This is an optimization exercise on Yosys and OpenROAD, whose aim is small area, not a production implementation.
At most, simulation tests tie the RTL to the original design; equivalence was not proved.
The series may have gaps, and a smaller design here may also do less where the tests do not look.
Only the layout flow was run in run 3; the RTL was not checked for function there.
No activity file was given, so power comes from the tool's default toggle rates.

File: flow/design.v
module cntwithen #(
    parameter BITWIDTH = 4  
) (
    input wire iClk,  
    input wire iRstN,  
    input wire iEn, 
    input wire iClr, 
    output reg [BITWIDTH - 1:0] oCnt
);
    always@(posedge iClk or negedge iRstN) begin
        if(~iRstN) begin
            oCnt <= 0;
        end else begin
            if(iClr) begin
                oCnt <= 0;
            end else begin
                oCnt <= oCnt + iEn;
            end
        end
    end
endmodule
module lsz # (
    parameter BITWIDTH = 4,
    parameter LOGBITWIDTH = $clog2(BITWIDTH)  
) (
    input wire [BITWIDTH - 1: 0] iGrey,  
    output wire [BITWIDTH - 1: 0] oOneHot,  
    output reg [LOGBITWIDTH - 1: 0] lszIdx  
);
    wire [BITWIDTH - 1: 0] tc;  
    genvar i;
    assign tc[0] = ~iGrey[0]; 
    generate 
        for (i = 1; i < BITWIDTH; i = i + 1) begin
            assign tc[i] = tc[i - 1] | ~iGrey[i];
        end
    endgenerate
    genvar j;
    assign oOneHot[0] = tc[0];
    generate 
        for(j = 1; j < BITWIDTH; j = j + 1) begin
            assign oOneHot[j] = tc[j - 1] ^ tc[j];
        end
    endgenerate
    always@(*) begin
        case(oOneHot)
            'd1 : lszIdx = 'd0;
            'd2 : lszIdx = 'd1;
            'd4 : lszIdx = 'd2;
            'd8 : lszIdx = 'd3;
            'd16 : lszIdx = 'd4;
            'd32 : lszIdx = 'd5;
            'd64 : lszIdx = 'd6;
            'd128 : lszIdx = 'd7;
            'd256 : lszIdx = 'd8;
            'd512 : lszIdx = 'd9;
            default : lszIdx = 'd0;
        endcase
    end
endmodule
module sobolrng_core #(
    parameter BITWIDTH = 8
) (
    input wire iClk,  
    input wire iRstN,  
    input wire iEn,
    input wire iClr,
    input wire [BITWIDTH - 1: 0] iOneHot,  
    input wire [BITWIDTH*BITWIDTH - 1: 0] dirVec,
    output reg [BITWIDTH - 1: 0] oRand  
);
    wire [BITWIDTH * BITWIDTH - 1: 0] orVec;
    wire [BITWIDTH - 1: 0] vec;
    assign orVec[BITWIDTH - 1: 0] = iOneHot[0] ? dirVec[BITWIDTH - 1: 0] : 0;
    genvar i;
    generate 
        for(i = 1; i < BITWIDTH; i = i + 1) begin
            assign orVec[(i+1)*BITWIDTH-1:i*BITWIDTH] = orVec[i*BITWIDTH-1:(i-1)*BITWIDTH] | (iOneHot[i] ? dirVec[(i+1)*BITWIDTH-1 : i*BITWIDTH] : 0);
        end
    endgenerate
    assign vec = orVec[BITWIDTH*BITWIDTH - 1: (BITWIDTH-1)*BITWIDTH];
    always@(posedge iClk or negedge iRstN) begin
        if(~iRstN) begin
            oRand <= 0;
        end else begin
            if(iClr) begin
                oRand <= 0;
            end else begin
                if(iEn) begin
                    oRand <= oRand ^ vec;
                end else begin 
                    oRand <= oRand;
                end 
            end 
        end
    end
endmodule
module sobolrng #(
    parameter BITWIDTH = 8
) (
    input wire iClk,  
    input wire iRstN,  
    input wire iEn, 
    input wire iClr, 
    output wire [BITWIDTH - 1: 0] sobolseq
);
    wire [BITWIDTH - 1: 0] cntNum;
    wire [BITWIDTH - 1: 0] oneHot;
    wire [BITWIDTH*BITWIDTH - 1: 0] dirVec;
    cntwithen #(
        .BITWIDTH(BITWIDTH)
    ) u_cntwithen (
        .iClk(iClk),
        .iRstN(iRstN),
        .iEn(iEn),
        .iClr(iClr),
        .oCnt(cntNum)
    );
    lsz #(
        .BITWIDTH(BITWIDTH)
    ) u_lsz (
        .iGrey(cntNum),
        .oOneHot(oneHot),
        .lszIdx()
    );
        assign dirVec[1*BITWIDTH-1 : 0*BITWIDTH] = 'd128;
        assign dirVec[2*BITWIDTH-1 : 1*BITWIDTH] = 'd64;
        assign dirVec[3*BITWIDTH-1 : 2*BITWIDTH] = 'd32;
        assign dirVec[4*BITWIDTH-1 : 3*BITWIDTH] = 'd16;
        assign dirVec[5*BITWIDTH-1 : 4*BITWIDTH] = 'd8;
        assign dirVec[6*BITWIDTH-1 : 5*BITWIDTH] = 'd4;
        assign dirVec[7*BITWIDTH-1 : 6*BITWIDTH] = 'd2;
        assign dirVec[8*BITWIDTH-1 : 7*BITWIDTH] = 'd1;
    sobolrng_core #(
        .BITWIDTH(BITWIDTH)
    ) u_sobolrng_core (
        .iClk(iClk),
        .iRstN(iRstN),
        .iEn(iEn),
        .iClr(iClr),
        .iOneHot(oneHot),
        .dirVec(dirVec),
        .oRand(sobolseq)
    );
endmodule
module parallelcnt (
    input wire iClk,
    input wire iRstN,
    input wire iA,
    input wire iB,
    output wire [1:0] oC
);
    assign oC = iA + iB;
endmodule
module uSADD #(
    parameter BINPUT = 2
) (
    input wire iClk,
    input wire iRstN, 
    input wire iA,
    input wire iB,
    output wire oC
);
    wire [BINPUT-1:0] PCout;
    reg [1:0] acc;
    parallelcnt u_parallelcnt (
        .iClk(iClk),
        .iRstN(iRstN),
        .iA(iA),
        .iB(iB),
        .oC(PCout)
    );
    always@(posedge iClk or negedge iRstN) begin
        if(~iRstN) begin
            acc <= 0;
        end else begin
            acc <= acc[0] + PCout;
        end
    end
    assign oC = acc[1];
endmodule
module uSSUB #(
    parameter BINPUT = 2
) (
    input wire iClk,
    input wire iRstN, 
    input wire iA,
    input wire iB,
    output wire oC
);
    wire [BINPUT-1:0] PCout;
    reg [1:0] acc;
    parallelcnt u_parallelcnt (
        .iClk(iClk),
        .iRstN(iRstN),
        .iA(iA),
        .iB(~iB),
        .oC(PCout)
    );
    always@(posedge iClk or negedge iRstN) begin
        if(~iRstN) begin
            acc <= 0;
        end else begin
            acc <= acc[0] + PCout;
        end
    end
    assign oC = acc[1];
endmodule
module uMUL_bi #(
    parameter BITWIDTH = 8
) (
    input wire iClk,
    input wire iRstN,
    input wire iA,
    input wire [BITWIDTH - 1: 0] iB,
    input wire loadB,
    input wire iClr,
    output reg oMult
);
    reg [BITWIDTH-1:0] iB_buff;  
    wire [BITWIDTH-1:0] sobolseqIn;
    wire [BITWIDTH-1:0] sobolseq;
    wire andTop;
    wire andBot;
    wire iA_inv = ~iA;
    always@(posedge iClk or negedge iRstN) begin
        if(~iRstN) begin
            iB_buff <= 0;
        end else begin
            if(loadB) begin
                iB_buff <= iB;
            end else begin
                iB_buff <= iB_buff;
            end
        end
    end
    sobolrng #(
        .BITWIDTH(BITWIDTH)
    ) u_sobolrngTop (
        .iClk(iClk),
        .iRstN(iRstN),
        .iEn(iA_inv), 
        .iClr(iClr),
        .sobolseq(sobolseqIn)
    );
    sobolrng #(
        .BITWIDTH(BITWIDTH)
    ) u_sobolrngBot (
        .iClk(iClk),
        .iRstN(iRstN),
        .iEn(iA), 
        .iClr(iClr),
        .sobolseq(sobolseq)
    );
    assign andTop = iA_inv & ~(iB_buff > sobolseqIn);
    assign andBot = iA & (iB_buff > sobolseq);
    always@(*) begin
        oMult <= andTop | andBot;
    end
endmodule
module uButterfly #(
    parameter BITWIDTH = 8,
              BINPUT = 2
) (
    input wire iClk,
    input wire iRstN,
    input wire loadW,
    input wire iClr,
    input wire iReal0,
    input wire iImg0,
    input wire iReal1,
    input wire iImg1,
    input wire [BITWIDTH-1:0] iwReal,
    input wire [BITWIDTH-1:0] iwImg,
    output wire oReal0,
    output wire oImg0,
    output wire oReal1,
    output wire oImg1
);
    wire eq_Real1_x_wReal;
    wire eq_Real1_x_wImg;
    wire eq_Img1_x_wReal;
    wire eq_Img1_x_wImg;
    wire scalerReal0;
    wire scalerImg0;
    wire real_eq;
    wire img_eq;
    reg biZero;
    always@(posedge iClk or negedge iRstN) begin
        if(~iRstN) begin 
            biZero <= 0;
        end else begin
            biZero <= ~biZero;
        end
    end
    uMUL_bi #(
        .BITWIDTH(BITWIDTH)
    )u_uMUL_bi_Real1_x_wReal (
        .iClk(iClk),
        .iRstN(iRstN),
        .iA(iReal1),
        .iB(iwReal),
        .loadB(loadW),
        .iClr(iClr),
        .oMult(eq_Real1_x_wReal)
    );
    uMUL_bi #(
        .BITWIDTH(BITWIDTH)
    ) u_uMUL_bi_Real1_x_wImg (
        .iClk(iClk),
        .iRstN(iRstN),
        .iA(iReal1),
        .iB(iwImg),
        .loadB(loadW),
        .iClr(iClr),
        .oMult(eq_Real1_x_wImg)
    );
    uMUL_bi #(
        .BITWIDTH(BITWIDTH)
    ) u_uMUL_bi_Img1_x_wReal (
        .iClk(iClk),
        .iRstN(iRstN),
        .iA(iImg1),
        .iB(iwReal),
        .loadB(loadW),
        .iClr(iClr),
        .oMult(eq_Img1_x_wReal)
    );
    uMUL_bi #(
        .BITWIDTH(BITWIDTH)
    ) u_uMUL_bi_Img1_x_wImg (
        .iClk(iClk),
        .iRstN(iRstN),
        .iA(iImg1),
        .iB(iwImg),
        .loadB(loadW),
        .iClr(iClr),
        .oMult(eq_Img1_x_wImg)
    );
    uSSUB #(
        .BINPUT(BINPUT)
    ) u_uSSUB_realeq (
        .iClk(iClk),
        .iRstN(iRstN),
        .iA(eq_Real1_x_wReal),
        .iB(eq_Img1_x_wImg),
        .oC(real_eq)
    );
    uSADD #(
        .BINPUT(BINPUT)
    ) u_uSADD_imgeq (
        .iClk(iClk),
        .iRstN(iRstN),
        .iA(eq_Real1_x_wImg),
        .iB(eq_Img1_x_wReal),
        .oC(img_eq) 
    );
    uSADD #(
        .BINPUT(BINPUT)
    ) u_uSADD_scalerReal (
        .iClk(iClk),
        .iRstN(iRstN),
        .iA(iReal0),
        .iB(biZero),
        .oC(scalerReal0)
    );
    uSADD #(
        .BINPUT(BINPUT)
    ) uSADD_scalerImg (
        .iClk(iClk),
        .iRstN(iRstN),
        .iA(iImg0),
        .iB(biZero),
        .oC(scalerImg0)
    );
    uSADD #(
        .BINPUT(BINPUT)
    ) u_uSADD_oReal0 (
        .iClk(iClk),
        .iRstN(iRstN),
        .iA(scalerReal0),
        .iB(real_eq),
        .oC(oReal0) 
    );
    uSADD #(
        .BINPUT(BINPUT)
    ) u_uSADD_oImg0 (
        .iClk(iClk),
        .iRstN(iRstN),
        .iA(scalerImg0),
        .iB(img_eq),
        .oC(oImg0) 
    );
    uSSUB #(
        .BINPUT(BINPUT)
    ) u_uSSUB_oReal1 (
        .iClk(iClk),
        .iRstN(iRstN),
        .iA(scalerReal0),
        .iB(real_eq),
        .oC(oReal1) 
    );
    uSSUB #(
        .BINPUT(BINPUT)
    ) u_uSSUB_oImg1 (
        .iClk(iClk),
        .iRstN(iRstN),
        .iA(scalerImg0),
        .iB(img_eq),
        .oC(oImg1) 
    );
endmodule
module uSFFT #(
    parameter BITWIDTH = 8,
    parameter BINPUT = 2
) (
    input wire iClk,
    input wire iRstN,
    input wire loadW,
    input wire iClr,
    input wire iAReal0,
    input wire iAImg0,
    input wire iAReal1,
    input wire iAImg1,
    input wire iBReal0,
    input wire iBImg0,
    input wire iBReal1,
    input wire iBImg1,
    input wire [BITWIDTH-1:0] iwReal,
    input wire [BITWIDTH-1:0] iwImg,
    output wire oCReal0,
    output wire oCImg0,
    output wire oCReal1,
    output wire oCImg1,
    output wire oDReal0,
    output wire oDImg0,
    output wire oDReal1,
    output wire oDImg1
);
    wire mid1_Real0;
    wire mid1_Img0;
    wire mid1_Real1;
    wire mid1_Img1;
    wire mid2_Real0;
    wire mid2_Img0;
    wire mid2_Real1;
    wire mid2_Img1;
    uButterfly #(
        .BITWIDTH(BITWIDTH),
        .BINPUT(BINPUT)
    ) u_uButterfly_in1 (
        .iClk(iClk),
        .iRstN(iRstN),
        .loadW(loadW),
        .iClr(iClr),
        .iReal0(iAReal0),
        .iImg0(iAImg0),
        .iReal1(iAReal1),
        .iImg1(iAImg1),
        .iwReal(iwReal),
        .iwImg(iwImg),
        .oReal0(mid1_Real0),
        .oImg0(mid1_Img0),
        .oReal1(mid1_Real1),
        .oImg1(mid1_Img1)
    );
    uButterfly #(
        .BITWIDTH(BITWIDTH),
        .BINPUT(BINPUT)
    ) u_uButterfly_in2 (
        .iClk(iClk),
        .iRstN(iRstN),
        .loadW(loadW),
        .iClr(iClr),
        .iReal0(iBReal0),
        .iImg0(iBImg0),
        .iReal1(iBReal1),
        .iImg1(iBImg1),
        .iwReal(iwReal),
        .iwImg(iwImg),
        .oReal0(mid2_Real0),
        .oImg0(mid2_Img0),
        .oReal1(mid2_Real1),
        .oImg1(mid2_Img1)
    );
    uButterfly #(
        .BITWIDTH(BITWIDTH),
        .BINPUT(BINPUT)
    ) u_uButterfly_out13 (
        .iClk(iClk),
        .iRstN(iRstN),
        .loadW(loadW),
        .iClr(iClr),
        .iReal0(mid1_Real0),
        .iImg0(mid1_Img0),
        .iReal1(mid2_Real0),
        .iImg1(mid2_Img0),
        .iwReal(iwReal),
        .iwImg(iwImg),
        .oReal0(oCReal0),
        .oImg0(oCImg0),
        .oReal1(oCReal1),
        .oImg1(oCImg1)
    );
    uButterfly #(
        .BITWIDTH(BITWIDTH),
        .BINPUT(BINPUT)
    ) u_uButterfly_out24 (
        .iClk(iClk),
        .iRstN(iRstN),
        .loadW(loadW),
        .iClr(iClr),
        .iReal0(mid1_Real1),
        .iImg0(mid1_Img1),
        .iReal1(mid2_Real1),
        .iImg1(mid2_Img1),
        .iwReal(iwReal),
        .iwImg(iwImg),
        .oReal0(oDReal0),
        .oImg0(oDImg0),
        .oReal1(oDReal1),
        .oImg1(oDImg1)
    );
endmodule
File: flow/run.sh
#!/bin/bash
# synth_recipe.tcl (not shown) runs the flow's synth.tcl, then flattens the netlist and writes it again
# the make line also repeats each setting of config.mk as NAME=value (left out here)
make -C /OpenROAD-flow-scripts/flow DESIGN_CONFIG=/design/flow/config.mk WORK_HOME=/design/flow/orfs CLKGATE_MAP_FILE= SYNTH_SCRIPT=/design/flow/synth_recipe.tcl finish
File: flow/config.mk
export PLATFORM = sky130hd
export DESIGN_NAME = uSFFT
export DESIGN_NICKNAME = uSFFT
export VERILOG_FILES = /design/flow/design.v
export SDC_FILE = /design/flow/constraint.sdc
export NUM_CORES = 4
export LEC_CHECK = 0
export CAP_MARGIN = 20
export CORE_MARGIN = 2
export CORE_UTILIZATION = 40
export SLEW_MARGIN = 20
File: flow/constraint.sdc
create_clock -name core_clock -period 4.0 [get_ports {iClk}]
set_input_delay 0.8000 -clock core_clock [delete_from_list [all_inputs] [get_ports {iClk}]]
set_output_delay 0.8000 -clock core_clock [all_outputs]
set_load 0.01 [all_outputs]
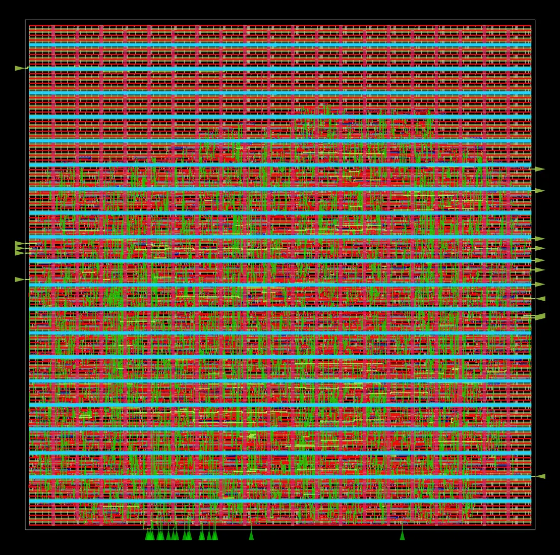
Fig. 1. Final layout (run 1).
non-filler cells, final: 4405
row count: 104

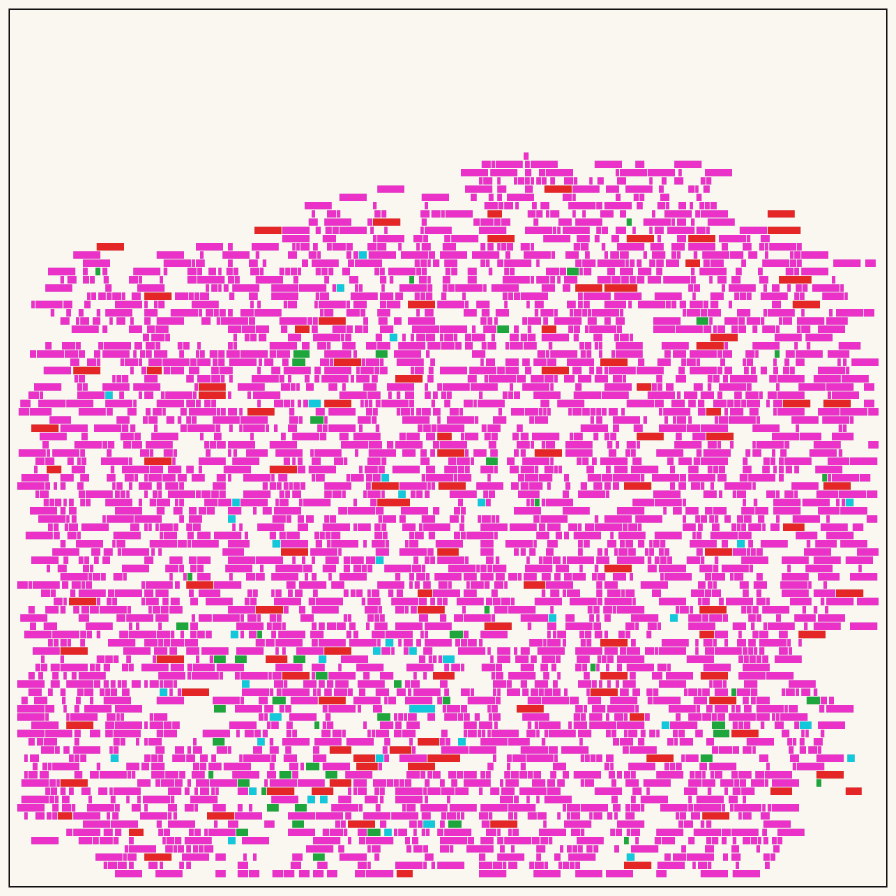
Fig. 2. Cells by drive strength (run 1).
- red: x6 and larger (cells 107; share 3.2%)
- green: x2 (cells 51; share 1.5%)
- magenta: x1 and smaller (cells 3146; share 94%)
- cyan: x3 and x4 (cells 40; share 1.2%)
worst setup margin: 1.02 ns
final instance area: 36700 um^2
Area growth syn-to-layout: 12.9%
nonclk buf count: 81

==> results.txt, run 1 <==
outcome timing/DRC/antenna clean; # setup viols final 0; post-synth top area cell dfrtp_1; worst min-delay path class in2async; area occupied by multi-input gates around 16000 um^2; Pre-antenna DRT Iters 5; Synth Flop Type dfrtp_1; critical path depth 7; P_comb 3.12 mW; FF-to-FF path depth 7; mapped cell area between 30000 and 40000 um^2; Fill cells 7623; Met2 Wirelength 30500 um; Top class by area multi-input combinational cells; initial antenna violation count 0; relative slew slack 32.9%; wire length on met1 33900 um; max frequency 336 MHz; r2r endpoint u_uButterfly_out13.u_uSSUB_realeq.acc[0]$_DFF_PN0_; die height between 200 and 300 um; Sequential Power about 7.5 mW; met2 usage 27.3%; Hold Buf Count CTS 0; sequential share of cell area 40.7%; vias in the first global route 22500; delay-heaviest family, CP flip-flops; top cell type's share of synthesized area 45.9%; period utilization between 70 and 80%; CTS buffer count 68; CTS Root Buffer Type clkbuf_16; Placed Area about 34000 um^2; Remaining Overflow, GRT 0; worst endpoint required time roughly 4.5 ns; sequential share of power 44.1%; simple-gate share of the synthesized area 18.2%; asr flop ratio synth 100%; Seq. cell area 14900 um^2; Critical path buffers and inverters 1; Synth Register Bits ~600; post-synthesis mux area share 0.486%; pre-CTS setup slack between 0.8 and 0.9 ns; commonest cells after routing, fill and taps aside dfrtp_1 (596), nor2_1 (336), ha_1 (320); die area ~83000 um^2; Critical Path Sink u_uButterfly_out13.u_uSSUB_realeq.acc[0]$_DFF_PN0_; Post-Synth XOR/XNOR Area 8.28%; first-pass GRT wire length 116000 um
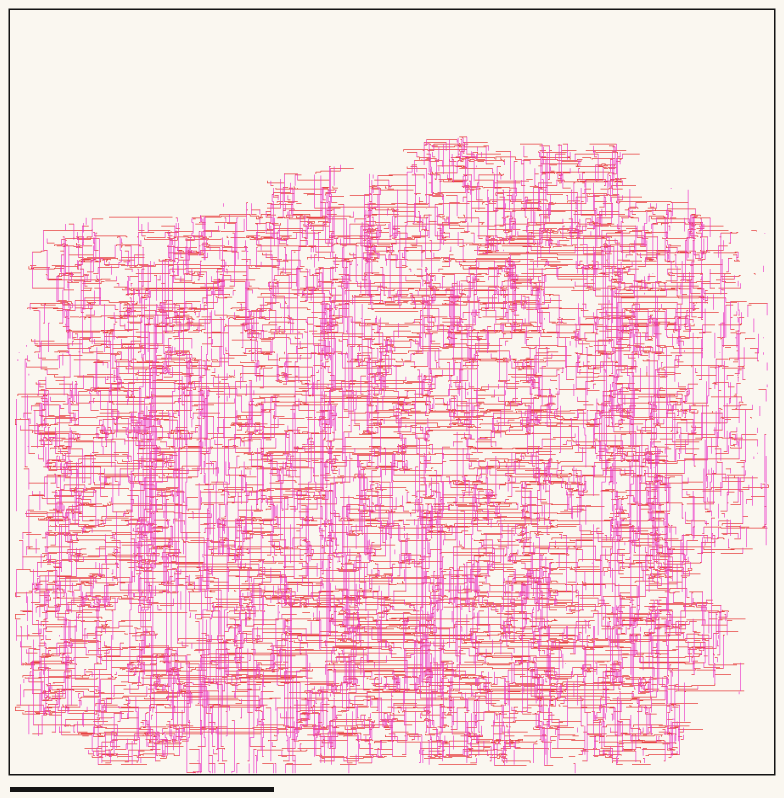
Fig. 3. Metal layers overlaid (run 1).
Bar = 100 um. Two of the layers only.
- magenta: M2 (wire length 30.5 mm)
- red: M1 (wire length 33.9 mm)
final WL: 67800 um
GRT Total Usage: 17.0%
routed wire length per instance: 15.4 um

--- run 2 (changed files replaced; the others as in run 1) ---
==> flow/design.v <==
module uSADD (
    input wire iClk,
    input wire iRstN,
    input wire iA,
    input wire iB,
    output reg oC
);
    reg acc0;
    always@(posedge iClk or negedge iRstN) begin
        if(~iRstN) begin
            acc0 <= 1'b0;
            oC <= 1'b0;
        end else begin
            acc0 <= acc0 ^ iA ^ iB;
            oC <= (acc0 & iA) | (acc0 & iB) | (iA & iB);
        end
    end
endmodule
module uSSUB (
    input wire iClk,
    input wire iRstN,
    input wire iBiZero,
    input wire iA,
    input wire iB,
    output reg oAdd,
    output reg oSub
);
    reg acc0;
    wire sub0 = acc0 ^ iBiZero;
    wire iBn = ~iB;
    always@(posedge iClk or negedge iRstN) begin
        if(~iRstN) begin
            acc0 <= 1'b0;
            oAdd <= 1'b0;
            oSub <= 1'b0;
        end else begin
            acc0 <= acc0 ^ iA ^ iB;
            oAdd <= (acc0 & iA) | (acc0 & iB) | (iA & iB);
            oSub <= (sub0 & iA) | (sub0 & iBn) | (iA & iBn);
        end
    end
endmodule
module uMUL_bi (
    input wire iClk,
    input wire iRstN,
    input wire iClr,
    input wire iA,
    input wire [8:0] iT,
    input wire [7:0] iwReal,
    input wire [7:0] iwImg,
    output wire oMultReal,
    output wire oMultImg
);
    reg [8:0] nBot;
    wire [8:0] n = iA ? nBot : (iT - nBot);
    wire [7:0] g = n[7:0] ^ n[8:1];
    wire [7:0] seq = {g[0], g[1], g[2], g[3], g[4], g[5], g[6], g[7]};
    always@(posedge iClk or negedge iRstN) begin
        if(~iRstN) begin
            nBot <= 9'd0;
        end else begin
            if(iClr) begin
                nBot <= 9'd0;
            end else begin
                nBot <= nBot + {8'd0, iA};
            end
        end
    end
    assign oMultReal = ~(iA ^ (iwReal > seq));
    assign oMultImg = ~(iA ^ (iwImg > seq));
endmodule
module uButterfly (
    input wire iClk,
    input wire iRstN,
    input wire iClr,
    input wire iBiZero,
    input wire [8:0] iT,
    input wire iReal0,
    input wire iImg0,
    input wire iReal1,
    input wire iImg1,
    input wire [7:0] iwReal,
    input wire [7:0] iwImg,
    output wire oReal0,
    output wire oImg0,
    output wire oReal1,
    output wire oImg1
);
    wire eq_Real1_x_wReal;
    wire eq_Real1_x_wImg;
    wire eq_Img1_x_wReal;
    wire eq_Img1_x_wImg;
    wire scalerReal0;
    wire scalerImg0;
    wire real_eq;
    wire img_eq;
    uMUL_bi u_uMUL_bi_Real1 (
        .iClk(iClk),
        .iRstN(iRstN),
        .iClr(iClr),
        .iA(iReal1),
        .iT(iT),
        .iwReal(iwReal),
        .iwImg(iwImg),
        .oMultReal(eq_Real1_x_wReal),
        .oMultImg(eq_Real1_x_wImg)
    );
    uMUL_bi u_uMUL_bi_Img1 (
        .iClk(iClk),
        .iRstN(iRstN),
        .iClr(iClr),
        .iA(iImg1),
        .iT(iT),
        .iwReal(iwReal),
        .iwImg(iwImg),
        .oMultReal(eq_Img1_x_wReal),
        .oMultImg(eq_Img1_x_wImg)
    );
    uSSUB u_uSSUB_realeq (
        .iClk(iClk),
        .iRstN(iRstN),
        .iBiZero(iBiZero),
        .iA(eq_Real1_x_wReal),
        .iB(eq_Img1_x_wImg),
        .oAdd(),
        .oSub(real_eq)
    );
    uSADD u_uSADD_imgeq (
        .iClk(iClk),
        .iRstN(iRstN),
        .iA(eq_Real1_x_wImg),
        .iB(eq_Img1_x_wReal),
        .oC(img_eq)
    );
    uSADD u_uSADD_scalerReal (
        .iClk(iClk),
        .iRstN(iRstN),
        .iA(iReal0),
        .iB(iBiZero),
        .oC(scalerReal0)
    );
    uSADD u_uSADD_scalerImg (
        .iClk(iClk),
        .iRstN(iRstN),
        .iA(iImg0),
        .iB(iBiZero),
        .oC(scalerImg0)
    );
    uSSUB u_uSSUB_oReal (
        .iClk(iClk),
        .iRstN(iRstN),
        .iBiZero(iBiZero),
        .iA(scalerReal0),
        .iB(real_eq),
        .oAdd(oReal0),
        .oSub(oReal1)
    );
    uSSUB u_uSSUB_oImg (
        .iClk(iClk),
        .iRstN(iRstN),
        .iBiZero(iBiZero),
        .iA(scalerImg0),
        .iB(img_eq),
        .oAdd(oImg0),
        .oSub(oImg1)
    );
endmodule
module uSFFT #(
    parameter BITWIDTH = 8,
    parameter BINPUT = 2
) (
    input wire iClk,
    input wire iRstN,
    input wire loadW,
    input wire iClr,
    input wire iAReal0,
    input wire iAImg0,
    input wire iAReal1,
    input wire iAImg1,
    input wire iBReal0,
    input wire iBImg0,
    input wire iBReal1,
    input wire iBImg1,
    input wire [BITWIDTH-1:0] iwReal,
    input wire [BITWIDTH-1:0] iwImg,
    output wire oCReal0,
    output wire oCImg0,
    output wire oCReal1,
    output wire oCImg1,
    output wire oDReal0,
    output wire oDImg0,
    output wire oDReal1,
    output wire oDImg1
);
    reg [7:0] wReal;
    reg [7:0] wImg;
    reg biZero;
    reg [8:0] cycT;  
    always@(posedge iClk or negedge iRstN) begin
        if(~iRstN) begin
            wReal <= 8'd0;
            wImg <= 8'd0;
        end else begin
            if(loadW) begin
                wReal <= iwReal;
                wImg <= iwImg;
            end
        end
    end
    always@(posedge iClk or negedge iRstN) begin
        if(~iRstN) begin
            biZero <= 1'b0;
        end else begin
            biZero <= ~biZero;
        end
    end
    always@(posedge iClk or negedge iRstN) begin
        if(~iRstN) begin
            cycT <= 9'd0;
        end else begin
            if(iClr) begin
                cycT <= 9'd0;
            end else begin
                cycT <= cycT + 9'd1;
            end
        end
    end
    wire mid1_Real0;
    wire mid1_Img0;
    wire mid1_Real1;
    wire mid1_Img1;
    wire mid2_Real0;
    wire mid2_Img0;
    wire mid2_Real1;
    wire mid2_Img1;
    uButterfly u_uButterfly_in1 (
        .iClk(iClk), .iRstN(iRstN), .iClr(iClr), .iBiZero(biZero), .iT(cycT),
        .iReal0(iAReal0), .iImg0(iAImg0), .iReal1(iAReal1), .iImg1(iAImg1),
        .iwReal(wReal), .iwImg(wImg),
        .oReal0(mid1_Real0), .oImg0(mid1_Img0), .oReal1(mid1_Real1), .oImg1(mid1_Img1)
    );
    uButterfly u_uButterfly_in2 (
        .iClk(iClk), .iRstN(iRstN), .iClr(iClr), .iBiZero(biZero), .iT(cycT),
        .iReal0(iBReal0), .iImg0(iBImg0), .iReal1(iBReal1), .iImg1(iBImg1),
        .iwReal(wReal), .iwImg(wImg),
        .oReal0(mid2_Real0), .oImg0(mid2_Img0), .oReal1(mid2_Real1), .oImg1(mid2_Img1)
    );
    uButterfly u_uButterfly_out13 (
        .iClk(iClk), .iRstN(iRstN), .iClr(iClr), .iBiZero(biZero), .iT(cycT),
        .iReal0(mid1_Real0), .iImg0(mid1_Img0), .iReal1(mid2_Real0), .iImg1(mid2_Img0),
        .iwReal(wReal), .iwImg(wImg),
        .oReal0(oCReal0), .oImg0(oCImg0), .oReal1(oCReal1), .oImg1(oCImg1)
    );
    uButterfly u_uButterfly_out24 (
        .iClk(iClk), .iRstN(iRstN), .iClr(iClr), .iBiZero(biZero), .iT(cycT),
        .iReal0(mid1_Real1), .iImg0(mid1_Img1), .iReal1(mid2_Real1), .iImg1(mid2_Img1),
        .iwReal(wReal), .iwImg(wImg),
        .oReal0(oDReal0), .oImg0(oDImg0), .oReal1(oDReal1), .oImg1(oDImg1)
    );
endmodule
==> run 2 against run 1 <==
  * Now fails the layout checks on negative setup slack
  * Critical endpoint is now u_uButterfly_in2.u_uSADD_imgeq.acc0$_DFF_PN0_
  * Critical path depth increased by 14
  * Critical path type unchanged
  * Die area decreased by 56%
  * First-iteration DRC count decreased by 47%
==> results.txt, run 2 <==
outcome complete, but fails checks (was timing/DRC/antenna clean); SO Viols negative setup slack; area occupied by multi-input gates 10300 um^2 (was 16200 um^2); die height 192 um (was 289 um); # setup viols final 3 (was 0); simple-gate share of the synthesized area 15.2% (was 18.2%); Synth Flop Type dfrtp_1 (unchanged); Fill cells 3157 (was 7623); Area growth syn-to-layout 22.4% (was 12.9%); final WL 37500 um (was 67800 um); Pre-antenna DRT Iters 6 (was 5); Remaining Overflow, GRT 0 (unchanged); sequential share of power 23.7% (was 44.1%); r2r endpoint u_uButterfly_in2.u_uSADD_imgeq.acc0$_DFF_PN0_ (was u_uButterfly_out13.u_uSSUB_realeq.acc[0]$_DFF_PN0_); post-synthesis mux area share 1.55% (was 0.486%); FF-to-FF path depth 21 (was 7); top cell type's share of synthesized area 27.4% (was 45.9%); sequential share of cell area 22.4% (was 40.7%); row count 68 (was 104); worst min-delay path class in2async (unchanged); Sequential Power 2.30 mW (was 7.52 mW); first-pass GRT wire length 59700 um (was 116000 um); max frequency 242 MHz (was 336 MHz); CTS Root Buffer Type clkbuf_16 (unchanged); Seq. cell area 3860 um^2 (was 14900 um^2); vias in the first global route 11600 (was 22500); nonclk buf count 177 (was 81); met2 usage 35.1% (was 27.3%); Post-Synth XOR/XNOR Area 13.5% (was 8.28%); Critical Path Sink u_uButterfly_in2.u_uSADD_imgeq.acc0$_DFF_PN0_ (was u_uButterfly_out13.u_uSSUB_realeq.acc[0]$_DFF_PN0_); worst setup margin -0.131 ns (was 1.02 ns); P_comb 5.61 mW (was 3.12 mW); die area 36700 um^2 (was 83500 um^2)
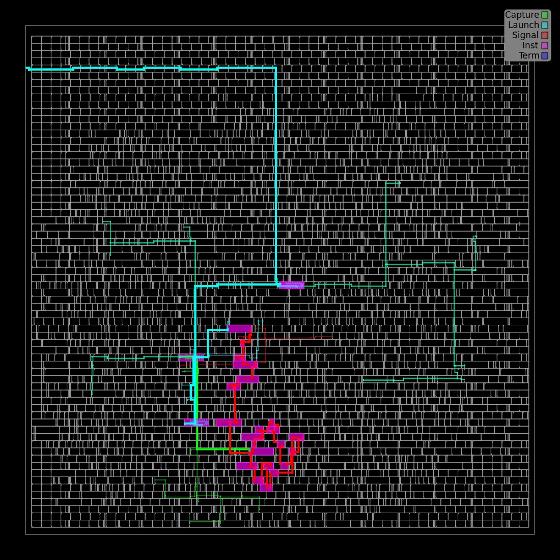
Fig. 4. Path with the least slack (run 2).
shortest period the worst path allows: 4.13 ns
worst setup margin: -0.131 ns

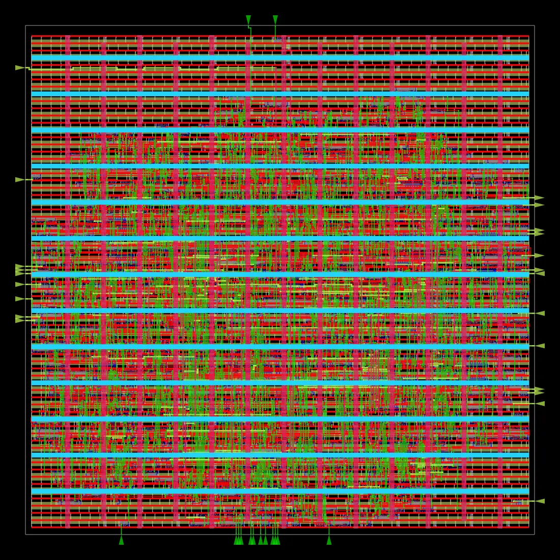
Fig. 5. Final layout (run 2).
# IOs: 36
final instance area: 17200 um^2

--- run 3 (diff from run 2) ---
--- a/flow/design.v
+++ b/flow/design.v
@@ -54,5 +54,9 @@
     reg [8:0] nBot;
-    wire [8:0] n = iA ? nBot : (iT - nBot);
+    wire [8:0] nTop;
+    wire [9:0] cSub;  
+    wire [9:0] cBot;  
+    assign cSub[0] = 1'b1;
+    assign cBot[0] = iA;
+    wire [8:0] n = iA ? nBot : nTop;
     wire [7:0] g = n[7:0] ^ n[8:1];
-    wire [7:0] seq = {g[0], g[1], g[2], g[3], g[4], g[5], g[6], g[7]};
     always@(posedge iClk or negedge iRstN) begin
@@ -64,3 +68,3 @@
             end else begin
-                nBot <= nBot + {8'd0, iA};
+                nBot <= nBot ^ cBot[8:0];
             end
@@ -68,4 +72,20 @@
     end
-    assign oMultReal = ~(iA ^ (iwReal > seq));
-    assign oMultImg = ~(iA ^ (iwImg > seq));
+    wire [8:0] cR;
+    wire [8:0] cI;
+    assign cR[8] = 1'b0;
+    assign cI[8] = 1'b0;
+    genvar i;
+    generate
+        for (i = 0; i < 8; i = i + 1) begin : g_cmp
+            assign cR[i] = (iwReal[7-i] & ~g[i]) | (cR[i+1] & (iwReal[7-i] | ~g[i]));
+            assign cI[i] = (iwImg[7-i] & ~g[i]) | (cI[i+1] & (iwImg[7-i] | ~g[i]));
+            assign cBot[i+1] = cBot[i] & nBot[i];
+        end
+        for (i = 0; i < 9; i = i + 1) begin : g_sub
+            assign nTop[i] = iT[i] ^ ~nBot[i] ^ cSub[i];
+            assign cSub[i+1] = (iT[i] & ~nBot[i]) | (cSub[i] & (iT[i] | ~nBot[i]));
+        end
+    endgenerate
+    assign oMultReal = ~(iA ^ cR[0]);
+    assign oMultImg = ~(iA ^ cI[0]);
 endmodule
==> run 3 against run 2 <==
  * The layout still fails its checks (negative setup slack)
  * Clock power fell by 6%
  * Worst setup slack lost 1.8 ns
  * Sequential share of layout area is 3.4 points higher
  * Total power is 8.5% lower
  * Routed wire length down 22%
  * Global-route usage down 0.96 points
  * Core utilization up 2.2 points
  * Area after synthesis down 17%
  * Combinational power decreased by 13%
  * Synthesized cell count shrank 27%
  * Cell count shrank 21%
  * First-iteration DRC count decreased by 7.5%
  * Critical endpoint is now u_uButterfly_out24.u_uSADD_imgeq.acc0$_DFF_PN0_
  * Largest power group unchanged
  * Highest routed layer unchanged
==> results.txt, run 3 <==
delay-heaviest family, CP adder cells (was compound AO/OA/AOI/OAI gates); Pre-antenna DRT Iters 9 (was 6); final WL 29200 um (was 37500 um); Synth Register Bits 154 (unchanged); vias in the first global route 8938 (was 11600); Synth Flop Type dfrtp_1 (unchanged); worst min-delay path class in2async (unchanged); worst setup margin -1.94 ns (was -0.131 ns); Sequential Power 2.31 mW (was 2.30 mW); Critical path buffers and inverters 5 (was 3); routed wire length per instance 17.1 um (was 17.4 um); Met2 Wirelength 14300 um (was 17400 um); Hold Buf Count CTS 0 (unchanged); P_comb 4.89 mW (was 5.61 mW); row count 62 (was 68); shortest period the worst path allows 5.94 ns (was 4.13 ns); FF-to-FF path depth 24 (was 21); max frequency 168 MHz (was 242 MHz); post-synth top area cell dfrtp_1 (unchanged); period utilization 148% (was 103%); sequential share of cell area 25.8% (was 22.4%); Critical Path Sink u_uButterfly_out24.u_uSADD_imgeq.acc0$_DFF_PN0_ (was u_uButterfly_in2.u_uSADD_imgeq.acc0$_DFF_PN0_); outcome complete, but fails checks (unchanged); # setup viols final 16 (was 3); r2r endpoint u_uButterfly_out24.u_uSADD_imgeq.acc0$_DFF_PN0_ (was u_uButterfly_in2.u_uSADD_imgeq.acc0$_DFF_PN0_); Post-Synth XOR/XNOR Area 14.4% (was 13.5%); Top class by area multi-input combinational cells (unchanged); asr flop ratio synth 100% (unchanged); area occupied by multi-input gates 7830 um^2 (was 10300 um^2); worst endpoint required time 4.35 ns (about the same); met2 usage 33.5% (was 35.1%); wire length on met1 12800 um (was 17000 um); SO Viols negative setup slack (unchanged); sequential share of power 26.0% (was 23.7%)
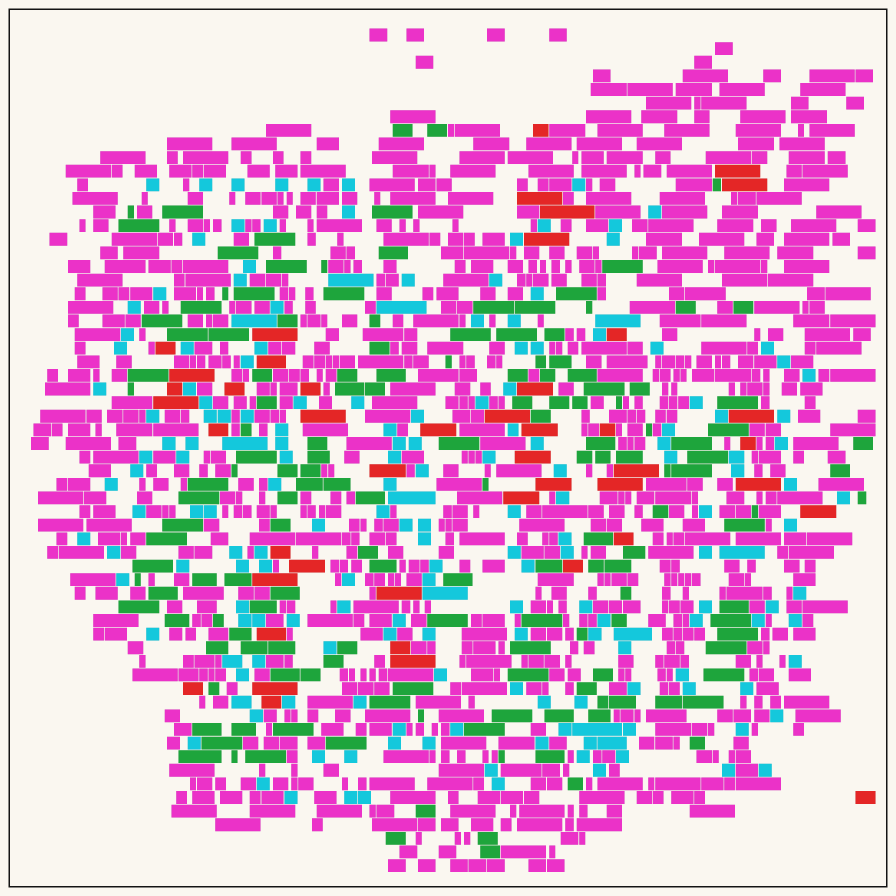
Fig. 6. Cells by drive strength (run 3).
- green: x2 (cells 156; share 12%)
- magenta: x1 and smaller (cells 941; share 71%)
- red: x6 and larger (cells 45; share 3.4%)
- cyan: x3 and x4 (cells 182; share 14%)
worst setup margin: -1.94 ns
nonclk buf count: 215
Area growth syn-to-layout: 27.9%

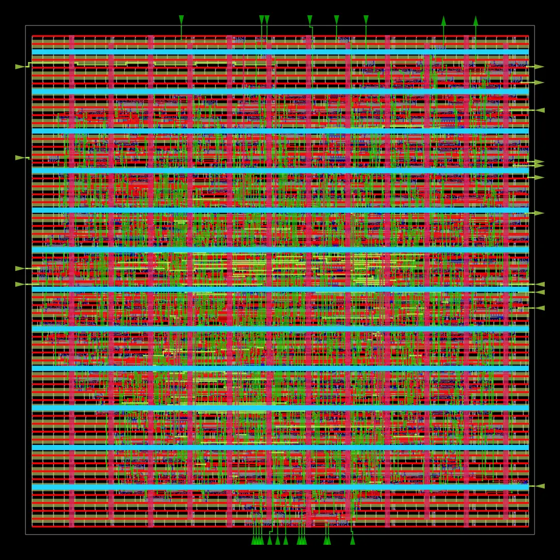
Fig. 7. Final layout (run 3).
final instance area: 15000 um^2
Die X: 175 um
non-filler cells, final: 1708

--- run 4 (diff from run 3) ---
--- a/flow/design.v
+++ b/flow/design.v
@@ -54,20 +54,6 @@
     reg [8:0] nBot;
-    wire [8:0] nTop;
-    wire [9:0] cSub;  
-    wire [9:0] cBot;  
-    assign cSub[0] = 1'b1;
-    assign cBot[0] = iA;
+    reg [8:0] nTop;
     wire [8:0] n = iA ? nBot : nTop;
+    wire [8:0] nInc = n + 9'd1;
     wire [7:0] g = n[7:0] ^ n[8:1];
-    always@(posedge iClk or negedge iRstN) begin
-        if(~iRstN) begin
-            nBot <= 9'd0;
-        end else begin
-            if(iClr) begin
-                nBot <= 9'd0;
-            end else begin
-                nBot <= nBot ^ cBot[8:0];
-            end
-        end
-    end
     wire [8:0] cR;
@@ -81,9 +67,21 @@
             assign cI[i] = (iwImg[7-i] & ~g[i]) | (cI[i+1] & (iwImg[7-i] | ~g[i]));
-            assign cBot[i+1] = cBot[i] & nBot[i];
-        end
-        for (i = 0; i < 9; i = i + 1) begin : g_sub
-            assign nTop[i] = iT[i] ^ ~nBot[i] ^ cSub[i];
-            assign cSub[i+1] = (iT[i] & ~nBot[i]) | (cSub[i] & (iT[i] | ~nBot[i]));
         end
     endgenerate
+    always@(posedge iClk or negedge iRstN) begin
+        if(~iRstN) begin
+            nBot <= 9'd0;
+            nTop <= 9'd0;
+        end else begin
+            if(iClr) begin
+                nBot <= 9'd0;
+                nTop <= 9'd0;
+            end else begin
+                if(iA) begin
+                    nBot <= nInc;
+                end else begin
+                    nTop <= nInc;
+                end
+            end
+        end
+    end
     assign oMultReal = ~(iA ^ cR[0]);
--- a/flow/config.mk
+++ b/flow/config.mk
@@ -10,2 +10,5 @@
 export CORE_UTILIZATION = 40
+export CTS_BUF_LIST = sky130_fd_sc_hd__clkbuf_8
+export CTS_CLUSTER_DIAMETER = 60
+export CTS_CLUSTER_SIZE = 20
 export SLEW_MARGIN = 20
==> run 4 against run 3 <==
  * Now clean on timing, DRC and antenna
  * Clock-buffer cell count up 10
  * Worst setup slack better by 2.4 ns
  * Register-to-register slack better by 2.4 ns
  * Synthesized cell count up 12%
  * Design area down 5.3%
  * Die area up 8.9%
  * Largest power group is now registers
==> results.txt, run 4 <==
mapped cell area 12800 um^2 (was 11700 um^2); pre-CTS setup slack 0.0221 ns (was -2.12 ns); Placed Area 13600 um^2 (was 13700 um^2); Remaining Overflow, GRT 0 (unchanged); Critical Path Sink u_uButterfly_out13.u_uSADD_imgeq.acc0$_DFF_PN0_ (was u_uButterfly_out24.u_uSADD_imgeq.acc0$_DFF_PN0_); delay-heaviest family, CP adder cells (unchanged); row count 65 (was 62); # setup viols final 0 (was 16); Fill cells 2948 (was 2578); vias in the first global route 9381 (was 8938); Pre-antenna DRT Iters 5 (was 9); die area 33300 um^2 (was 30600 um^2); shortest period the worst path allows 3.49 ns (was 5.94 ns); Top class by area multi-input combinational cells (unchanged); Seq. cell area 5430 um^2 (was 3850 um^2); Synth Register Bits 217 (was 154); top cell type's share of synthesized area 42.6% (was 32.9%); asr flop ratio synth 100% (unchanged); Synth Flop Type dfrtp_1 (unchanged); commonest cells after routing, fill and taps aside dfrtp_1 (217), nor2_1 (171), xor2_1 (103) (was buf_4 (165), dfrtp_1 (154), nor2_1 (79)); post-synthesis mux area share 7.85% (was 2.44%); outcome timing/DRC/antenna clean (was complete, but fails checks); Die X 183 um (was 175 um); Sequential Power 2.98 mW (was 2.31 mW); non-filler cells, final 1713 (was 1708); area occupied by multi-input gates 6760 um^2 (was 7830 um^2)
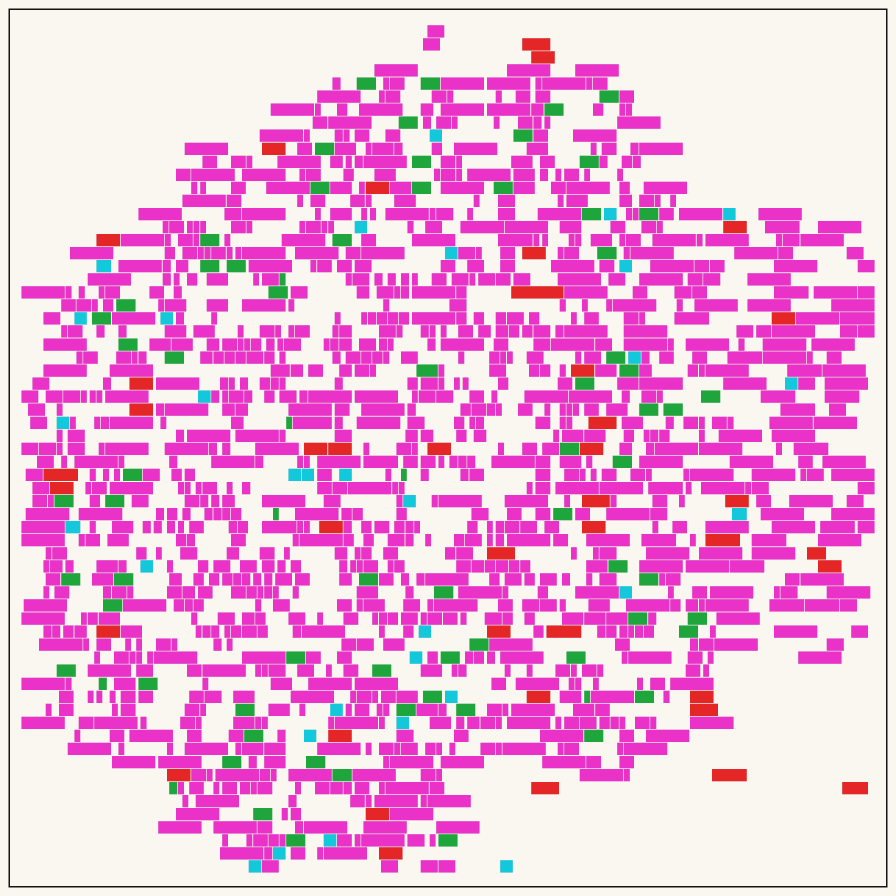
Fig. 8. Cells by drive strength (run 4).
- green: x2 (cells 74; share 5.6%)
- cyan: x3 and x4 (cells 31; share 2.4%)
- magenta: x1 and smaller (cells 1166; share 89%)
- red: x6 and larger (cells 40; share 3.1%)
nonclk buf count: 63
Area growth syn-to-layout: 11.0%
worst setup margin: 0.505 ns
final instance area: 14200 um^2

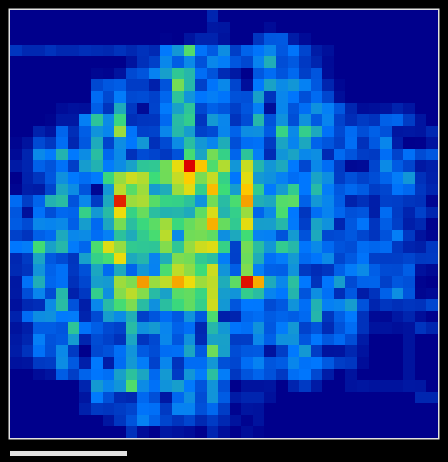
Fig. 9. Wiring heat map (run 4).
Bar = 50 um. 37 x 37 tiles, from dark blue (low) to red (high), scaled to the fullest tile. Values are wire area over tile area, all layers added.
- mean over tiles: 0.14
- densest ninth of the die: centre
- nearly empty tiles: 24%
- tiles over half the peak: 7.5%
- fullest tile: 0.74
GRT Total Usage: 18.1%
routed wire length per instance: 17.0 um
final WL: 29100 um
via count: 9042

--- run 5 (diff from run 4) ---
--- a/flow/config.mk
+++ b/flow/config.mk
@@ -10,5 +10,2 @@
 export CORE_UTILIZATION = 40
-export CTS_BUF_LIST = sky130_fd_sc_hd__clkbuf_8
-export CTS_CLUSTER_DIAMETER = 60
-export CTS_CLUSTER_SIZE = 20
 export SLEW_MARGIN = 20
==> run 5 against run 4 <==
  * Core utilization increased by 0.64 points
  * Still clean on timing, DRC and antenna
  * Synthesized cell count unchanged
  * Worst setup slack got worse by 0.032 ns
  * Critical path type unchanged
  * Via count increased by 0.11%
  * Sequential cell count unchanged
  * Clock skew decreased by 0.014 ns
  * Critical path depth unchanged
  * Non-clock buffer count unchanged
==> results.txt, run 5 <==
delay-heaviest family, CP adder cells (unchanged); CTS buffer count 25 (was 24); Post-Synth XOR/XNOR Area 11.8% (unchanged); max frequency 284 MHz (was 286 MHz); Synth Flop Type dfrtp_1 (unchanged); GRT Total Usage 18.1% (about the same); row count 65 (unchanged); CTS Root Buffer Type clkbuf_16 (was clkbuf_8); pre-CTS setup slack 0.0221 ns (unchanged); Critical Path Sink u_uButterfly_out13.u_uSADD_imgeq.acc0$_DFF_PN0_ (unchanged); sequential share of power 40.6% (was 43.3%); nonclk buf count 63 (unchanged); relative slew slack 31.4% (was 28.7%); sequential share of cell area 37.8% (was 38.3%); post-synthesis mux area share 7.85% (unchanged); Fill cells 2910 (was 2948); FF-to-FF path depth 10 (unchanged); period utilization 88.2% (was 87.4%); met2 usage 28.8% (was 28.9%); # setup viols final 0 (unchanged); outcome timing/DRC/antenna clean (unchanged); first-pass GRT wire length 48800 um (was 48900 um); worst min-delay path class in2async (unchanged); die area 33300 um^2 (unchanged); Top class by area multi-input combinational cells (unchanged); Seq. cell area 5430 um^2 (unchanged); final WL 29200 um (was 29100 um)
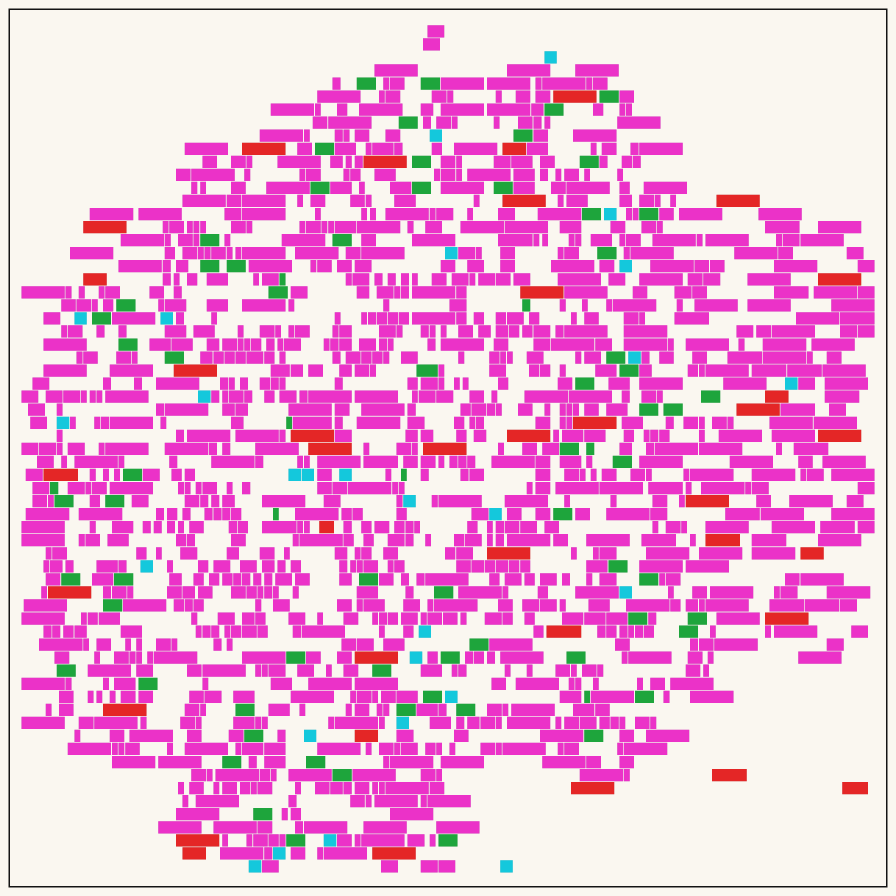
Fig. 10. Cells by drive strength (run 5).
- red: x6 and larger (cells 37; share 2.8%)
- green: x2 (cells 75; share 5.7%)
- cyan: x3 and x4 (cells 27; share 2.1%)
- magenta: x1 and smaller (cells 1172; share 89%)
final instance area: 14400 um^2
worst setup margin: 0.473 ns
Area growth syn-to-layout: 12.5%

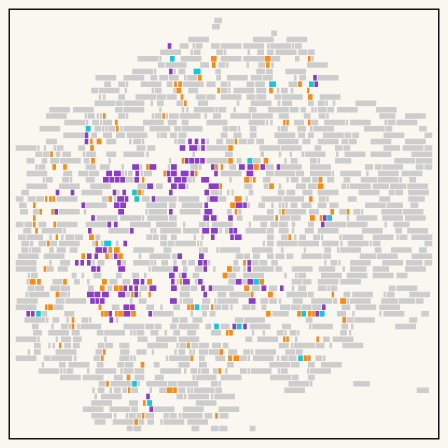
Fig. 11. Selected gate families (run 5).
- orange: nand cells (cells 146)
- cyan: and/or cells (cells 20)
- purple: aoi and oai cells (cells 147)
commonest non-fill, non-tap cell in the layout: dfrtp_1
non-filler cells, final: 1713
fraction of area in multi-input gates: 47.1%

--- run 6 (diff from run 5) ---
--- a/flow/config.mk
+++ b/flow/config.mk
@@ -10,2 +10,5 @@
 export CORE_UTILIZATION = 40
+export CTS_BUF_LIST = sky130_fd_sc_hd__clkbuf_16
+export CTS_CLUSTER_DIAMETER = 100
+export CTS_CLUSTER_SIZE = 30
 export SLEW_MARGIN = 20
==> run 6 against run 5 <==
  * Largest cell class unchanged
  * Critical endpoint is now u_uButterfly_in2.u_uSSUB_realeq.oSub$_DFF_PN0_
  * Global-route usage down 0.17 points
  * Worst hold slack better by 0.029 ns
  * Critical path depth unchanged
  * Sequential power about the same
  * Routed wire length down 1.3%
  * Still clean on timing, DRC and antenna
  * Via count down 1.5%
  * Design area down 2.7%
  * Cell count down 1.5%
  * Clock power down 34%
==> results.txt, run 6 <==
Fill cells 2948 (was 2910); Top class by area multi-input combinational cells (unchanged); die area 33300 um^2 (unchanged); relative slew slack 31.4% (about the same); r2r endpoint u_uButterfly_out13.u_uSADD_imgeq.acc0$_DFF_PN0_ (unchanged); delay-heaviest family, CP compound AO/OA/AOI/OAI gates (was adder cells); Die X 183 um (unchanged); worst min-delay path class in2async (unchanged); first-pass GRT wire length 48400 um (was 48800 um); Sequential Power 2.98 mW (was 2.99 mW); post-synth top area cell dfrtp_1 (unchanged); worst endpoint required time 4.38 ns (was 4.42 ns); Synth Register Bits 217 (unchanged); wire length on met1 13600 um (was 13800 um); nonclk buf count 63 (unchanged); sequential share of cell area 38.8% (was 37.8%); simple-gate share of the synthesized area 13.4% (unchanged); GRT Total Usage 17.9% (was 18.1%); P_comb 2.20 mW (about the same); area occupied by multi-input gates 6760 um^2 (unchanged); FF-to-FF path depth 10 (unchanged); # setup viols final 0 (unchanged); Critical path buffers and inverters 2 (was 1); final WL 28800 um (was 29200 um); clk_skew 0.0282 ns (was 0.00902 ns); commonest non-fill, non-tap cell in the layout dfrtp_1 (unchanged); vias in the first global route 9270 (was 9364); CTS buffer count 12 (was 25); pre-CTS setup slack 0.0221 ns (unchanged); Critical Path Sink u_uButterfly_in2.u_uSSUB_realeq.oSub$_DFF_PN0_ (was u_uButterfly_out13.u_uSADD_imgeq.acc0$_DFF_PN0_); Post-Synth XOR/XNOR Area 11.8% (unchanged); post-synthesis mux area share 7.85% (unchanged); max frequency 281 MHz (was 284 MHz); # IOs 36 (unchanged); Remaining Overflow, GRT 0 (unchanged); mapped cell area 12800 um^2 (unchanged); die height 183 um (unchanged); Synth Flop Type dfrtp_1 (unchanged); outcome timing/DRC/antenna clean (unchanged); row count 65 (unchanged); sequential share of power 45.1% (was 40.6%); routed wire length per instance 17.0 um (about the same); Met2 Wirelength 13000 um (was 13100 um); CTS Root Buffer Type clkbuf_16 (unchanged); via count 8919 (was 9052); Seq. cell area 5430 um^2 (unchanged); initial antenna violation count 0 (unchanged)
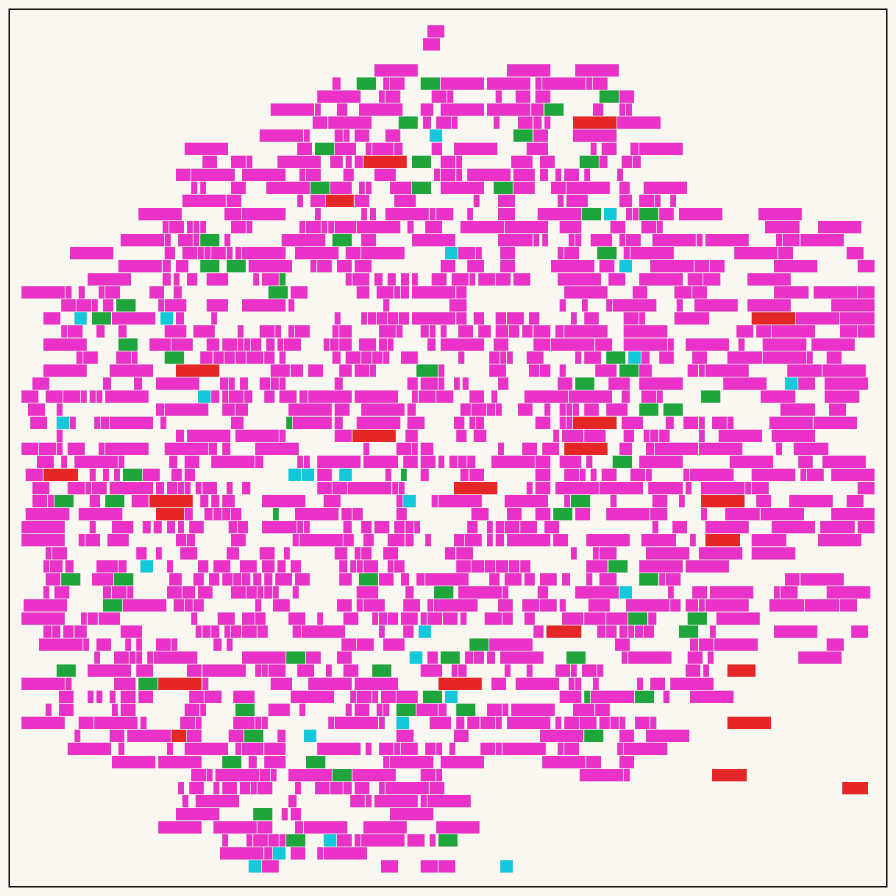
Fig. 12. Cells by drive strength (run 6).
- green: x2 (cells 72; share 5.6%)
- cyan: x3 and x4 (cells 25; share 1.9%)
- red: x6 and larger (cells 22; share 1.7%)
- magenta: x1 and smaller (cells 1167; share 91%)
Area growth syn-to-layout: 9.54%
worst setup margin: 0.441 ns
final instance area: 14000 um^2

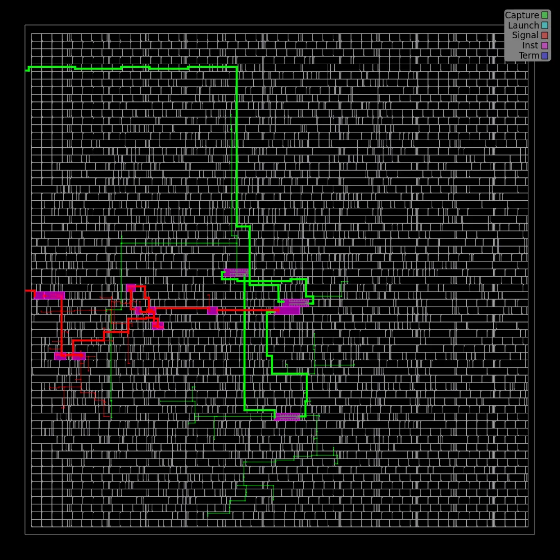
Fig. 13. Path with the least slack (run 6).
Setup TNS Final: 0 ns
non-filler cells, final: 1688
shortest period the worst path allows: 3.56 ns
utilization after layout: 44.4%

--- run 7 (diff from run 6) ---
==> flow/flow/run.sh (new file) <==
#!/bin/bash
# Own layout flow: the standard flow (standard.sh) with two changes.
#  - Synthesis maps the logic with an area-oriented ABC script (area.abc)
#    instead of ORFS's delay-oriented one, and without ORFS's pre-mapping
#    of full/half adders, so ABC sees all of the logic.
#  - The ports are buffered with the smallest buffer, buf_1.
# Everything else (the synthesis passes, register names, floorplan, power
# grid, placement, CTS, routing) is the standard flow.
set -euo pipefail
W=$(pwd)
F=$W/flow

# The standard flow's synthesis script, with its abc call given our script
{
  head -n 1 synth_recipe.tcl
  cat <<TCL
proc abc {args} {
  set i [lsearch \$args -script]
  if {\$i >= 0} {
    set args [lreplace \$args \$i [expr {\$i + 1}] -script $F/area.abc]
  }
  yosys abc {*}\$args
}
TCL
  tail -n +2 synth_recipe.tcl
} > own_synth.tcl

sed -e "s#SYNTH_SCRIPT=[^ ]*#SYNTH_SCRIPT=$W/own_synth.tcl ADDER_MAP_FILE= 'BUFFER_PORTS_ARGS=-buffer_cell sky130_fd_sc_hd__buf_1'#" \
  standard.sh > own_standard.sh

bash own_standard.sh > own_flow.log 2>&1
==> flow/flow/area.abc (new file) <==
&get -n
&st
&dch
&nf -a
&put
==> flow/standard.sh (new file) <==
#!/bin/bash
# synth_recipe.tcl (not shown) runs the flow's synth.tcl, then flattens the netlist and writes it again
# the make line also repeats each setting of config.mk as NAME=value (left out here)
make -C /OpenROAD-flow-scripts/flow DESIGN_CONFIG=/design/flow/config.mk WORK_HOME=/design/flow/orfs CLKGATE_MAP_FILE= SYNTH_SCRIPT=/design/flow/synth_recipe.tcl "${@:-finish}"
--- a/flow/config.mk
+++ b/flow/config.mk
@@ -10,5 +10,5 @@
 export CORE_UTILIZATION = 40
-export CTS_BUF_LIST = sky130_fd_sc_hd__clkbuf_16
-export CTS_CLUSTER_DIAMETER = 100
-export CTS_CLUSTER_SIZE = 30
+export CTS_BUF_LIST = sky130_fd_sc_hd__clkbuf_8
+export CTS_CLUSTER_DIAMETER = 60
+export CTS_CLUSTER_SIZE = 20
 export SLEW_MARGIN = 20
removed: flow/run.sh
==> run 7 against run 6 <==
  * Still clean
  * Sequential power grew 2%
  * Clock skew grew 0.0011 ns
  * Non-clock buffer count shrank 4
  * Die area shrank 8.4%
  * Combinational power shrank 6%
  * Area after synthesis shrank 8.6%
  * Via count grew 0.22%
  * Clock power grew 13%
  * Routed wire length shrank 8.4%
  * First-iteration DRC count grew 20%
  * Maximum frequency grew 5.3%
  * Critical endpoint is now u_uButterfly_out13.u_uSSUB_realeq.acc0$_DFF_PN0_
==> results.txt, run 7 <==
outcome timing/DRC/antenna clean (unchanged); nonclk buf count 59 (was 63); clk_skew 0.0294 ns (was 0.0282 ns); utilization after layout 45.4% (was 44.4%); Critical Path Sink u_uButterfly_out13.u_uSSUB_realeq.acc0$_DFF_PN0_ (was u_uButterfly_in2.u_uSSUB_realeq.oSub$_DFF_PN0_); worst setup margin 0.621 ns (was 0.441 ns); # setup viols final 0 (unchanged); first-pass GRT wire length 44300 um (was 48400 um); area occupied by multi-input gates 6200 um^2 (was 6760 um^2); Setup TNS Final 0 ns (unchanged); asr flop ratio synth 100% (unchanged); max frequency 296 MHz (was 281 MHz); Pre-antenna DRT Iters 5 (unchanged); simple-gate share of the synthesized area 16.5% (was 13.4%); relative slew slack 30.0% (was 31.4%); die area 30500 um^2 (was 33300 um^2); Area growth syn-to-layout 11.7% (was 9.54%); Hold Buf Count CTS 0 (unchanged); row count 62 (was 65); Synth Register Bits 217 (unchanged); Seq. cell area 5430 um^2 (unchanged); post-synth top area cell dfrtp_1 (unchanged); vias in the first global route 8602 (was 9270); delay-heaviest family, CP compound AO/OA/AOI/OAI gates (unchanged); Die X 175 um (was 183 um); CTS buffer count 23 (was 12); Post-Synth XOR/XNOR Area 11.2% (was 11.8%); FF-to-FF path depth 9 (was 10); Top class by area multi-input combinational cells (unchanged); Fill cells 2773 (was 2948); mapped cell area 11700 um^2 (was 12800 um^2); r2r endpoint u_uButterfly_out13.u_uSSUB_realeq.acc0$_DFF_PN0_ (was u_uButterfly_out13.u_uSADD_imgeq.acc0$_DFF_PN0_); period utilization 84.5% (was 89.0%); # IOs 36 (unchanged); initial antenna violation count 1 (was 0); sequential share of cell area 41.7% (was 38.8%); Remaining Overflow, GRT 0 (unchanged); worst min-delay path class in2async (unchanged); top cell type's share of synthesized area 46.5% (was 42.6%); final instance area 13000 um^2 (was 14000 um^2); wire length on met1 12800 um (was 13600 um); Met2 Wirelength 11700 um (was 13000 um); post-synthesis mux area share 7.84% (was 7.85%); commonest cells after routing, fill and taps aside dfrtp_1 (217), nand2_1 (208), o21ai_0 (160) (was dfrtp_1 (217), nor2_1 (171), xor2_1 (103)); CTS Root Buffer Type clkbuf_8 (was clkbuf_16); P_comb 2.07 mW (was 2.20 mW); sequential share of power 45.2% (was 45.1%); GRT Total Usage 17.6% (was 17.9%); critical path depth 9 (was 10); Placed Area 12500 um^2 (was 13600 um^2)
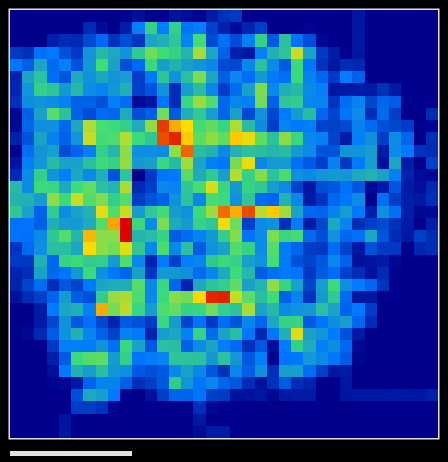
Fig. 14. Wiring heat map (run 7).
Bar = 50 um. 35 x 35 tiles, from dark blue (low) to red (high), scaled to the fullest tile. Values are wire area over tile area, all layers added.
- fullest tile: 0.60
- nearly empty tiles: 24%
- tiles over half the peak: 9.4%
- emptiest ninth of the die: lower right
- mean over tiles: 0.14
final WL: 26400 um
routed wire length per instance: 15.7 um
via count: 8939

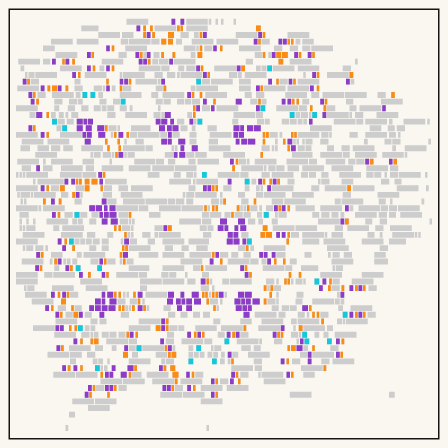
Fig. 15. Selected gate families (run 7).
- cyan: and/or cells (cells 31)
- orange: nand cells (cells 242)
- purple: aoi and oai cells (cells 254)
non-filler cells, final: 1681
fraction of area in multi-input gates: 47.6%

--- run 8 (diff from run 7) ---
--- a/flow/flow/run.sh
+++ b/flow/flow/run.sh
@@ -6,2 +6,3 @@
 #  - The ports are buffered with the smallest buffer, buf_1.
+#  - CTS builds the clock tree from clkbuf_8 without dummy loads.
 # Everything else (the synthesis passes, register names, floorplan, power
@@ -27,3 +28,7 @@
 
-sed -e "s#SYNTH_SCRIPT=[^ ]*#SYNTH_SCRIPT=$W/own_synth.tcl ADDER_MAP_FILE= 'BUFFER_PORTS_ARGS=-buffer_cell sky130_fd_sc_hd__buf_1'#" \
+CTS="-sink_clustering_enable -repair_clock_nets -dont_use_dummy_load"
+CTS="$CTS -sink_clustering_size 20 -sink_clustering_max_diameter 60"
+CTS="$CTS -buf_list sky130_fd_sc_hd__clkbuf_8"
+
+sed -e "s#SYNTH_SCRIPT=[^ ]*#SYNTH_SCRIPT=$W/own_synth.tcl ADDER_MAP_FILE= 'BUFFER_PORTS_ARGS=-buffer_cell sky130_fd_sc_hd__buf_1' 'CTS_ARGS=$CTS'#" \
   standard.sh > own_standard.sh
==> run 8 against run 7 <==
  * Critical path type unchanged
  * Via count is 0.56% lower
  * Worst hold slack better by 0.0025 ns
  * Critical endpoint unchanged
  * Core utilization is 0.70 points lower
  * Total power is 5.6% lower
  * Routed wire length is 0.39% lower
  * Clock-buffer cell count is 1 lower
  * First-iteration DRC count is 0.78% lower
  * Design area is 1.5% lower
  * Global-route usage hardly changed
  * Die area stayed put
  * Area after synthesis stayed put
==> results.txt, run 8 <==
Met2 Wirelength 11700 um (about the same); final WL 26300 um (was 26400 um); Fill cells 2791 (was 2773); commonest non-fill, non-tap cell in the layout dfrtp_1 (unchanged); # IOs 36 (unchanged); pre-CTS setup slack 0.349 ns (unchanged); worst min-delay path class in2async (unchanged); GRT Total Usage 17.6% (about the same); critical path depth 9 (unchanged); period utilization 84.4% (was 84.5%); Remaining Overflow, GRT 0 (unchanged); Critical path buffers and inverters 0 (unchanged); Placed Area 12500 um^2 (unchanged); CTS Root Buffer Type clkbuf_8 (unchanged); Sequential Power 3.04 mW (about the same); sequential share of power 47.9% (was 45.2%); Top class by area multi-input combinational cells (unchanged); met2 usage 27.8% (about the same); Hold Buf Count CTS 0 (unchanged); first-pass GRT wire length 44200 um (was 44300 um); P_clk 1.24 mW (was 1.61 mW); die area 30500 um^2 (unchanged); clk_skew 0.0770 ns (was 0.0294 ns); commonest cells after routing, fill and taps aside dfrtp_1 (217), nand2_1 (208), o21ai_0 (160) (unchanged); top cell type's share of synthesized area 46.5% (unchanged); Non-CTS inverters 9 (unchanged); routed wire length per instance 15.8 um (was 15.7 um); Synth Flop Type dfrtp_1 (unchanged); Area growth syn-to-layout 9.97% (was 11.7%); FF-to-FF path depth 9 (unchanged); CTS buffer count 23 (unchanged); sequential share of cell area 42.3% (was 41.7%); delay-heaviest family, CP compound AO/OA/AOI/OAI gates (unchanged); post-synthesis mux area share 7.84% (unchanged); relative slew slack 31.5% (was 30.0%); simple-gate share of the synthesized area 16.5% (unchanged); fraction of area in multi-input gates 48.3% (was 47.6%); r2r endpoint u_uButterfly_out13.u_uSSUB_realeq.acc0$_DFF_PN0_ (unchanged); Post-Synth XOR/XNOR Area 11.2% (unchanged); mapped cell area 11700 um^2 (unchanged); initial antenna violation count 1 (unchanged); asr flop ratio synth 100% (unchanged); max frequency 296 MHz (about the same); outcome timing/DRC/antenna clean (unchanged); die height 175 um (unchanged); post-synth top area cell dfrtp_1 (unchanged); # setup viols final 0 (unchanged); Setup TNS Final 0 ns (unchanged); wire length on met1 12700 um (was 12800 um); Critical Path Sink u_uButterfly_out13.u_uSSUB_realeq.acc0$_DFF_PN0_ (unchanged); Seq. cell area 5430 um^2 (unchanged); worst endpoint required time 4.40 ns (was 4.44 ns); Pre-antenna DRT Iters 5 (unchanged); Synth Register Bits 217 (unchanged); RSZ-0062 raised after global routing false (unchanged); P_comb 2.07 mW (about the same); vias in the first global route 8573 (was 8602); area occupied by multi-input gates 6200 um^2 (unchanged); row count 62 (unchanged)
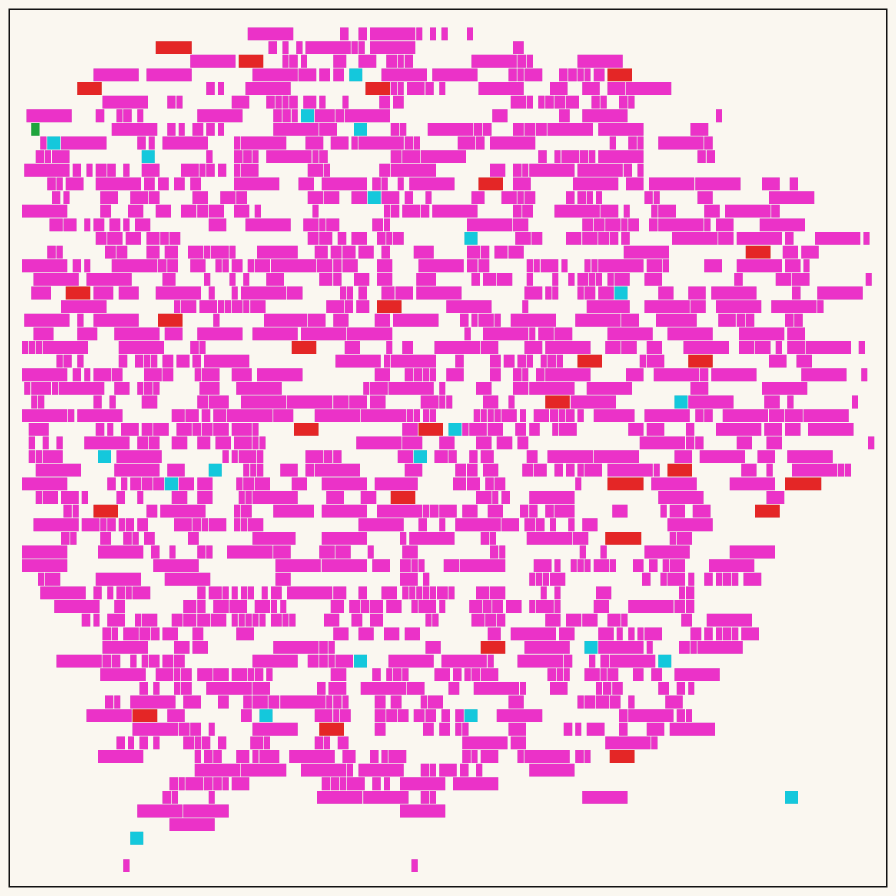
Fig. 16. Cells by drive strength (run 8).
- cyan: x3 and x4 (cells 21; share 1.6%)
- green: x2 (cells 1; share 0.078%)
- magenta: x1 and smaller (cells 1229; share 96%)
- red: x6 and larger (cells 27; share 2.1%)
worst setup margin: 0.626 ns
final instance area: 12800 um^2
nonclk buf count: 59

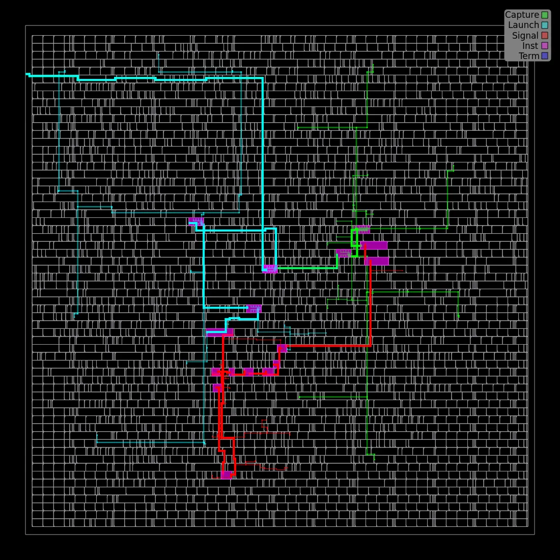
Fig. 17. Path with the least slack (run 8).
utilization after layout: 44.7%
shortest period the worst path allows: 3.37 ns
non-filler cells, final: 1662

--- run 9 (diff from run 8) ---
--- a/flow/design.v
+++ b/flow/design.v
@@ -47,3 +47,3 @@
     input wire iA,
-    input wire [8:0] iT,
+    input wire [2:0] iT,
     input wire [7:0] iwReal,
@@ -54,3 +54,5 @@
     reg [8:0] nBot;
-    reg [8:0] nTop;
+    reg [8:3] nTopHi;
+    wire [2:0] nTopLo = iT[2:0] - nBot[2:0];
+    wire [8:0] nTop = {nTopHi, nTopLo};
     wire [8:0] n = iA ? nBot : nTop;
@@ -58,2 +60,19 @@
     wire [7:0] g = n[7:0] ^ n[8:1];
+    always@(posedge iClk or negedge iRstN) begin
+        if(~iRstN) begin
+            nBot <= 9'd0;
+            nTopHi <= 6'd0;
+        end else begin
+            if(iClr) begin
+                nBot <= 9'd0;
+                nTopHi <= 6'd0;
+            end else begin
+                if(iA) begin
+                    nBot <= nInc;
+                end else begin
+                    nTopHi <= nInc[8:3];
+                end
+            end
+        end
+    end
     wire [8:0] cR;
@@ -69,19 +88,2 @@
     endgenerate
-    always@(posedge iClk or negedge iRstN) begin
-        if(~iRstN) begin
-            nBot <= 9'd0;
-            nTop <= 9'd0;
-        end else begin
-            if(iClr) begin
-                nBot <= 9'd0;
-                nTop <= 9'd0;
-            end else begin
-                if(iA) begin
-                    nBot <= nInc;
-                end else begin
-                    nTop <= nInc;
-                end
-            end
-        end
-    end
     assign oMultReal = ~(iA ^ cR[0]);
@@ -94,3 +96,3 @@
     input wire iBiZero,
-    input wire [8:0] iT,
+    input wire [2:0] iT,
     input wire iReal0,
@@ -215,3 +217,3 @@
     reg biZero;
-    reg [8:0] cycT;  
+    reg [2:0] cycT;  
     always@(posedge iClk or negedge iRstN) begin
@@ -236,8 +238,8 @@
         if(~iRstN) begin
-            cycT <= 9'd0;
+            cycT <= 3'd0;
         end else begin
             if(iClr) begin
-                cycT <= 9'd0;
+                cycT <= 3'd0;
             end else begin
-                cycT <= cycT + 9'd1;
+                cycT <= cycT + 3'd1;
             end
==> run 9 against run 8 <==
  * Still clean
  * Worst hold slack improved by 0.076 ns
  * Clock power fell by about 20%
  * Core utilization rose by 0.69 points
  * Cell count fell by 1.7%
  * Sequential share of layout area fell by 3.3 points
  * Via count fell by 3.3%
  * Routed wire length rose by 1.1%
  * Register-to-register slack got worse by 0.39 ns
  * Worst setup slack got worse by 0.39 ns
  * Critical endpoint is now u_uButterfly_out24.u_uSSUB_realeq.oSub$_DFF_PN0_
  * Largest cell class unchanged
==> results.txt, run 9 <==
post-synthesis mux area share 6.41% (was 7.84%); GRT Total Usage 19.2% (was 17.6%); commonest cells after routing, fill and taps aside dfrtp_1 (195), nand2_1 (175), o21ai_0 (122) (was dfrtp_1 (217), nand2_1 (208), o21ai_0 (160)); Synth Flop Type dfrtp_1 (unchanged); mapped cell area 11200 um^2 (was 11700 um^2); initial antenna violation count 1 (unchanged); RSZ-0062 raised after global routing false (unchanged); sequential share of cell area 39.0% (was 42.3%); first-pass GRT wire length 44300 um (was 44200 um); asr flop ratio synth 100% (unchanged); Remaining Overflow, GRT 0 (unchanged); worst endpoint required time 4.33 ns (was 4.40 ns); FF-to-FF path depth 10 (was 9); Top class by area multi-input combinational cells (unchanged); pre-CTS setup slack -0.0124 ns (was 0.349 ns); max frequency 266 MHz (was 296 MHz); # setup viols final 0 (unchanged); non-filler cells, final 1633 (was 1662); simple-gate share of the synthesized area 13.8% (was 16.5%); relative slew slack 37.4% (was 31.5%); Critical Path Sink u_uButterfly_out24.u_uSSUB_realeq.oSub$_DFF_PN0_ (was u_uButterfly_out13.u_uSSUB_realeq.acc0$_DFF_PN0_); shortest period the worst path allows 3.77 ns (was 3.37 ns); wire length on met1 12500 um (was 12700 um); P_clk 995 uW (was 1.24 mW); Setup TNS Final 0 ns (unchanged); CTS Root Buffer Type clkbuf_8 (unchanged); # IOs 36 (unchanged); Pre-antenna DRT Iters 5 (unchanged); outcome timing/DRC/antenna clean (unchanged); Fill cells 2638 (was 2791); vias in the first global route 8492 (was 8573); sequential share of power 41.9% (was 47.9%); commonest non-fill, non-tap cell in the layout dfrtp_1 (unchanged)
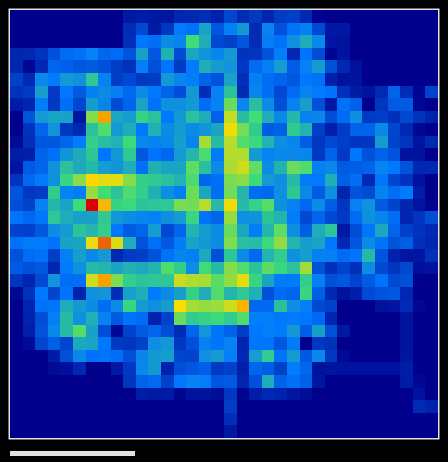
Fig. 18. Wiring heat map (run 9).
Bar = 50 um. 34 x 34 tiles, from dark blue (low) to red (high), scaled to the fullest tile. Values are wire area over tile area, all layers added.
- densest ninth of the die: centre
- nearly empty tiles: 23%
- fullest tile: 0.71
final WL: 26600 um
via count: 8593

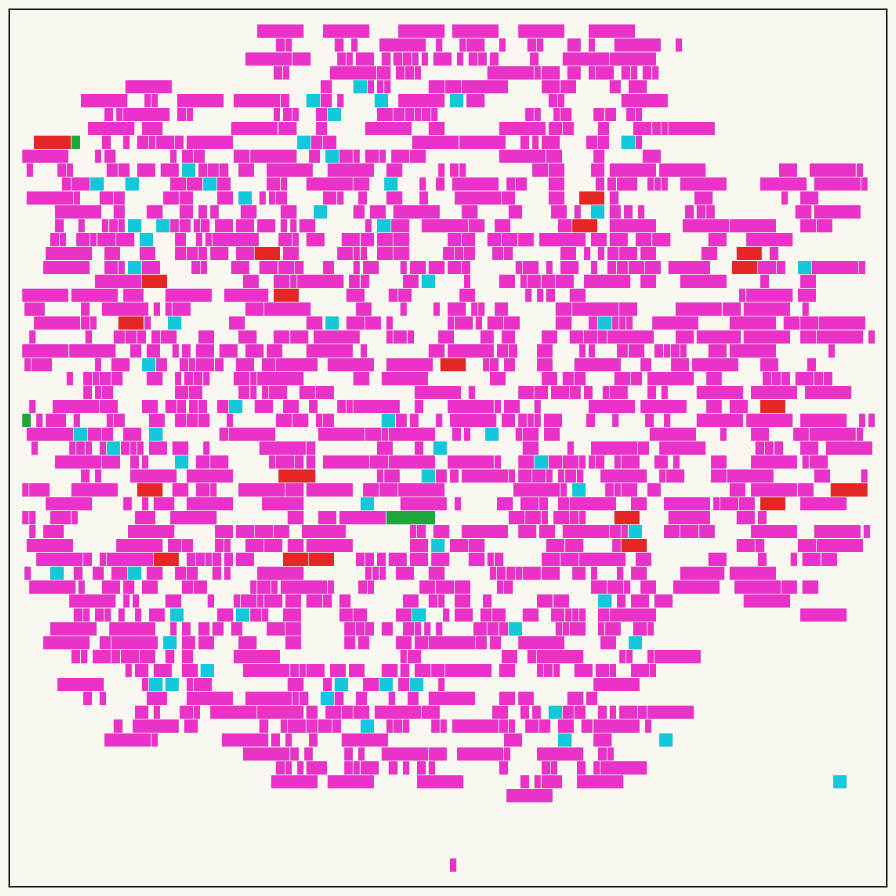
Fig. 19. Cells by drive strength (run 9).
- magenta: x1 and smaller (cells 1170; share 93%)
- cyan: x3 and x4 (cells 62; share 4.9%)
- red: x6 and larger (cells 20; share 1.6%)
- green: x2 (cells 3; share 0.24%)
nonclk buf count: 99
worst setup margin: 0.235 ns
Area growth syn-to-layout: 12.2%
final instance area: 12600 um^2

--- run 10 (diff from run 9) ---
==> flow/flow/area.abc (replaced) <==
&get -n
&st
&dch -f
&nf -a -R 100
&put
==> run 10 against run 9 <==
  * Area after synthesis down 1.8%
  * Worst setup slack got worse by 0.025 ns
  * Design area fell by 2.6%
  * Register-to-register slack worse by 0.03 ns
  * Synthesized cell count grew 1.3%
  * Critical path depth is 1 higher
  * Largest power group is now registers
==> results.txt, run 10 <==
worst min-delay path class in2async (unchanged); first-pass GRT wire length 42500 um (was 44300 um); via count 8406 (was 8593); area occupied by multi-input gates 6070 um^2 (was 6240 um^2); initial antenna violation count 1 (unchanged); vias in the first global route 8268 (was 8492); RSZ-0062 raised after global routing false (unchanged); relative slew slack 41.6% (was 37.4%); Core Area 27000 um^2 (was 27700 um^2); Area growth syn-to-layout 11.2% (was 12.2%); commonest non-fill, non-tap cell in the layout dfrtp_1 (unchanged); r2r endpoint u_uButterfly_out13.u_uSSUB_realeq.oSub$_DFF_PN0_ (was u_uButterfly_out24.u_uSSUB_realeq.oSub$_DFF_PN0_); delay-heaviest family, CP adder cells (unchanged); simple-gate share of the synthesized area 13.7% (was 13.8%); worst slew pin tran 0.872 ns (was 0.936 ns); final WL 25000 um (was 26600 um); FF-to-FF path depth 11 (was 10); Post-Synth XOR/XNOR Area 13.4% (was 14.2%); Critical Path Sink u_uButterfly_out13.u_uSSUB_realeq.oSub$_DFF_PN0_ (was u_uButterfly_out24.u_uSSUB_realeq.oSub$_DFF_PN0_); Top class by area multi-input combinational cells (unchanged); sequential share of cell area 40.0% (was 39.0%); met2 usage 29.8% (was 30.8%); final instance area 12300 um^2 (was 12600 um^2); period utilization 94.8% (was 94.1%); P_comb 2.57 mW (was 2.86 mW); max frequency 264 MHz (was 266 MHz); outcome timing/DRC/antenna clean (unchanged); Sequential Power 2.79 mW (was 2.78 mW); pre-CTS setup slack -0.0295 ns (was -0.0124 ns); GRT Total Usage 18.5% (was 19.2%); Die X 170 um (was 171 um); Met2 Wirelength 11300 um (was 12100 um); Setup TNS Final 0 ns (unchanged); die area 28900 um^2 (was 29400 um^2); Pre-antenna DRT Iters 5 (unchanged); Remaining Overflow, GRT 0 (unchanged); worst setup margin 0.210 ns (was 0.235 ns); # setup viols final 0 (unchanged); shortest period the worst path allows 3.79 ns (was 3.77 ns); Synth Register Bits 196 (unchanged); Synth Flop Type dfrtp_1 (unchanged); critical path depth 11 (was 10); top-count cell post-synth dfrtp_1 (unchanged); post-synthesis mux area share 6.00% (was 6.41%); post-synth top area cell dfrtp_1 (unchanged); Critical path buffers and inverters 1 (was 0); utilization after layout 45.3% (was 45.4%); post-synthesis average cell area 9.55 um^2 (was 9.84 um^2); wire length on met1 12300 um (was 12500 um); worst endpoint required time 4.32 ns (was 4.33 ns); Fill cells 2597 (was 2638); CTS buffer count 17 (unchanged); nonclk buf count 88 (was 99); Hold Buf Count CTS 0 (unchanged); sequential share of power 43.9% (was 41.9%); Seq. cell area 4900 um^2 (was 4910 um^2); commonest cells after routing, fill and taps aside dfrtp_1 (196), nand2_1 (182), o21ai_0 (167) (was dfrtp_1 (195), nand2_1 (175), o21ai_0 (122)); # IOs 36 (unchanged); clk_skew 0.0409 ns (was 0.0443 ns); Non-CTS inverters 13 (was 19)
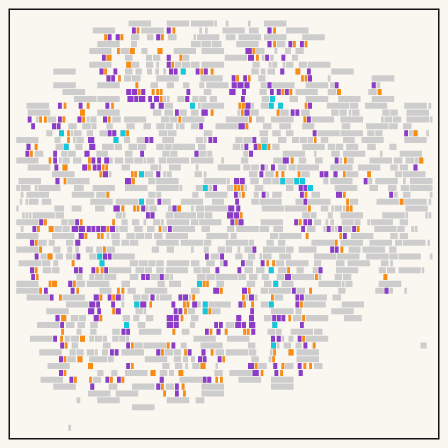
Fig. 20. Selected gate families (run 10).
- cyan: and/or cells (cells 29)
- purple: aoi and oai cells (cells 275)
- orange: nand cells (cells 208)
non-filler cells, final: 1600
fraction of area in multi-input gates: 49.5%

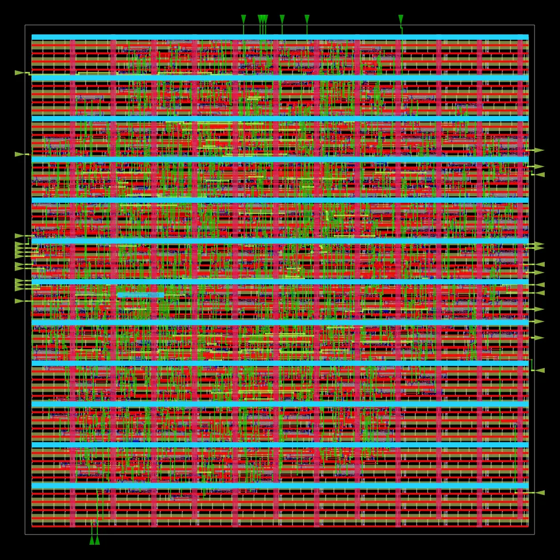
Fig. 21. Final layout (run 10).
row count: 60
die height: 170 um

--- run 11 (diff from run 10) ---
==> flow/flow/area.abc (replaced) <==
strash
dch -f
amap
topo
==> run 11 against run 10 <==
  * Non-clock buffer count fell by 16
  * Routed wire length rose by 17%
  * Register-to-register slack improved by 0.17 ns
  * Core utilization fell by 0.083 points
  * Combinational power rose by 61%
  * Sequential power rose by 5%
  * Design area fell by 0.18%
  * Clock power barely moved
  * Critical path type unchanged
  * Largest cell class unchanged
==> results.txt, run 11 <==
shortest period the worst path allows 3.62 ns (was 3.79 ns); outcome timing/DRC/antenna clean (unchanged); Synth Flop Type dfrtp_1 (unchanged); max frequency 276 MHz (was 264 MHz); mapped cell area 11000 um^2 (about the same); simple-gate share of the synthesized area 12.8% (was 13.7%); non-filler cells, final 1821 (was 1600); CTS buffer count 17 (unchanged); utilization after layout 45.3% (about the same); row count 60 (unchanged); RSZ-0062 raised after global routing true (was false); first-pass GRT wire length 47900 um (was 42500 um); die height 170 um (about the same); area occupied by multi-input gates 5220 um^2 (was 6070 um^2); top cell type's share of synthesized area 44.4% (was 44.5%); Non-CTS inverters 264 (was 13); post-synth top area cell dfrtp_1 (unchanged); Core Area 27000 um^2 (unchanged); asr flop ratio synth 100% (unchanged); P_comb 4.15 mW (was 2.57 mW); Met2 Wirelength 13900 um (was 11300 um); clk_skew 0.0404 ns (was 0.0409 ns); FF-to-FF path depth 20 (was 11); # IOs 36 (unchanged); Die X 170 um (about the same); period utilization 90.5% (was 94.8%); Critical Path Sink u_uButterfly_out13.u_uSADD_imgeq.acc0$_DFF_PN0_ (was u_uButterfly_out13.u_uSSUB_realeq.oSub$_DFF_PN0_); r2r endpoint u_uButterfly_out13.u_uSADD_imgeq.acc0$_DFF_PN0_ (was u_uButterfly_out13.u_uSSUB_realeq.oSub$_DFF_PN0_); P_clk 1.01 mW (was 996 uW)
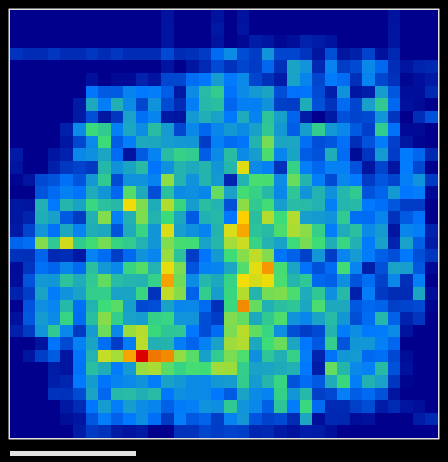
Fig. 22. Wiring heat map (run 11).
Bar = 50 um. 34 x 34 tiles, from dark blue (low) to red (high), scaled to the fullest tile. Values are wire area over tile area, all layers added.
- nearly empty tiles: 18%
- emptiest ninth of the die: upper left
- fullest tile: 0.67
via count: 10200
routed wire length per instance: 16.0 um
GRT Total Usage: 20.7%
final WL: 29100 um

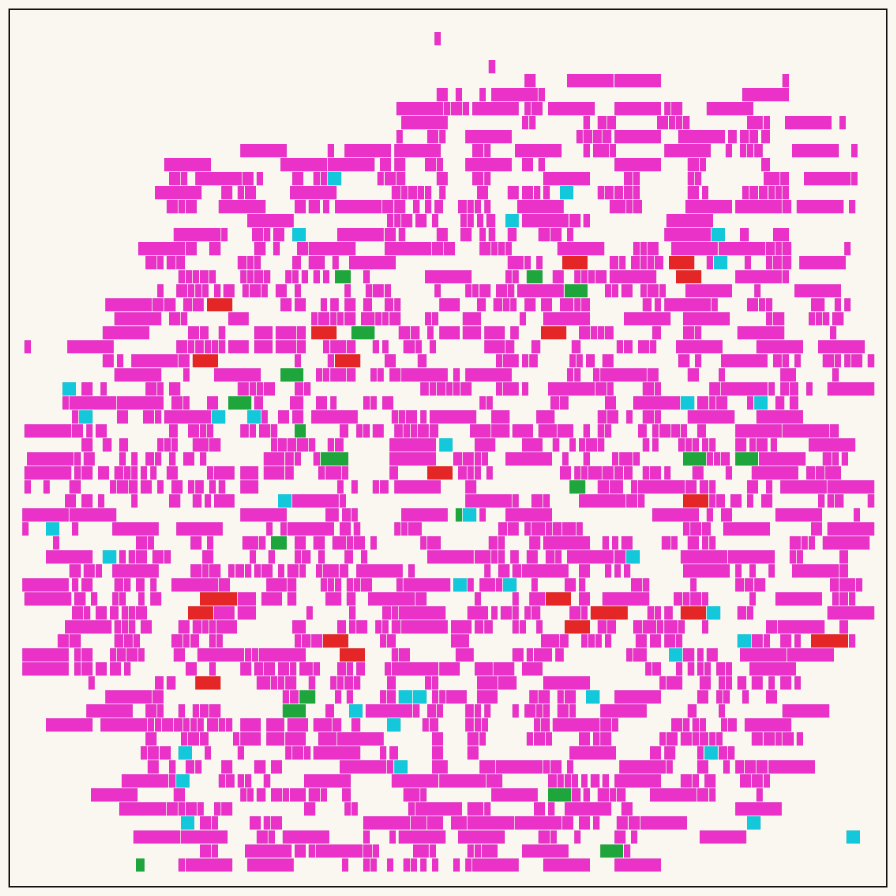
Fig. 23. Cells by drive strength (run 11).
- green: x2 (cells 18; share 1.2%)
- red: x6 and larger (cells 20; share 1.4%)
- magenta: x1 and smaller (cells 1407; share 95%)
- cyan: x3 and x4 (cells 35; share 2.4%)
final instance area: 12200 um^2
nonclk buf count: 72
worst setup margin: 0.379 ns
Area growth syn-to-layout: 10.8%

--- run 12 (diff from run 11) ---
--- a/flow/config.mk
+++ b/flow/config.mk
@@ -10,5 +10,3 @@
 export CORE_UTILIZATION = 40
-export CTS_BUF_LIST = sky130_fd_sc_hd__clkbuf_8
-export CTS_CLUSTER_DIAMETER = 60
-export CTS_CLUSTER_SIZE = 20
+export GPL_TIMING_DRIVEN = 0
 export SLEW_MARGIN = 20
==> run 12 against run 11 <==
  * Die area stayed put
  * Clock skew down 0.0043 ns
  * Largest cell class unchanged
  * Highest routed layer unchanged
  * Design area about the same
==> results.txt, run 12 <==
outcome timing/DRC/antenna clean (unchanged); post-synthesis mux area share 0% (unchanged); sequential share of cell area 40.3% (was 40.1%); worst slew pin tran 0.945 ns (was 0.827 ns); commonest cells after routing, fill and taps aside clkinv_1 (254), o22ai_1 (247), nor2_1 (227) (was clkinv_1 (263), o22ai_1 (258), nor2_1 (226)); r2r endpoint u_uButterfly_in1.u_uSSUB_realeq.oSub$_DFF_PN0_ (was u_uButterfly_out13.u_uSADD_imgeq.acc0$_DFF_PN0_); Met2 Wirelength 13700 um (was 13900 um); initial antenna violation count 0 (unchanged); Core Area 27000 um^2 (unchanged); clock sink count 196 (unchanged); vias in the first global route 9402 (was 9418); shortest period the worst path allows 3.71 ns (was 3.62 ns); post-synthesis average cell area 7.94 um^2 (unchanged); first-pass GRT wire length 46400 um (was 47900 um); CTS Root Buffer Type clkbuf_8 (unchanged); simple-gate share of the synthesized area 12.8% (unchanged); asr flop ratio synth 100% (unchanged); row count 60 (unchanged); clk_skew 0.0361 ns (was 0.0404 ns); Pre-antenna DRT Iters 7 (was 6); critical path depth 18 (was 20); # setup viols final 0 (unchanged); FF-to-FF path depth 18 (was 20); Sequential Power 3.02 mW (was 2.92 mW); P_clk 1.02 mW (was 1.01 mW); Setup TNS Final 0 ns (unchanged); Hold Buf Count CTS 0 (unchanged); P_comb 4.04 mW (was 4.15 mW); # IOs 36 (unchanged); Die X 170 um (unchanged); GRT Total Usage 20.0% (was 20.7%); Critical path buffers and inverters 2 (was 3); worst min-delay path class in2async (unchanged); relative slew slack 37.0% (was 44.9%); Placed Area 11700 um^2 (was 11900 um^2); Post-Synth XOR/XNOR Area 0% (unchanged); max frequency 270 MHz (was 276 MHz); Remaining Overflow, GRT 0 (unchanged); mapped cell area 11000 um^2 (unchanged); Synth Flop Type dfrtp_1 (unchanged); Fill cells 2729 (was 2688); Synth Register Bits 196 (unchanged); met2 usage 34.8% (was 35.5%); top cell type's share of synthesized area 44.4% (unchanged); utilization after layout 45.2% (was 45.3%); wire length on met1 13000 um (was 13600 um); routed wire length per instance 15.7 um (was 16.0 um); final WL 28200 um (was 29100 um); Top class by area multi-input combinational cells (unchanged); Seq. cell area 4920 um^2 (was 4900 um^2); worst endpoint required time 4.34 ns (was 4.42 ns)
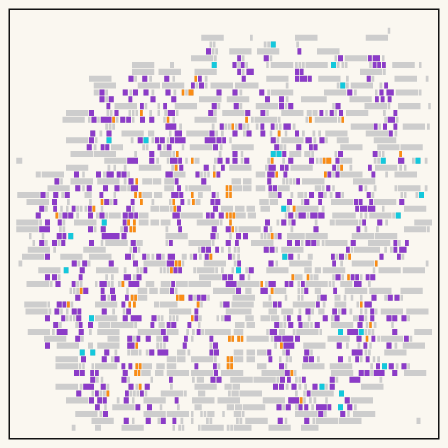
Fig. 24. Selected gate families (run 12).
- purple: aoi and oai cells (cells 502; where widely spread)
- orange: nand cells (cells 91)
- cyan: and/or cells (cells 27; where widely spread)
fraction of area in multi-input gates: 43.4%
commonest non-fill, non-tap cell in the layout: clkinv_1
non-filler cells, final: 1795

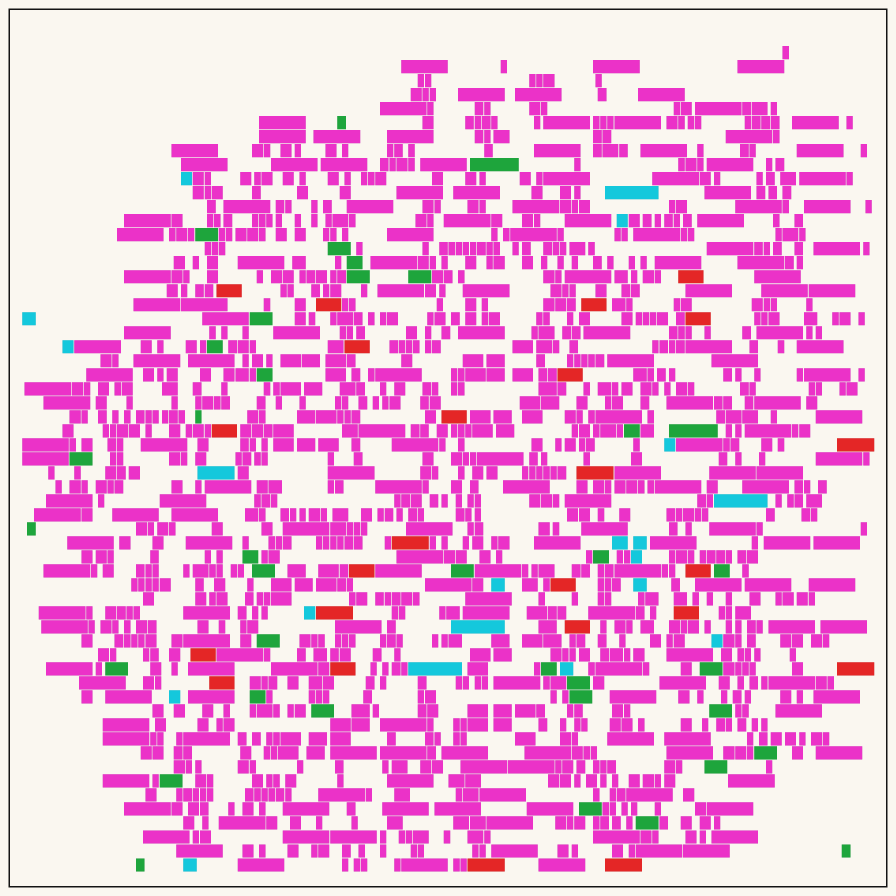
Fig. 25. Cells by drive strength (run 12).
- red: x6 and larger (cells 24; share 1.7%)
- green: x2 (cells 36; share 2.5%)
- magenta: x1 and smaller (cells 1374; share 94%)
- cyan: x3 and x4 (cells 20; share 1.4%)
nonclk buf count: 46
Area growth syn-to-layout: 10.7%
worst setup margin: 0.293 ns
final instance area: 12200 um^2

--- run 13 (diff from run 12) ---
--- a/flow/design.v
+++ b/flow/design.v
@@ -58,3 +58,2 @@
     wire [8:0] n = iA ? nBot : nTop;
-    wire [8:0] nInc = n + 9'd1;
     wire [7:0] g = n[7:0] ^ n[8:1];
@@ -69,7 +68,4 @@
             end else begin
-                if(iA) begin
-                    nBot <= nInc;
-                end else begin
-                    nTopHi <= nInc[8:3];
-                end
+                nBot <= nBot + {8'd0, iA};
+                nTopHi <= nTopHi + {5'd0, ~iA & (&nTopLo)};
             end
--- a/flow/flow/run.sh
+++ b/flow/flow/run.sh
@@ -30,3 +30,3 @@
 CTS="$CTS -sink_clustering_size 20 -sink_clustering_max_diameter 60"
-CTS="$CTS -buf_list sky130_fd_sc_hd__clkbuf_8"
+CTS="$CTS -buf_list \"sky130_fd_sc_hd__clkbuf_8 sky130_fd_sc_hd__clkbuf_16\""
 
--- a/flow/config.mk
+++ b/flow/config.mk
@@ -10,3 +10,2 @@
 export CORE_UTILIZATION = 40
-export GPL_TIMING_DRIVEN = 0
 export SLEW_MARGIN = 20
==> run 13 against run 12 <==
  * The run now fails in 4_1_cts
  * Area after synthesis fell by 3.1%
  * Synthesized cell count fell by 5.8%
==> results.txt, run 13 <==
post-placement cell count 1712 (was 1774); post-synthesis mux area share 0% (unchanged); # IOs 36 (unchanged); post-synthesis average cell area 8.16 um^2 (was 7.94 um^2); post-synth top area cell dfrtp_1 (unchanged); main combinational cell family by area after synthesis compound AO/OA/AOI/OAI gates (unchanged); die height 168 um (was 170 um); mapped cell area 10700 um^2 (was 11000 um^2); Synth Area in Compound Gates 28.4% (was 33.8%); first error [ERROR STA-0564] clock_tree_synthesis positional arguments not supported.; top-count cell post-synth nor2_1; Final HPWL DP 18900 um (was 18800 um); Synth Flop Type dfrtp_1 (unchanged); outcome did not finish (was timing/DRC/antenna clean); Synth Register Bits 196 (unchanged); Post-Synth XOR/XNOR Area 0% (unchanged); Die X 168 um (was 170 um); Exit stage 4_1_cts; ranking of synthesized cells by area dfrtp_1 (46%), nor2_1 (9.6%), o22ai_1 (7.8%) (was dfrtp_1 (44%), o22ai_1 (15%), clkinv_1 (9.0%)); pre-CTS setup slack 0.312 ns (was -1.38 ns); Netlist cell types 16 (was 20); Post-synth EDFFs 0 (unchanged); row count 59 (was 60); I/O Buffers 35 (unchanged); asr flop ratio synth 100% (unchanged); simple-gate share of the synthesized area 21.9% (was 12.8%); Placed Area 11500 um^2 (was 11700 um^2); top cell type's share of synthesized area 45.8% (was 44.4%); sequential fraction of the synthesis area 45.8% (was 44.4%)
--- run 14 (diff from run 13) ---
--- a/flow/flow/run.sh
+++ b/flow/flow/run.sh
@@ -6,3 +6,3 @@
 #  - The ports are buffered with the smallest buffer, buf_1.
-#  - CTS builds the clock tree from clkbuf_8 without dummy loads.
+#  - CTS builds the clock tree from clkbuf_16 without dummy loads.
 # Everything else (the synthesis passes, register names, floorplan, power
@@ -30,3 +30,3 @@
 CTS="$CTS -sink_clustering_size 20 -sink_clustering_max_diameter 60"
-CTS="$CTS -buf_list \"sky130_fd_sc_hd__clkbuf_8 sky130_fd_sc_hd__clkbuf_16\""
+CTS="$CTS -buf_list sky130_fd_sc_hd__clkbuf_16"
 
==> run 14 against run 13 <==
  * The run now finishes clean
  * Synthesized cell count did not move
  * Area after synthesis unchanged
==> results.txt, run 14 <==
die area 28100 um^2; Seq. cell area 4900 um^2; CTS Root Buffer Type clkbuf_16; shortest period the worst path allows approximately 3.6 ns; Synth Area in Compound Gates 28.4% (unchanged); Fill cells 2602; sequential share of power 38.1%; Core Area 26100 um^2; die height 168 um (unchanged); vias in the first global route 8771; Synth Register Bits 196 (unchanged); Die X 168 um (unchanged); asr flop ratio synth 100% (unchanged); Non-CTS inverters 111; post-synth top area cell dfrtp_1 (unchanged); wire length on met1 roughly 13000 um; main combinational cell family by area after synthesis compound AO/OA/AOI/OAI gates (unchanged); P_comb between 2 and 3 mW; met2 usage 34.0%; worst slew pin tran 0.781 ns; commonest cells after routing, fill and taps aside nor2_1 (275), dfrtp_1 (196), a21oi_1 (134), o22ai_1 (134), clkinv_1 (110); clock sink count around 200; Placed Area 11500 um^2 (unchanged); Netlist cell types 16 (unchanged); Synth Flop Type dfrtp_1 (unchanged); simple-gate share of the synthesized area 21.9% (unchanged); Final HPWL DP 18900 um (unchanged); P_clk 1.43 mW; worst endpoint required time around 4.4 ns; outcome timing/DRC/antenna clean (was did not finish); mapped cell area 10700 um^2 (unchanged); CTS buffer count 17; post-synthesis average cell area 8.16 um^2 (unchanged); ranking of synthesized cells by area dfrtp_1 (46%), nor2_1 (9.6%), o22ai_1 (7.8%) (unchanged); period utilization 88.9%; Critical path buffers and inverters 2; Post-Synth XOR/XNOR Area 0% (unchanged); Pre-antenna DRT Iters 5; row count 59 (unchanged); max frequency 281 MHz; delay-heaviest family, CP compound AO/OA/AOI/OAI gates; final WL roughly 27000 um; initial antenna violation count 0; Critical Path Sink u_uButterfly_out13.u_uSSUB_realeq.acc0$_DFF_PN0_; sequential share of cell area 41.0%; top cell type's share of synthesized area 45.8% (unchanged); # IOs 36 (unchanged); area occupied by multi-input gates 5380 um^2; relative slew slack 48.0%; first-pass GRT wire length 45000 um; # setup viols final 0; Post-synth EDFFs 0 (unchanged)
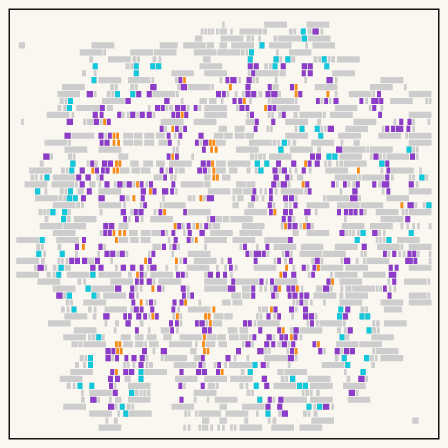
Fig. 26. Selected gate families (run 14).
- orange: nand cells (cells 81)
- cyan: and/or cells (cells 88; where widely spread)
- purple: aoi and oai cells (cells 393)
fraction of area in multi-input gates: 45.0%
non-filler cells, final: 1729
commonest non-fill, non-tap cell in the layout: nor2_1

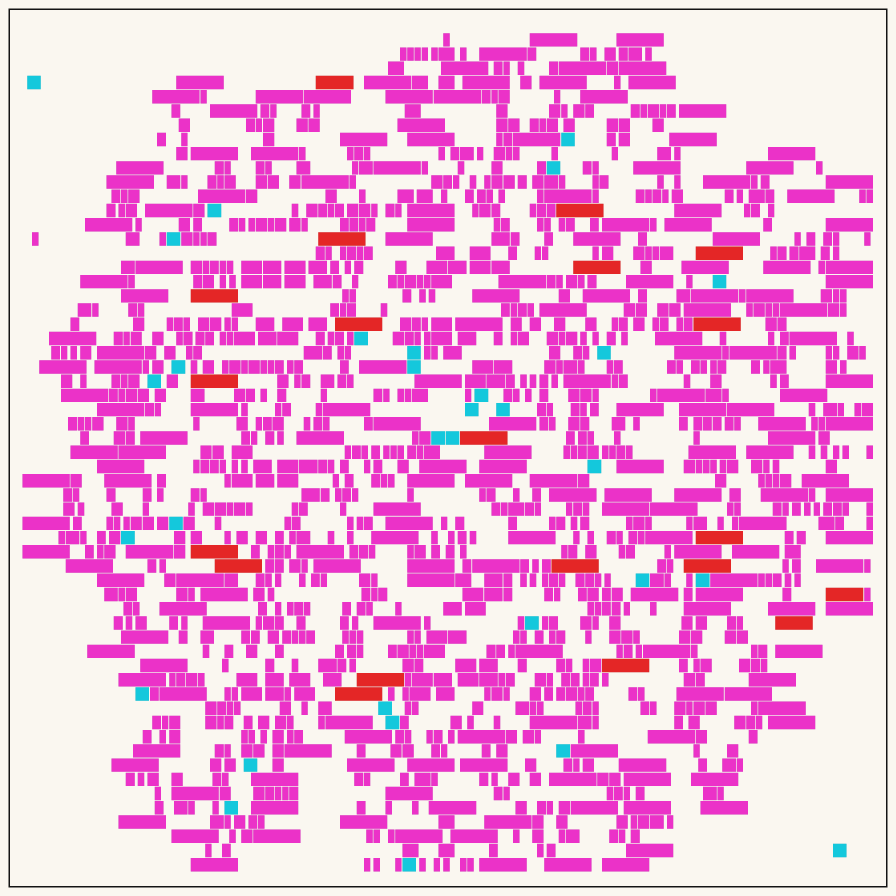
Fig. 27. Cells by drive strength (run 14).
- red: x6 and larger (cells 20; share 1.4%)
- magenta: x1 and smaller (cells 1343; share 96%)
- cyan: x3 and x4 (cells 31; share 2.2%)
final instance area: 12000 um^2
worst setup margin: 0.443 ns
Area growth syn-to-layout: 11.8%

--- run 15 (diff from run 14) ---
--- a/flow/flow/run.sh
+++ b/flow/flow/run.sh
@@ -1,3 +1,3 @@
 #!/bin/bash
-# Own layout flow: the standard flow (standard.sh) with two changes.
+# Own layout flow: the standard flow (standard.sh) with these changes.
 #  - Synthesis maps the logic with an area-oriented ABC script (area.abc)
==> run 15 against run 14 <==
  * Total power did not move
  * Critical path depth stayed put
  * Sequential power hardly changed
  * Highest routed layer unchanged
  * Still clean on timing, DRC and antenna
  * Design area did not move
  * Register-to-register slack hardly changed
  * Non-clock buffer count did not move
  * Maximum frequency stayed put
  * Synthesized cell count unchanged
  * First-iteration DRC count did not move
  * Worst setup slack stayed put
==> results.txt, run 15 <==
Pre-antenna DRT Iters 5 (unchanged); commonest cells after routing, fill and taps aside nor2_1 (275), dfrtp_1 (196), a21oi_1 (134), o22ai_1 (134), clkinv_1 (110) (unchanged); Synth Area in Compound Gates 28.4% (unchanged); P_comb 2.76 mW (about the same); pre-CTS setup slack 0.312 ns (unchanged); wire length on met1 12800 um (unchanged); row count 59 (unchanged); Hold Buf Count CTS 0 (unchanged); post-placement cell count 1712 (unchanged); ranking of synthesized cells by area dfrtp_1 (46%), nor2_1 (9.6%), o22ai_1 (7.8%) (unchanged); fraction of area in multi-input gates 45.0% (unchanged); Setup TNS Final 0 ns (unchanged); max frequency 281 MHz (unchanged); Seq. cell area 4900 um^2 (unchanged); met2 usage 34.0% (unchanged); Post-Synth XOR/XNOR Area 0% (unchanged); initial antenna violation count 0 (unchanged); top cell type's share of synthesized area 45.8% (unchanged); period utilization 88.9% (unchanged); outcome timing/DRC/antenna clean (unchanged); # IOs 36 (unchanged); top-count cell post-synth nor2_1 (unchanged); commonest non-fill, non-tap cell in the layout nor2_1 (unchanged); die area 28100 um^2 (unchanged); Placed Area 11500 um^2 (unchanged); Critical path buffers and inverters 2 (unchanged); Synth Flop Type dfrtp_1 (unchanged); sequential share of cell area 41.0% (unchanged); Synth Register Bits 196 (unchanged); non-filler cells, final 1729 (unchanged); critical path depth 20 (unchanged); clock sink count 196 (unchanged); RSZ-0062 raised after global routing false (unchanged); P_clk 1.43 mW (about the same)
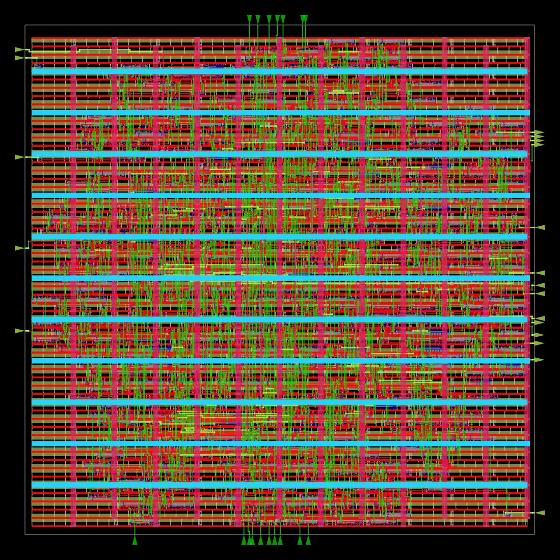
Fig. 28. Final layout (run 15).
Die X: 168 um
utilization after layout: 45.8%

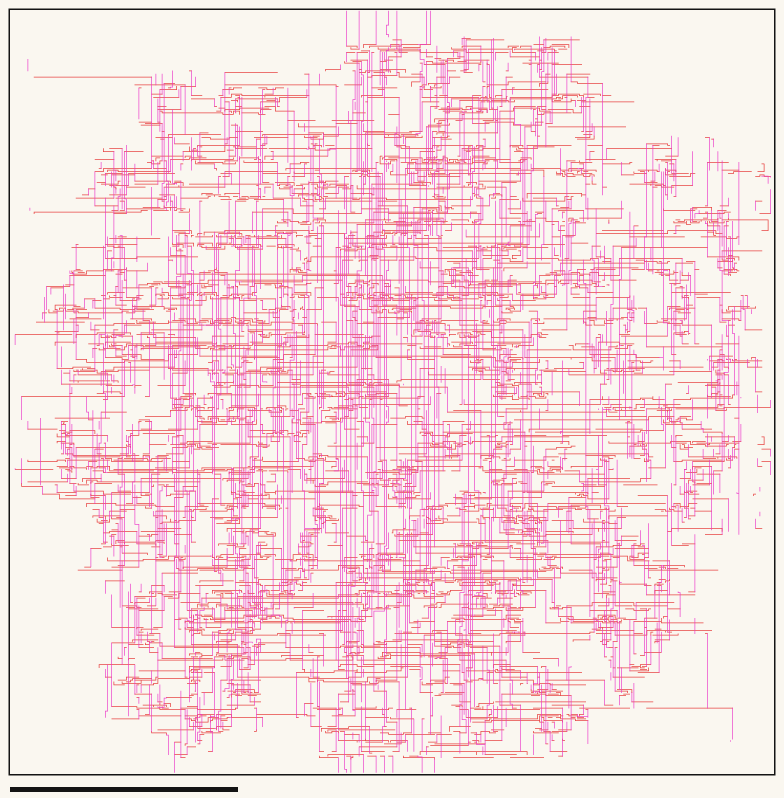
Fig. 29. Metal layers overlaid (run 15).
Bar = 50 um. Two of the layers only.
- red: M1 (wire length 12800 um)
- magenta: M2 (wire length 12900 um)
routed wire length per instance: 15.7 um
via count: 9695
GRT Total Usage: 20.1%
final WL: 27200 um

--- run 16 (diff from run 15) ---
--- a/flow/flow/run.sh
+++ b/flow/flow/run.sh
@@ -29,3 +29,3 @@
 CTS="-sink_clustering_enable -repair_clock_nets -dont_use_dummy_load"
-CTS="$CTS -sink_clustering_size 20 -sink_clustering_max_diameter 60"
+CTS="$CTS -sink_clustering_size 30 -sink_clustering_max_diameter 80"
 CTS="$CTS -buf_list sky130_fd_sc_hd__clkbuf_16"
==> run 16 against run 15 <==
  * Synthesized cell count is the same
  * Sequential cell count is the same
  * Sequential power is essentially flat
  * Critical path type unchanged
  * Sequential share of layout area is the same
  * Still clean
  * Die area is the same
  * Largest power group unchanged
  * Clock power is essentially flat
==> results.txt, run 16 <==
outcome timing/DRC/antenna clean (unchanged); asr flop ratio synth 100% (unchanged); post-synthesis average cell area 8.16 um^2 (unchanged); FF-to-FF path depth 20 (unchanged); Placed Area 11500 um^2 (unchanged); Seq. cell area 4900 um^2 (unchanged); CTS Root Buffer Type clkbuf_16 (unchanged); commonest non-fill, non-tap cell in the layout nor2_1 (unchanged); max frequency 281 MHz (unchanged); relative slew slack 48.0% (unchanged); Core Area 26100 um^2 (unchanged); utilization after layout 45.8% (unchanged); sequential fraction of the synthesis area 45.8% (unchanged); clk_skew 0.0307 ns (unchanged); Post-Synth XOR/XNOR Area 0% (unchanged); post-synthesis mux area share 0% (unchanged); Critical Path Sink u_uButterfly_out13.u_uSSUB_realeq.acc0$_DFF_PN0_ (unchanged); Top class by area multi-input combinational cells (unchanged); RSZ-0062 raised after global routing false (unchanged); Non-CTS inverters 111 (unchanged); Setup TNS Final 0 ns (unchanged); Final HPWL DP 18900 um (unchanged); GRT Total Usage 20.1% (unchanged); Synth Flop Type dfrtp_1 (unchanged); period utilization 88.9% (unchanged); CTS buffer count 17 (unchanged); ranking of synthesized cells by area dfrtp_1 (46%), nor2_1 (9.6%), o22ai_1 (7.8%) (unchanged); routed wire length per instance 15.7 um (unchanged); post-placement cell count 1712 (unchanged); row count 59 (unchanged); nonclk buf count 66 (unchanged); top cell type's share of synthesized area 45.8% (unchanged); I/O Buffers 35 (unchanged); Met2 Wirelength 12900 um (unchanged); Synth Register Bits 196 (unchanged); area occupied by multi-input gates 5380 um^2 (unchanged); Pre-antenna DRT Iters 5 (unchanged); initial antenna violation count 0 (unchanged); # IOs 36 (unchanged); Die X 168 um (unchanged); Sequential Power 2.57 mW (about the same); die area 28100 um^2 (unchanged); r2r endpoint u_uButterfly_out13.u_uSSUB_realeq.acc0$_DFF_PN0_ (unchanged); met2 usage 34.0% (unchanged); first-pass GRT wire length 45000 um (unchanged); P_comb 2.76 mW (about the same); worst setup margin 0.443 ns (unchanged); wire length on met1 12800 um (unchanged); mapped cell area 10700 um^2 (unchanged); Fill cells 2602 (unchanged); Netlist cell types 16 (unchanged)
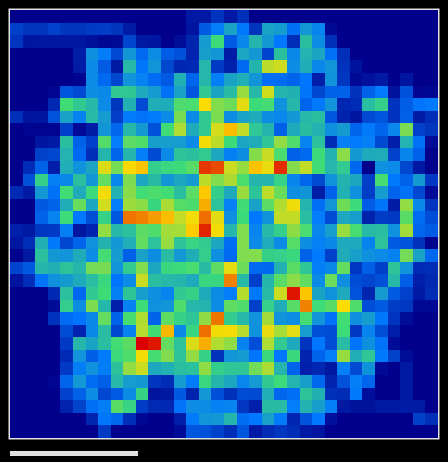
Fig. 30. Wiring heat map (run 16).
Bar = 50 um. 34 x 34 tiles, from dark blue (low) to red (high), scaled to the fullest tile. Values are wire area over tile area, all layers added.
- nearly empty tiles: 18%
- mean over tiles: 0.15
- tiles over half the peak: 16%
- fullest tile: 0.56

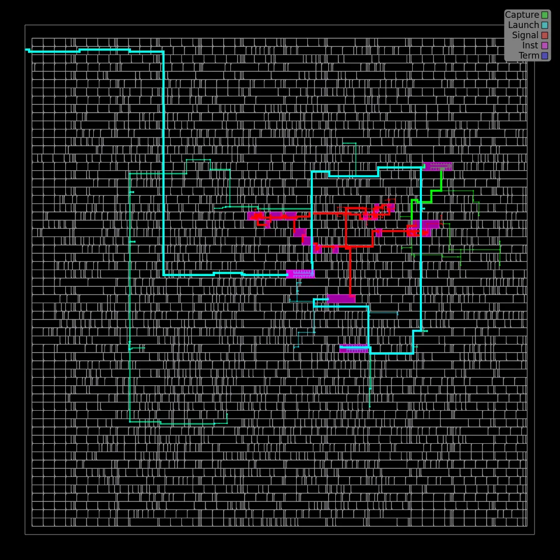
Fig. 31. Path with the least slack (run 16).
shortest period the worst path allows: 3.56 ns

--- run 17 (diff from run 16) ---
--- a/flow/flow/run.sh
+++ b/flow/flow/run.sh
@@ -6,3 +6,3 @@
 #  - The ports are buffered with the smallest buffer, buf_1.
-#  - CTS builds the clock tree from clkbuf_16 without dummy loads.
+#  - CTS builds the clock tree from clkbuf_8 without dummy loads.
 # Everything else (the synthesis passes, register names, floorplan, power
@@ -29,4 +29,4 @@
 CTS="-sink_clustering_enable -repair_clock_nets -dont_use_dummy_load"
-CTS="$CTS -sink_clustering_size 30 -sink_clustering_max_diameter 80"
-CTS="$CTS -buf_list sky130_fd_sc_hd__clkbuf_16"
+CTS="$CTS -sink_clustering_size 10 -sink_clustering_max_diameter 40"
+CTS="$CTS -buf_list sky130_fd_sc_hd__clkbuf_8"
 
==> run 17 against run 16 <==
  * Still clean on timing, DRC and antenna
  * Die area unchanged
  * Maximum frequency rose by 0.14%
  * Global-route usage decreased by 0.088 points
  * Cell count is the same
  * Design area decreased by 1.6%
  * Sequential share of layout area rose by 0.67 points
  * Critical path depth did not move
  * First-iteration DRC count decreased by 1.5%
  * Worst setup slack improved by 0.0051 ns
  * Critical endpoint unchanged
  * Largest cell class unchanged
==> results.txt, run 17 <==
Placed Area 11500 um^2 (unchanged); Setup TNS Final 0 ns (unchanged); shortest period the worst path allows 3.55 ns (was 3.56 ns); I/O Buffers 35 (unchanged); Post-Synth XOR/XNOR Area 0% (unchanged); ranking of synthesized cells by area dfrtp_1 (46%), nor2_1 (9.6%), o22ai_1 (7.8%) (unchanged); max frequency 282 MHz (was 281 MHz); post-synthesis average cell area 8.16 um^2 (unchanged); Die X 168 um (unchanged); worst min-delay path class in2async (unchanged); Critical path buffers and inverters 2 (unchanged); Non-CTS inverters 111 (unchanged); clk_skew 0.0383 ns (was 0.0307 ns); utilization after layout 45.0% (was 45.8%); top-count cell post-synth nor2_1 (unchanged); Synth Flop Type dfrtp_1 (unchanged); mapped cell area 10700 um^2 (unchanged); outcome timing/DRC/antenna clean (unchanged); first-pass GRT wire length 44800 um (was 45000 um); P_comb 2.75 mW (was 2.76 mW); sequential share of power 40.5% (was 38.1%); Pre-antenna DRT Iters 5 (unchanged); post-synthesis mux area share 0% (unchanged); r2r endpoint u_uButterfly_out13.u_uSSUB_realeq.acc0$_DFF_PN0_ (unchanged); Hold Buf Count CTS 0 (unchanged); pre-CTS setup slack 0.312 ns (unchanged); row count 59 (unchanged); sequential share of cell area 41.7% (was 41.0%); non-filler cells, final 1729 (unchanged); Post-synth EDFFs 0 (unchanged); Met2 Wirelength 12700 um (was 12900 um); Netlist cell types 16 (unchanged); Fill cells 2635 (was 2602); asr flop ratio synth 100% (unchanged); Core Area 26100 um^2 (unchanged); sequential fraction of the synthesis area 45.8% (unchanged); worst endpoint required time 4.39 ns (was 4.37 ns); die height 168 um (unchanged); commonest non-fill, non-tap cell in the layout nor2_1 (unchanged); Synth Area in Compound Gates 28.4% (unchanged); post-placement cell count 1712 (unchanged); area occupied by multi-input gates 5380 um^2 (unchanged); period utilization 88.8% (was 88.9%); met2 usage 33.6% (was 34.0%); initial antenna violation count 0 (unchanged); clock sink count 196 (unchanged); RSZ-0062 raised after global routing false (unchanged); main combinational cell family by area after synthesis compound AO/OA/AOI/OAI gates (unchanged); Synth Register Bits 196 (unchanged); simple-gate share of the synthesized area 21.9% (unchanged); CTS Root Buffer Type clkbuf_8 (was clkbuf_16); relative slew slack 46.9% (was 48.0%); # IOs 36 (unchanged); fraction of area in multi-input gates 45.7% (was 45.0%); nonclk buf count 66 (unchanged); Critical Path Sink u_uButterfly_out13.u_uSSUB_realeq.acc0$_DFF_PN0_ (unchanged); Sequential Power 2.57 mW (about the same); Final HPWL DP 18900 um (unchanged); via count 9653 (was 9695); Top class by area multi-input combinational cells (unchanged)
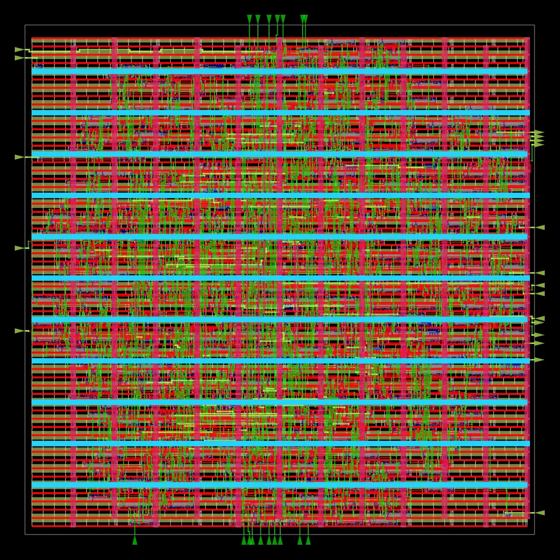
Fig. 32. Final layout (run 17).
final instance area: 11800 um^2
die area: 28100 um^2

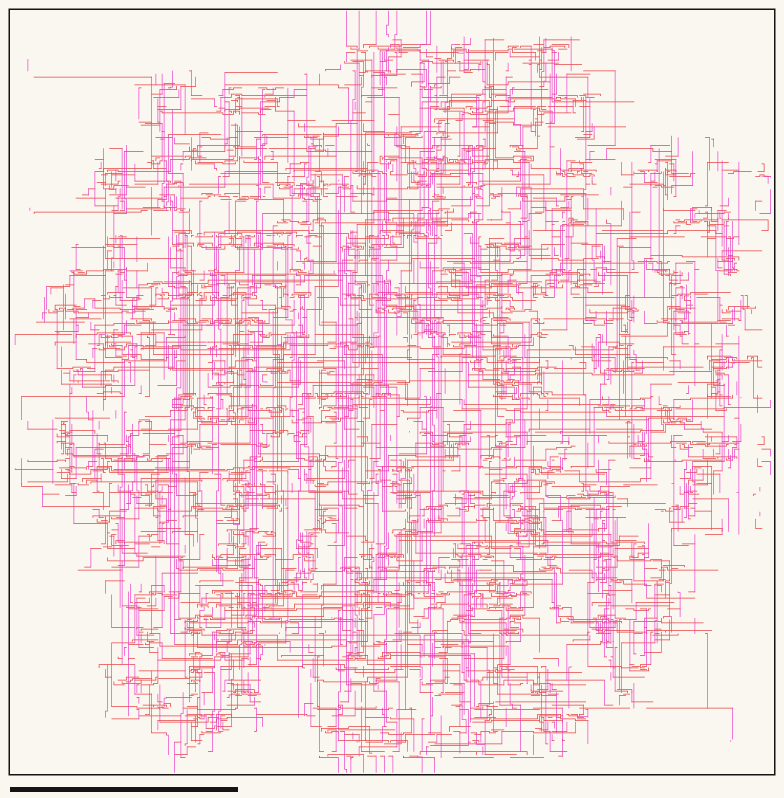
Fig. 33. Metal layers overlaid (run 17).
Bar = 50 um. Two of the layers only.
- magenta: M2 (wire length 12700 um)
- red: M1 (wire length 12800 um)
routed wire length per instance: 15.7 um
final WL: 27100 um
GRT Total Usage: 20.0%


==> layout pictures side by side <==
Selected gate families.
Plate I
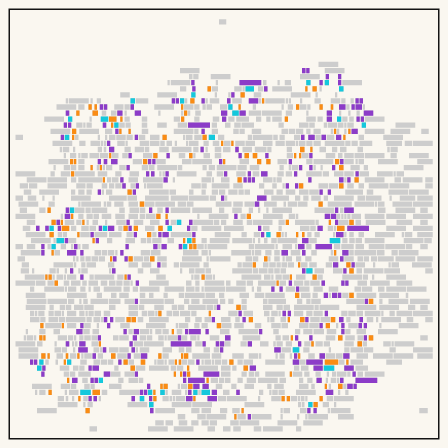
Plate II
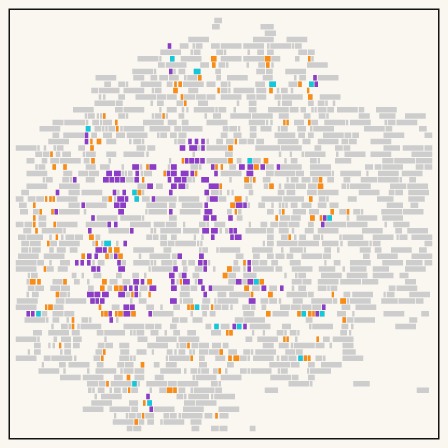
Plate III
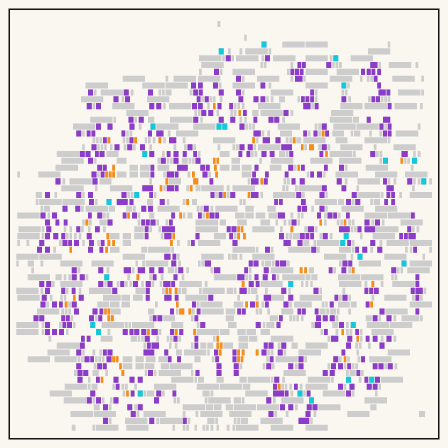
Plate IV
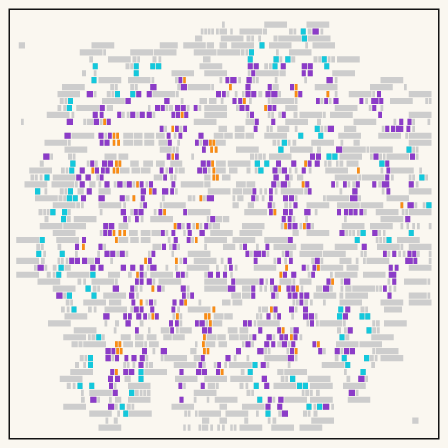
Plate V
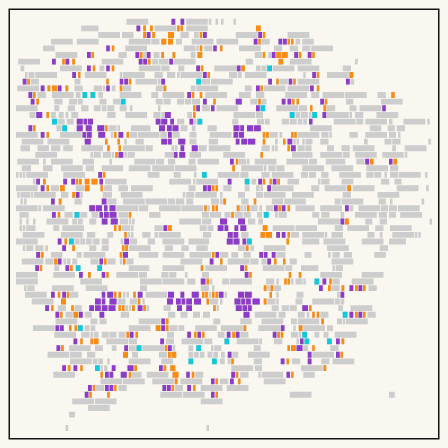
Plate VI
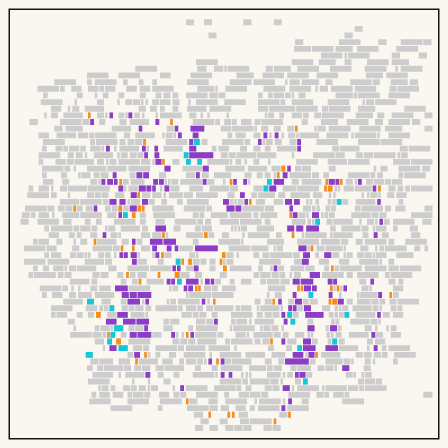
Plate VI: run 3
Plate V: run 8
Plate III: run 11
Plate II: run 4
Plate I: run 2
Plate IV: run 17
- most cells: Plate I


## Gallery

Selected gate families.
picture 1
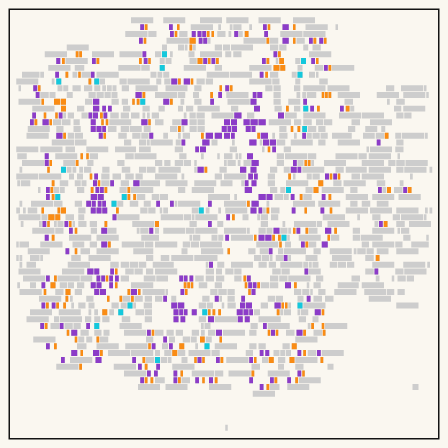
picture 2
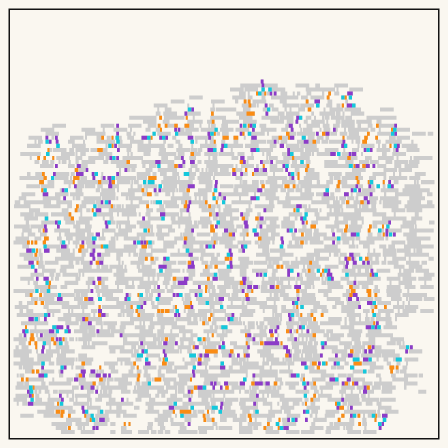
picture 3
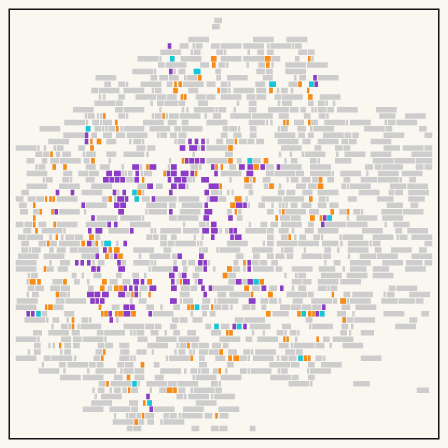
- most cells: picture 2
| from | picture |
|---|---|
| run 9 | picture 1 |
| run 6 | picture 3 |
| run 1 | picture 2 |

Key to picture 2:
- cyan: and/or cells (cells 190; where widely spread)
- orange: nand cells (cells 312; where widely spread)
- purple: aoi and oai cells (cells 444)

re-timing with driven ports:
The results above use ideal ports. As a check the final layouts listed here were re-extracted and re-timed, cells and wires unchanged.
Step 1 sets driving cells, clkbuf_16 on the clock port and buf_2 on the other inputs (assumed; they add their load-dependent delay and slew).
Step 2 times the ports against the registers' clock, not the clock port: input delays grow and output delays shrink by t, the midpoint of the rising clock arrivals with the driver on.
a / b / c = ideal / step 1 / step 2; a / b = the first two.
| run | t, ns | slack for setup (ns) | worst hold slack (ns) | cell pins on the clock port's net |
|---|---|---|---|---|
| run 1 | 0.652 | 1.025 / 1.025 / 0.888 | 0.188 / 0.182 / 0.475 | 1 |
| run 2 | 0.489 | -0.131 / -0.131 / -0.131 | 0.370 / 0.360 / 0.524 | 1 |
| run 3 | 0.488 | -1.939 / -1.939 / -1.939 | 0.359 / 0.348 / 0.523 | 1 |
| run 4 | 0.605 | 0.505 / 0.505 / -0.015 | 0.256 / 0.263 / 0.519 | 1 |
| run 5 | 0.579 | 0.473 / 0.473 / -0.029 | 0.307 / 0.307 / 0.518 | 1 |
| run 6 | 0.540 | 0.441 / 0.468 / -0.070 | 0.336 / 0.336 / 0.529 | 1 |
| run 7 | 0.605 | 0.621 / 0.621 / 0.320 | 0.361 / 0.349 / 0.479 | 1 |
| run 8 | 0.580 | 0.626 / 0.626 / 0.359 | 0.364 / 0.352 / 0.475 | 1 |
| run 9 | 0.504 | 0.235 / 0.235 / -0.101 | 0.440 / 0.427 / 0.479 | 1 |
| run 10 | 0.490 | 0.210 / 0.210 / 0.017 | 0.468 / 0.462 / 0.485 | 1 |
| run 11 | 0.506 | 0.379 / 0.379 / 0.042 | 0.428 / 0.412 / 0.514 | 1 |
| run 12 | 0.512 | 0.293 / 0.293 / -0.163 | 0.257 / 0.237 / 0.484 | 1 |
| run 14 | 0.486 | 0.443 / 0.443 / 0.290 | 0.461 / 0.437 / 0.479 | 1 |
| run 15 | 0.486 | 0.443 / 0.443 / 0.290 | 0.461 / 0.437 / 0.479 | 1 |
| run 16 | 0.486 | 0.443 / 0.443 / 0.290 | 0.461 / 0.437 / 0.479 | 1 |
| run 17 | 0.507 | 0.448 / 0.448 / 0.292 | 0.427 / 0.406 / 0.481 | 1 |
With both steps, setup timing fails in 5 of these runs, where it was met with ideal ports. The setup slack of run 4, which loses most, moves by 0.000 ns with the drivers and by -0.520 ns with both steps.
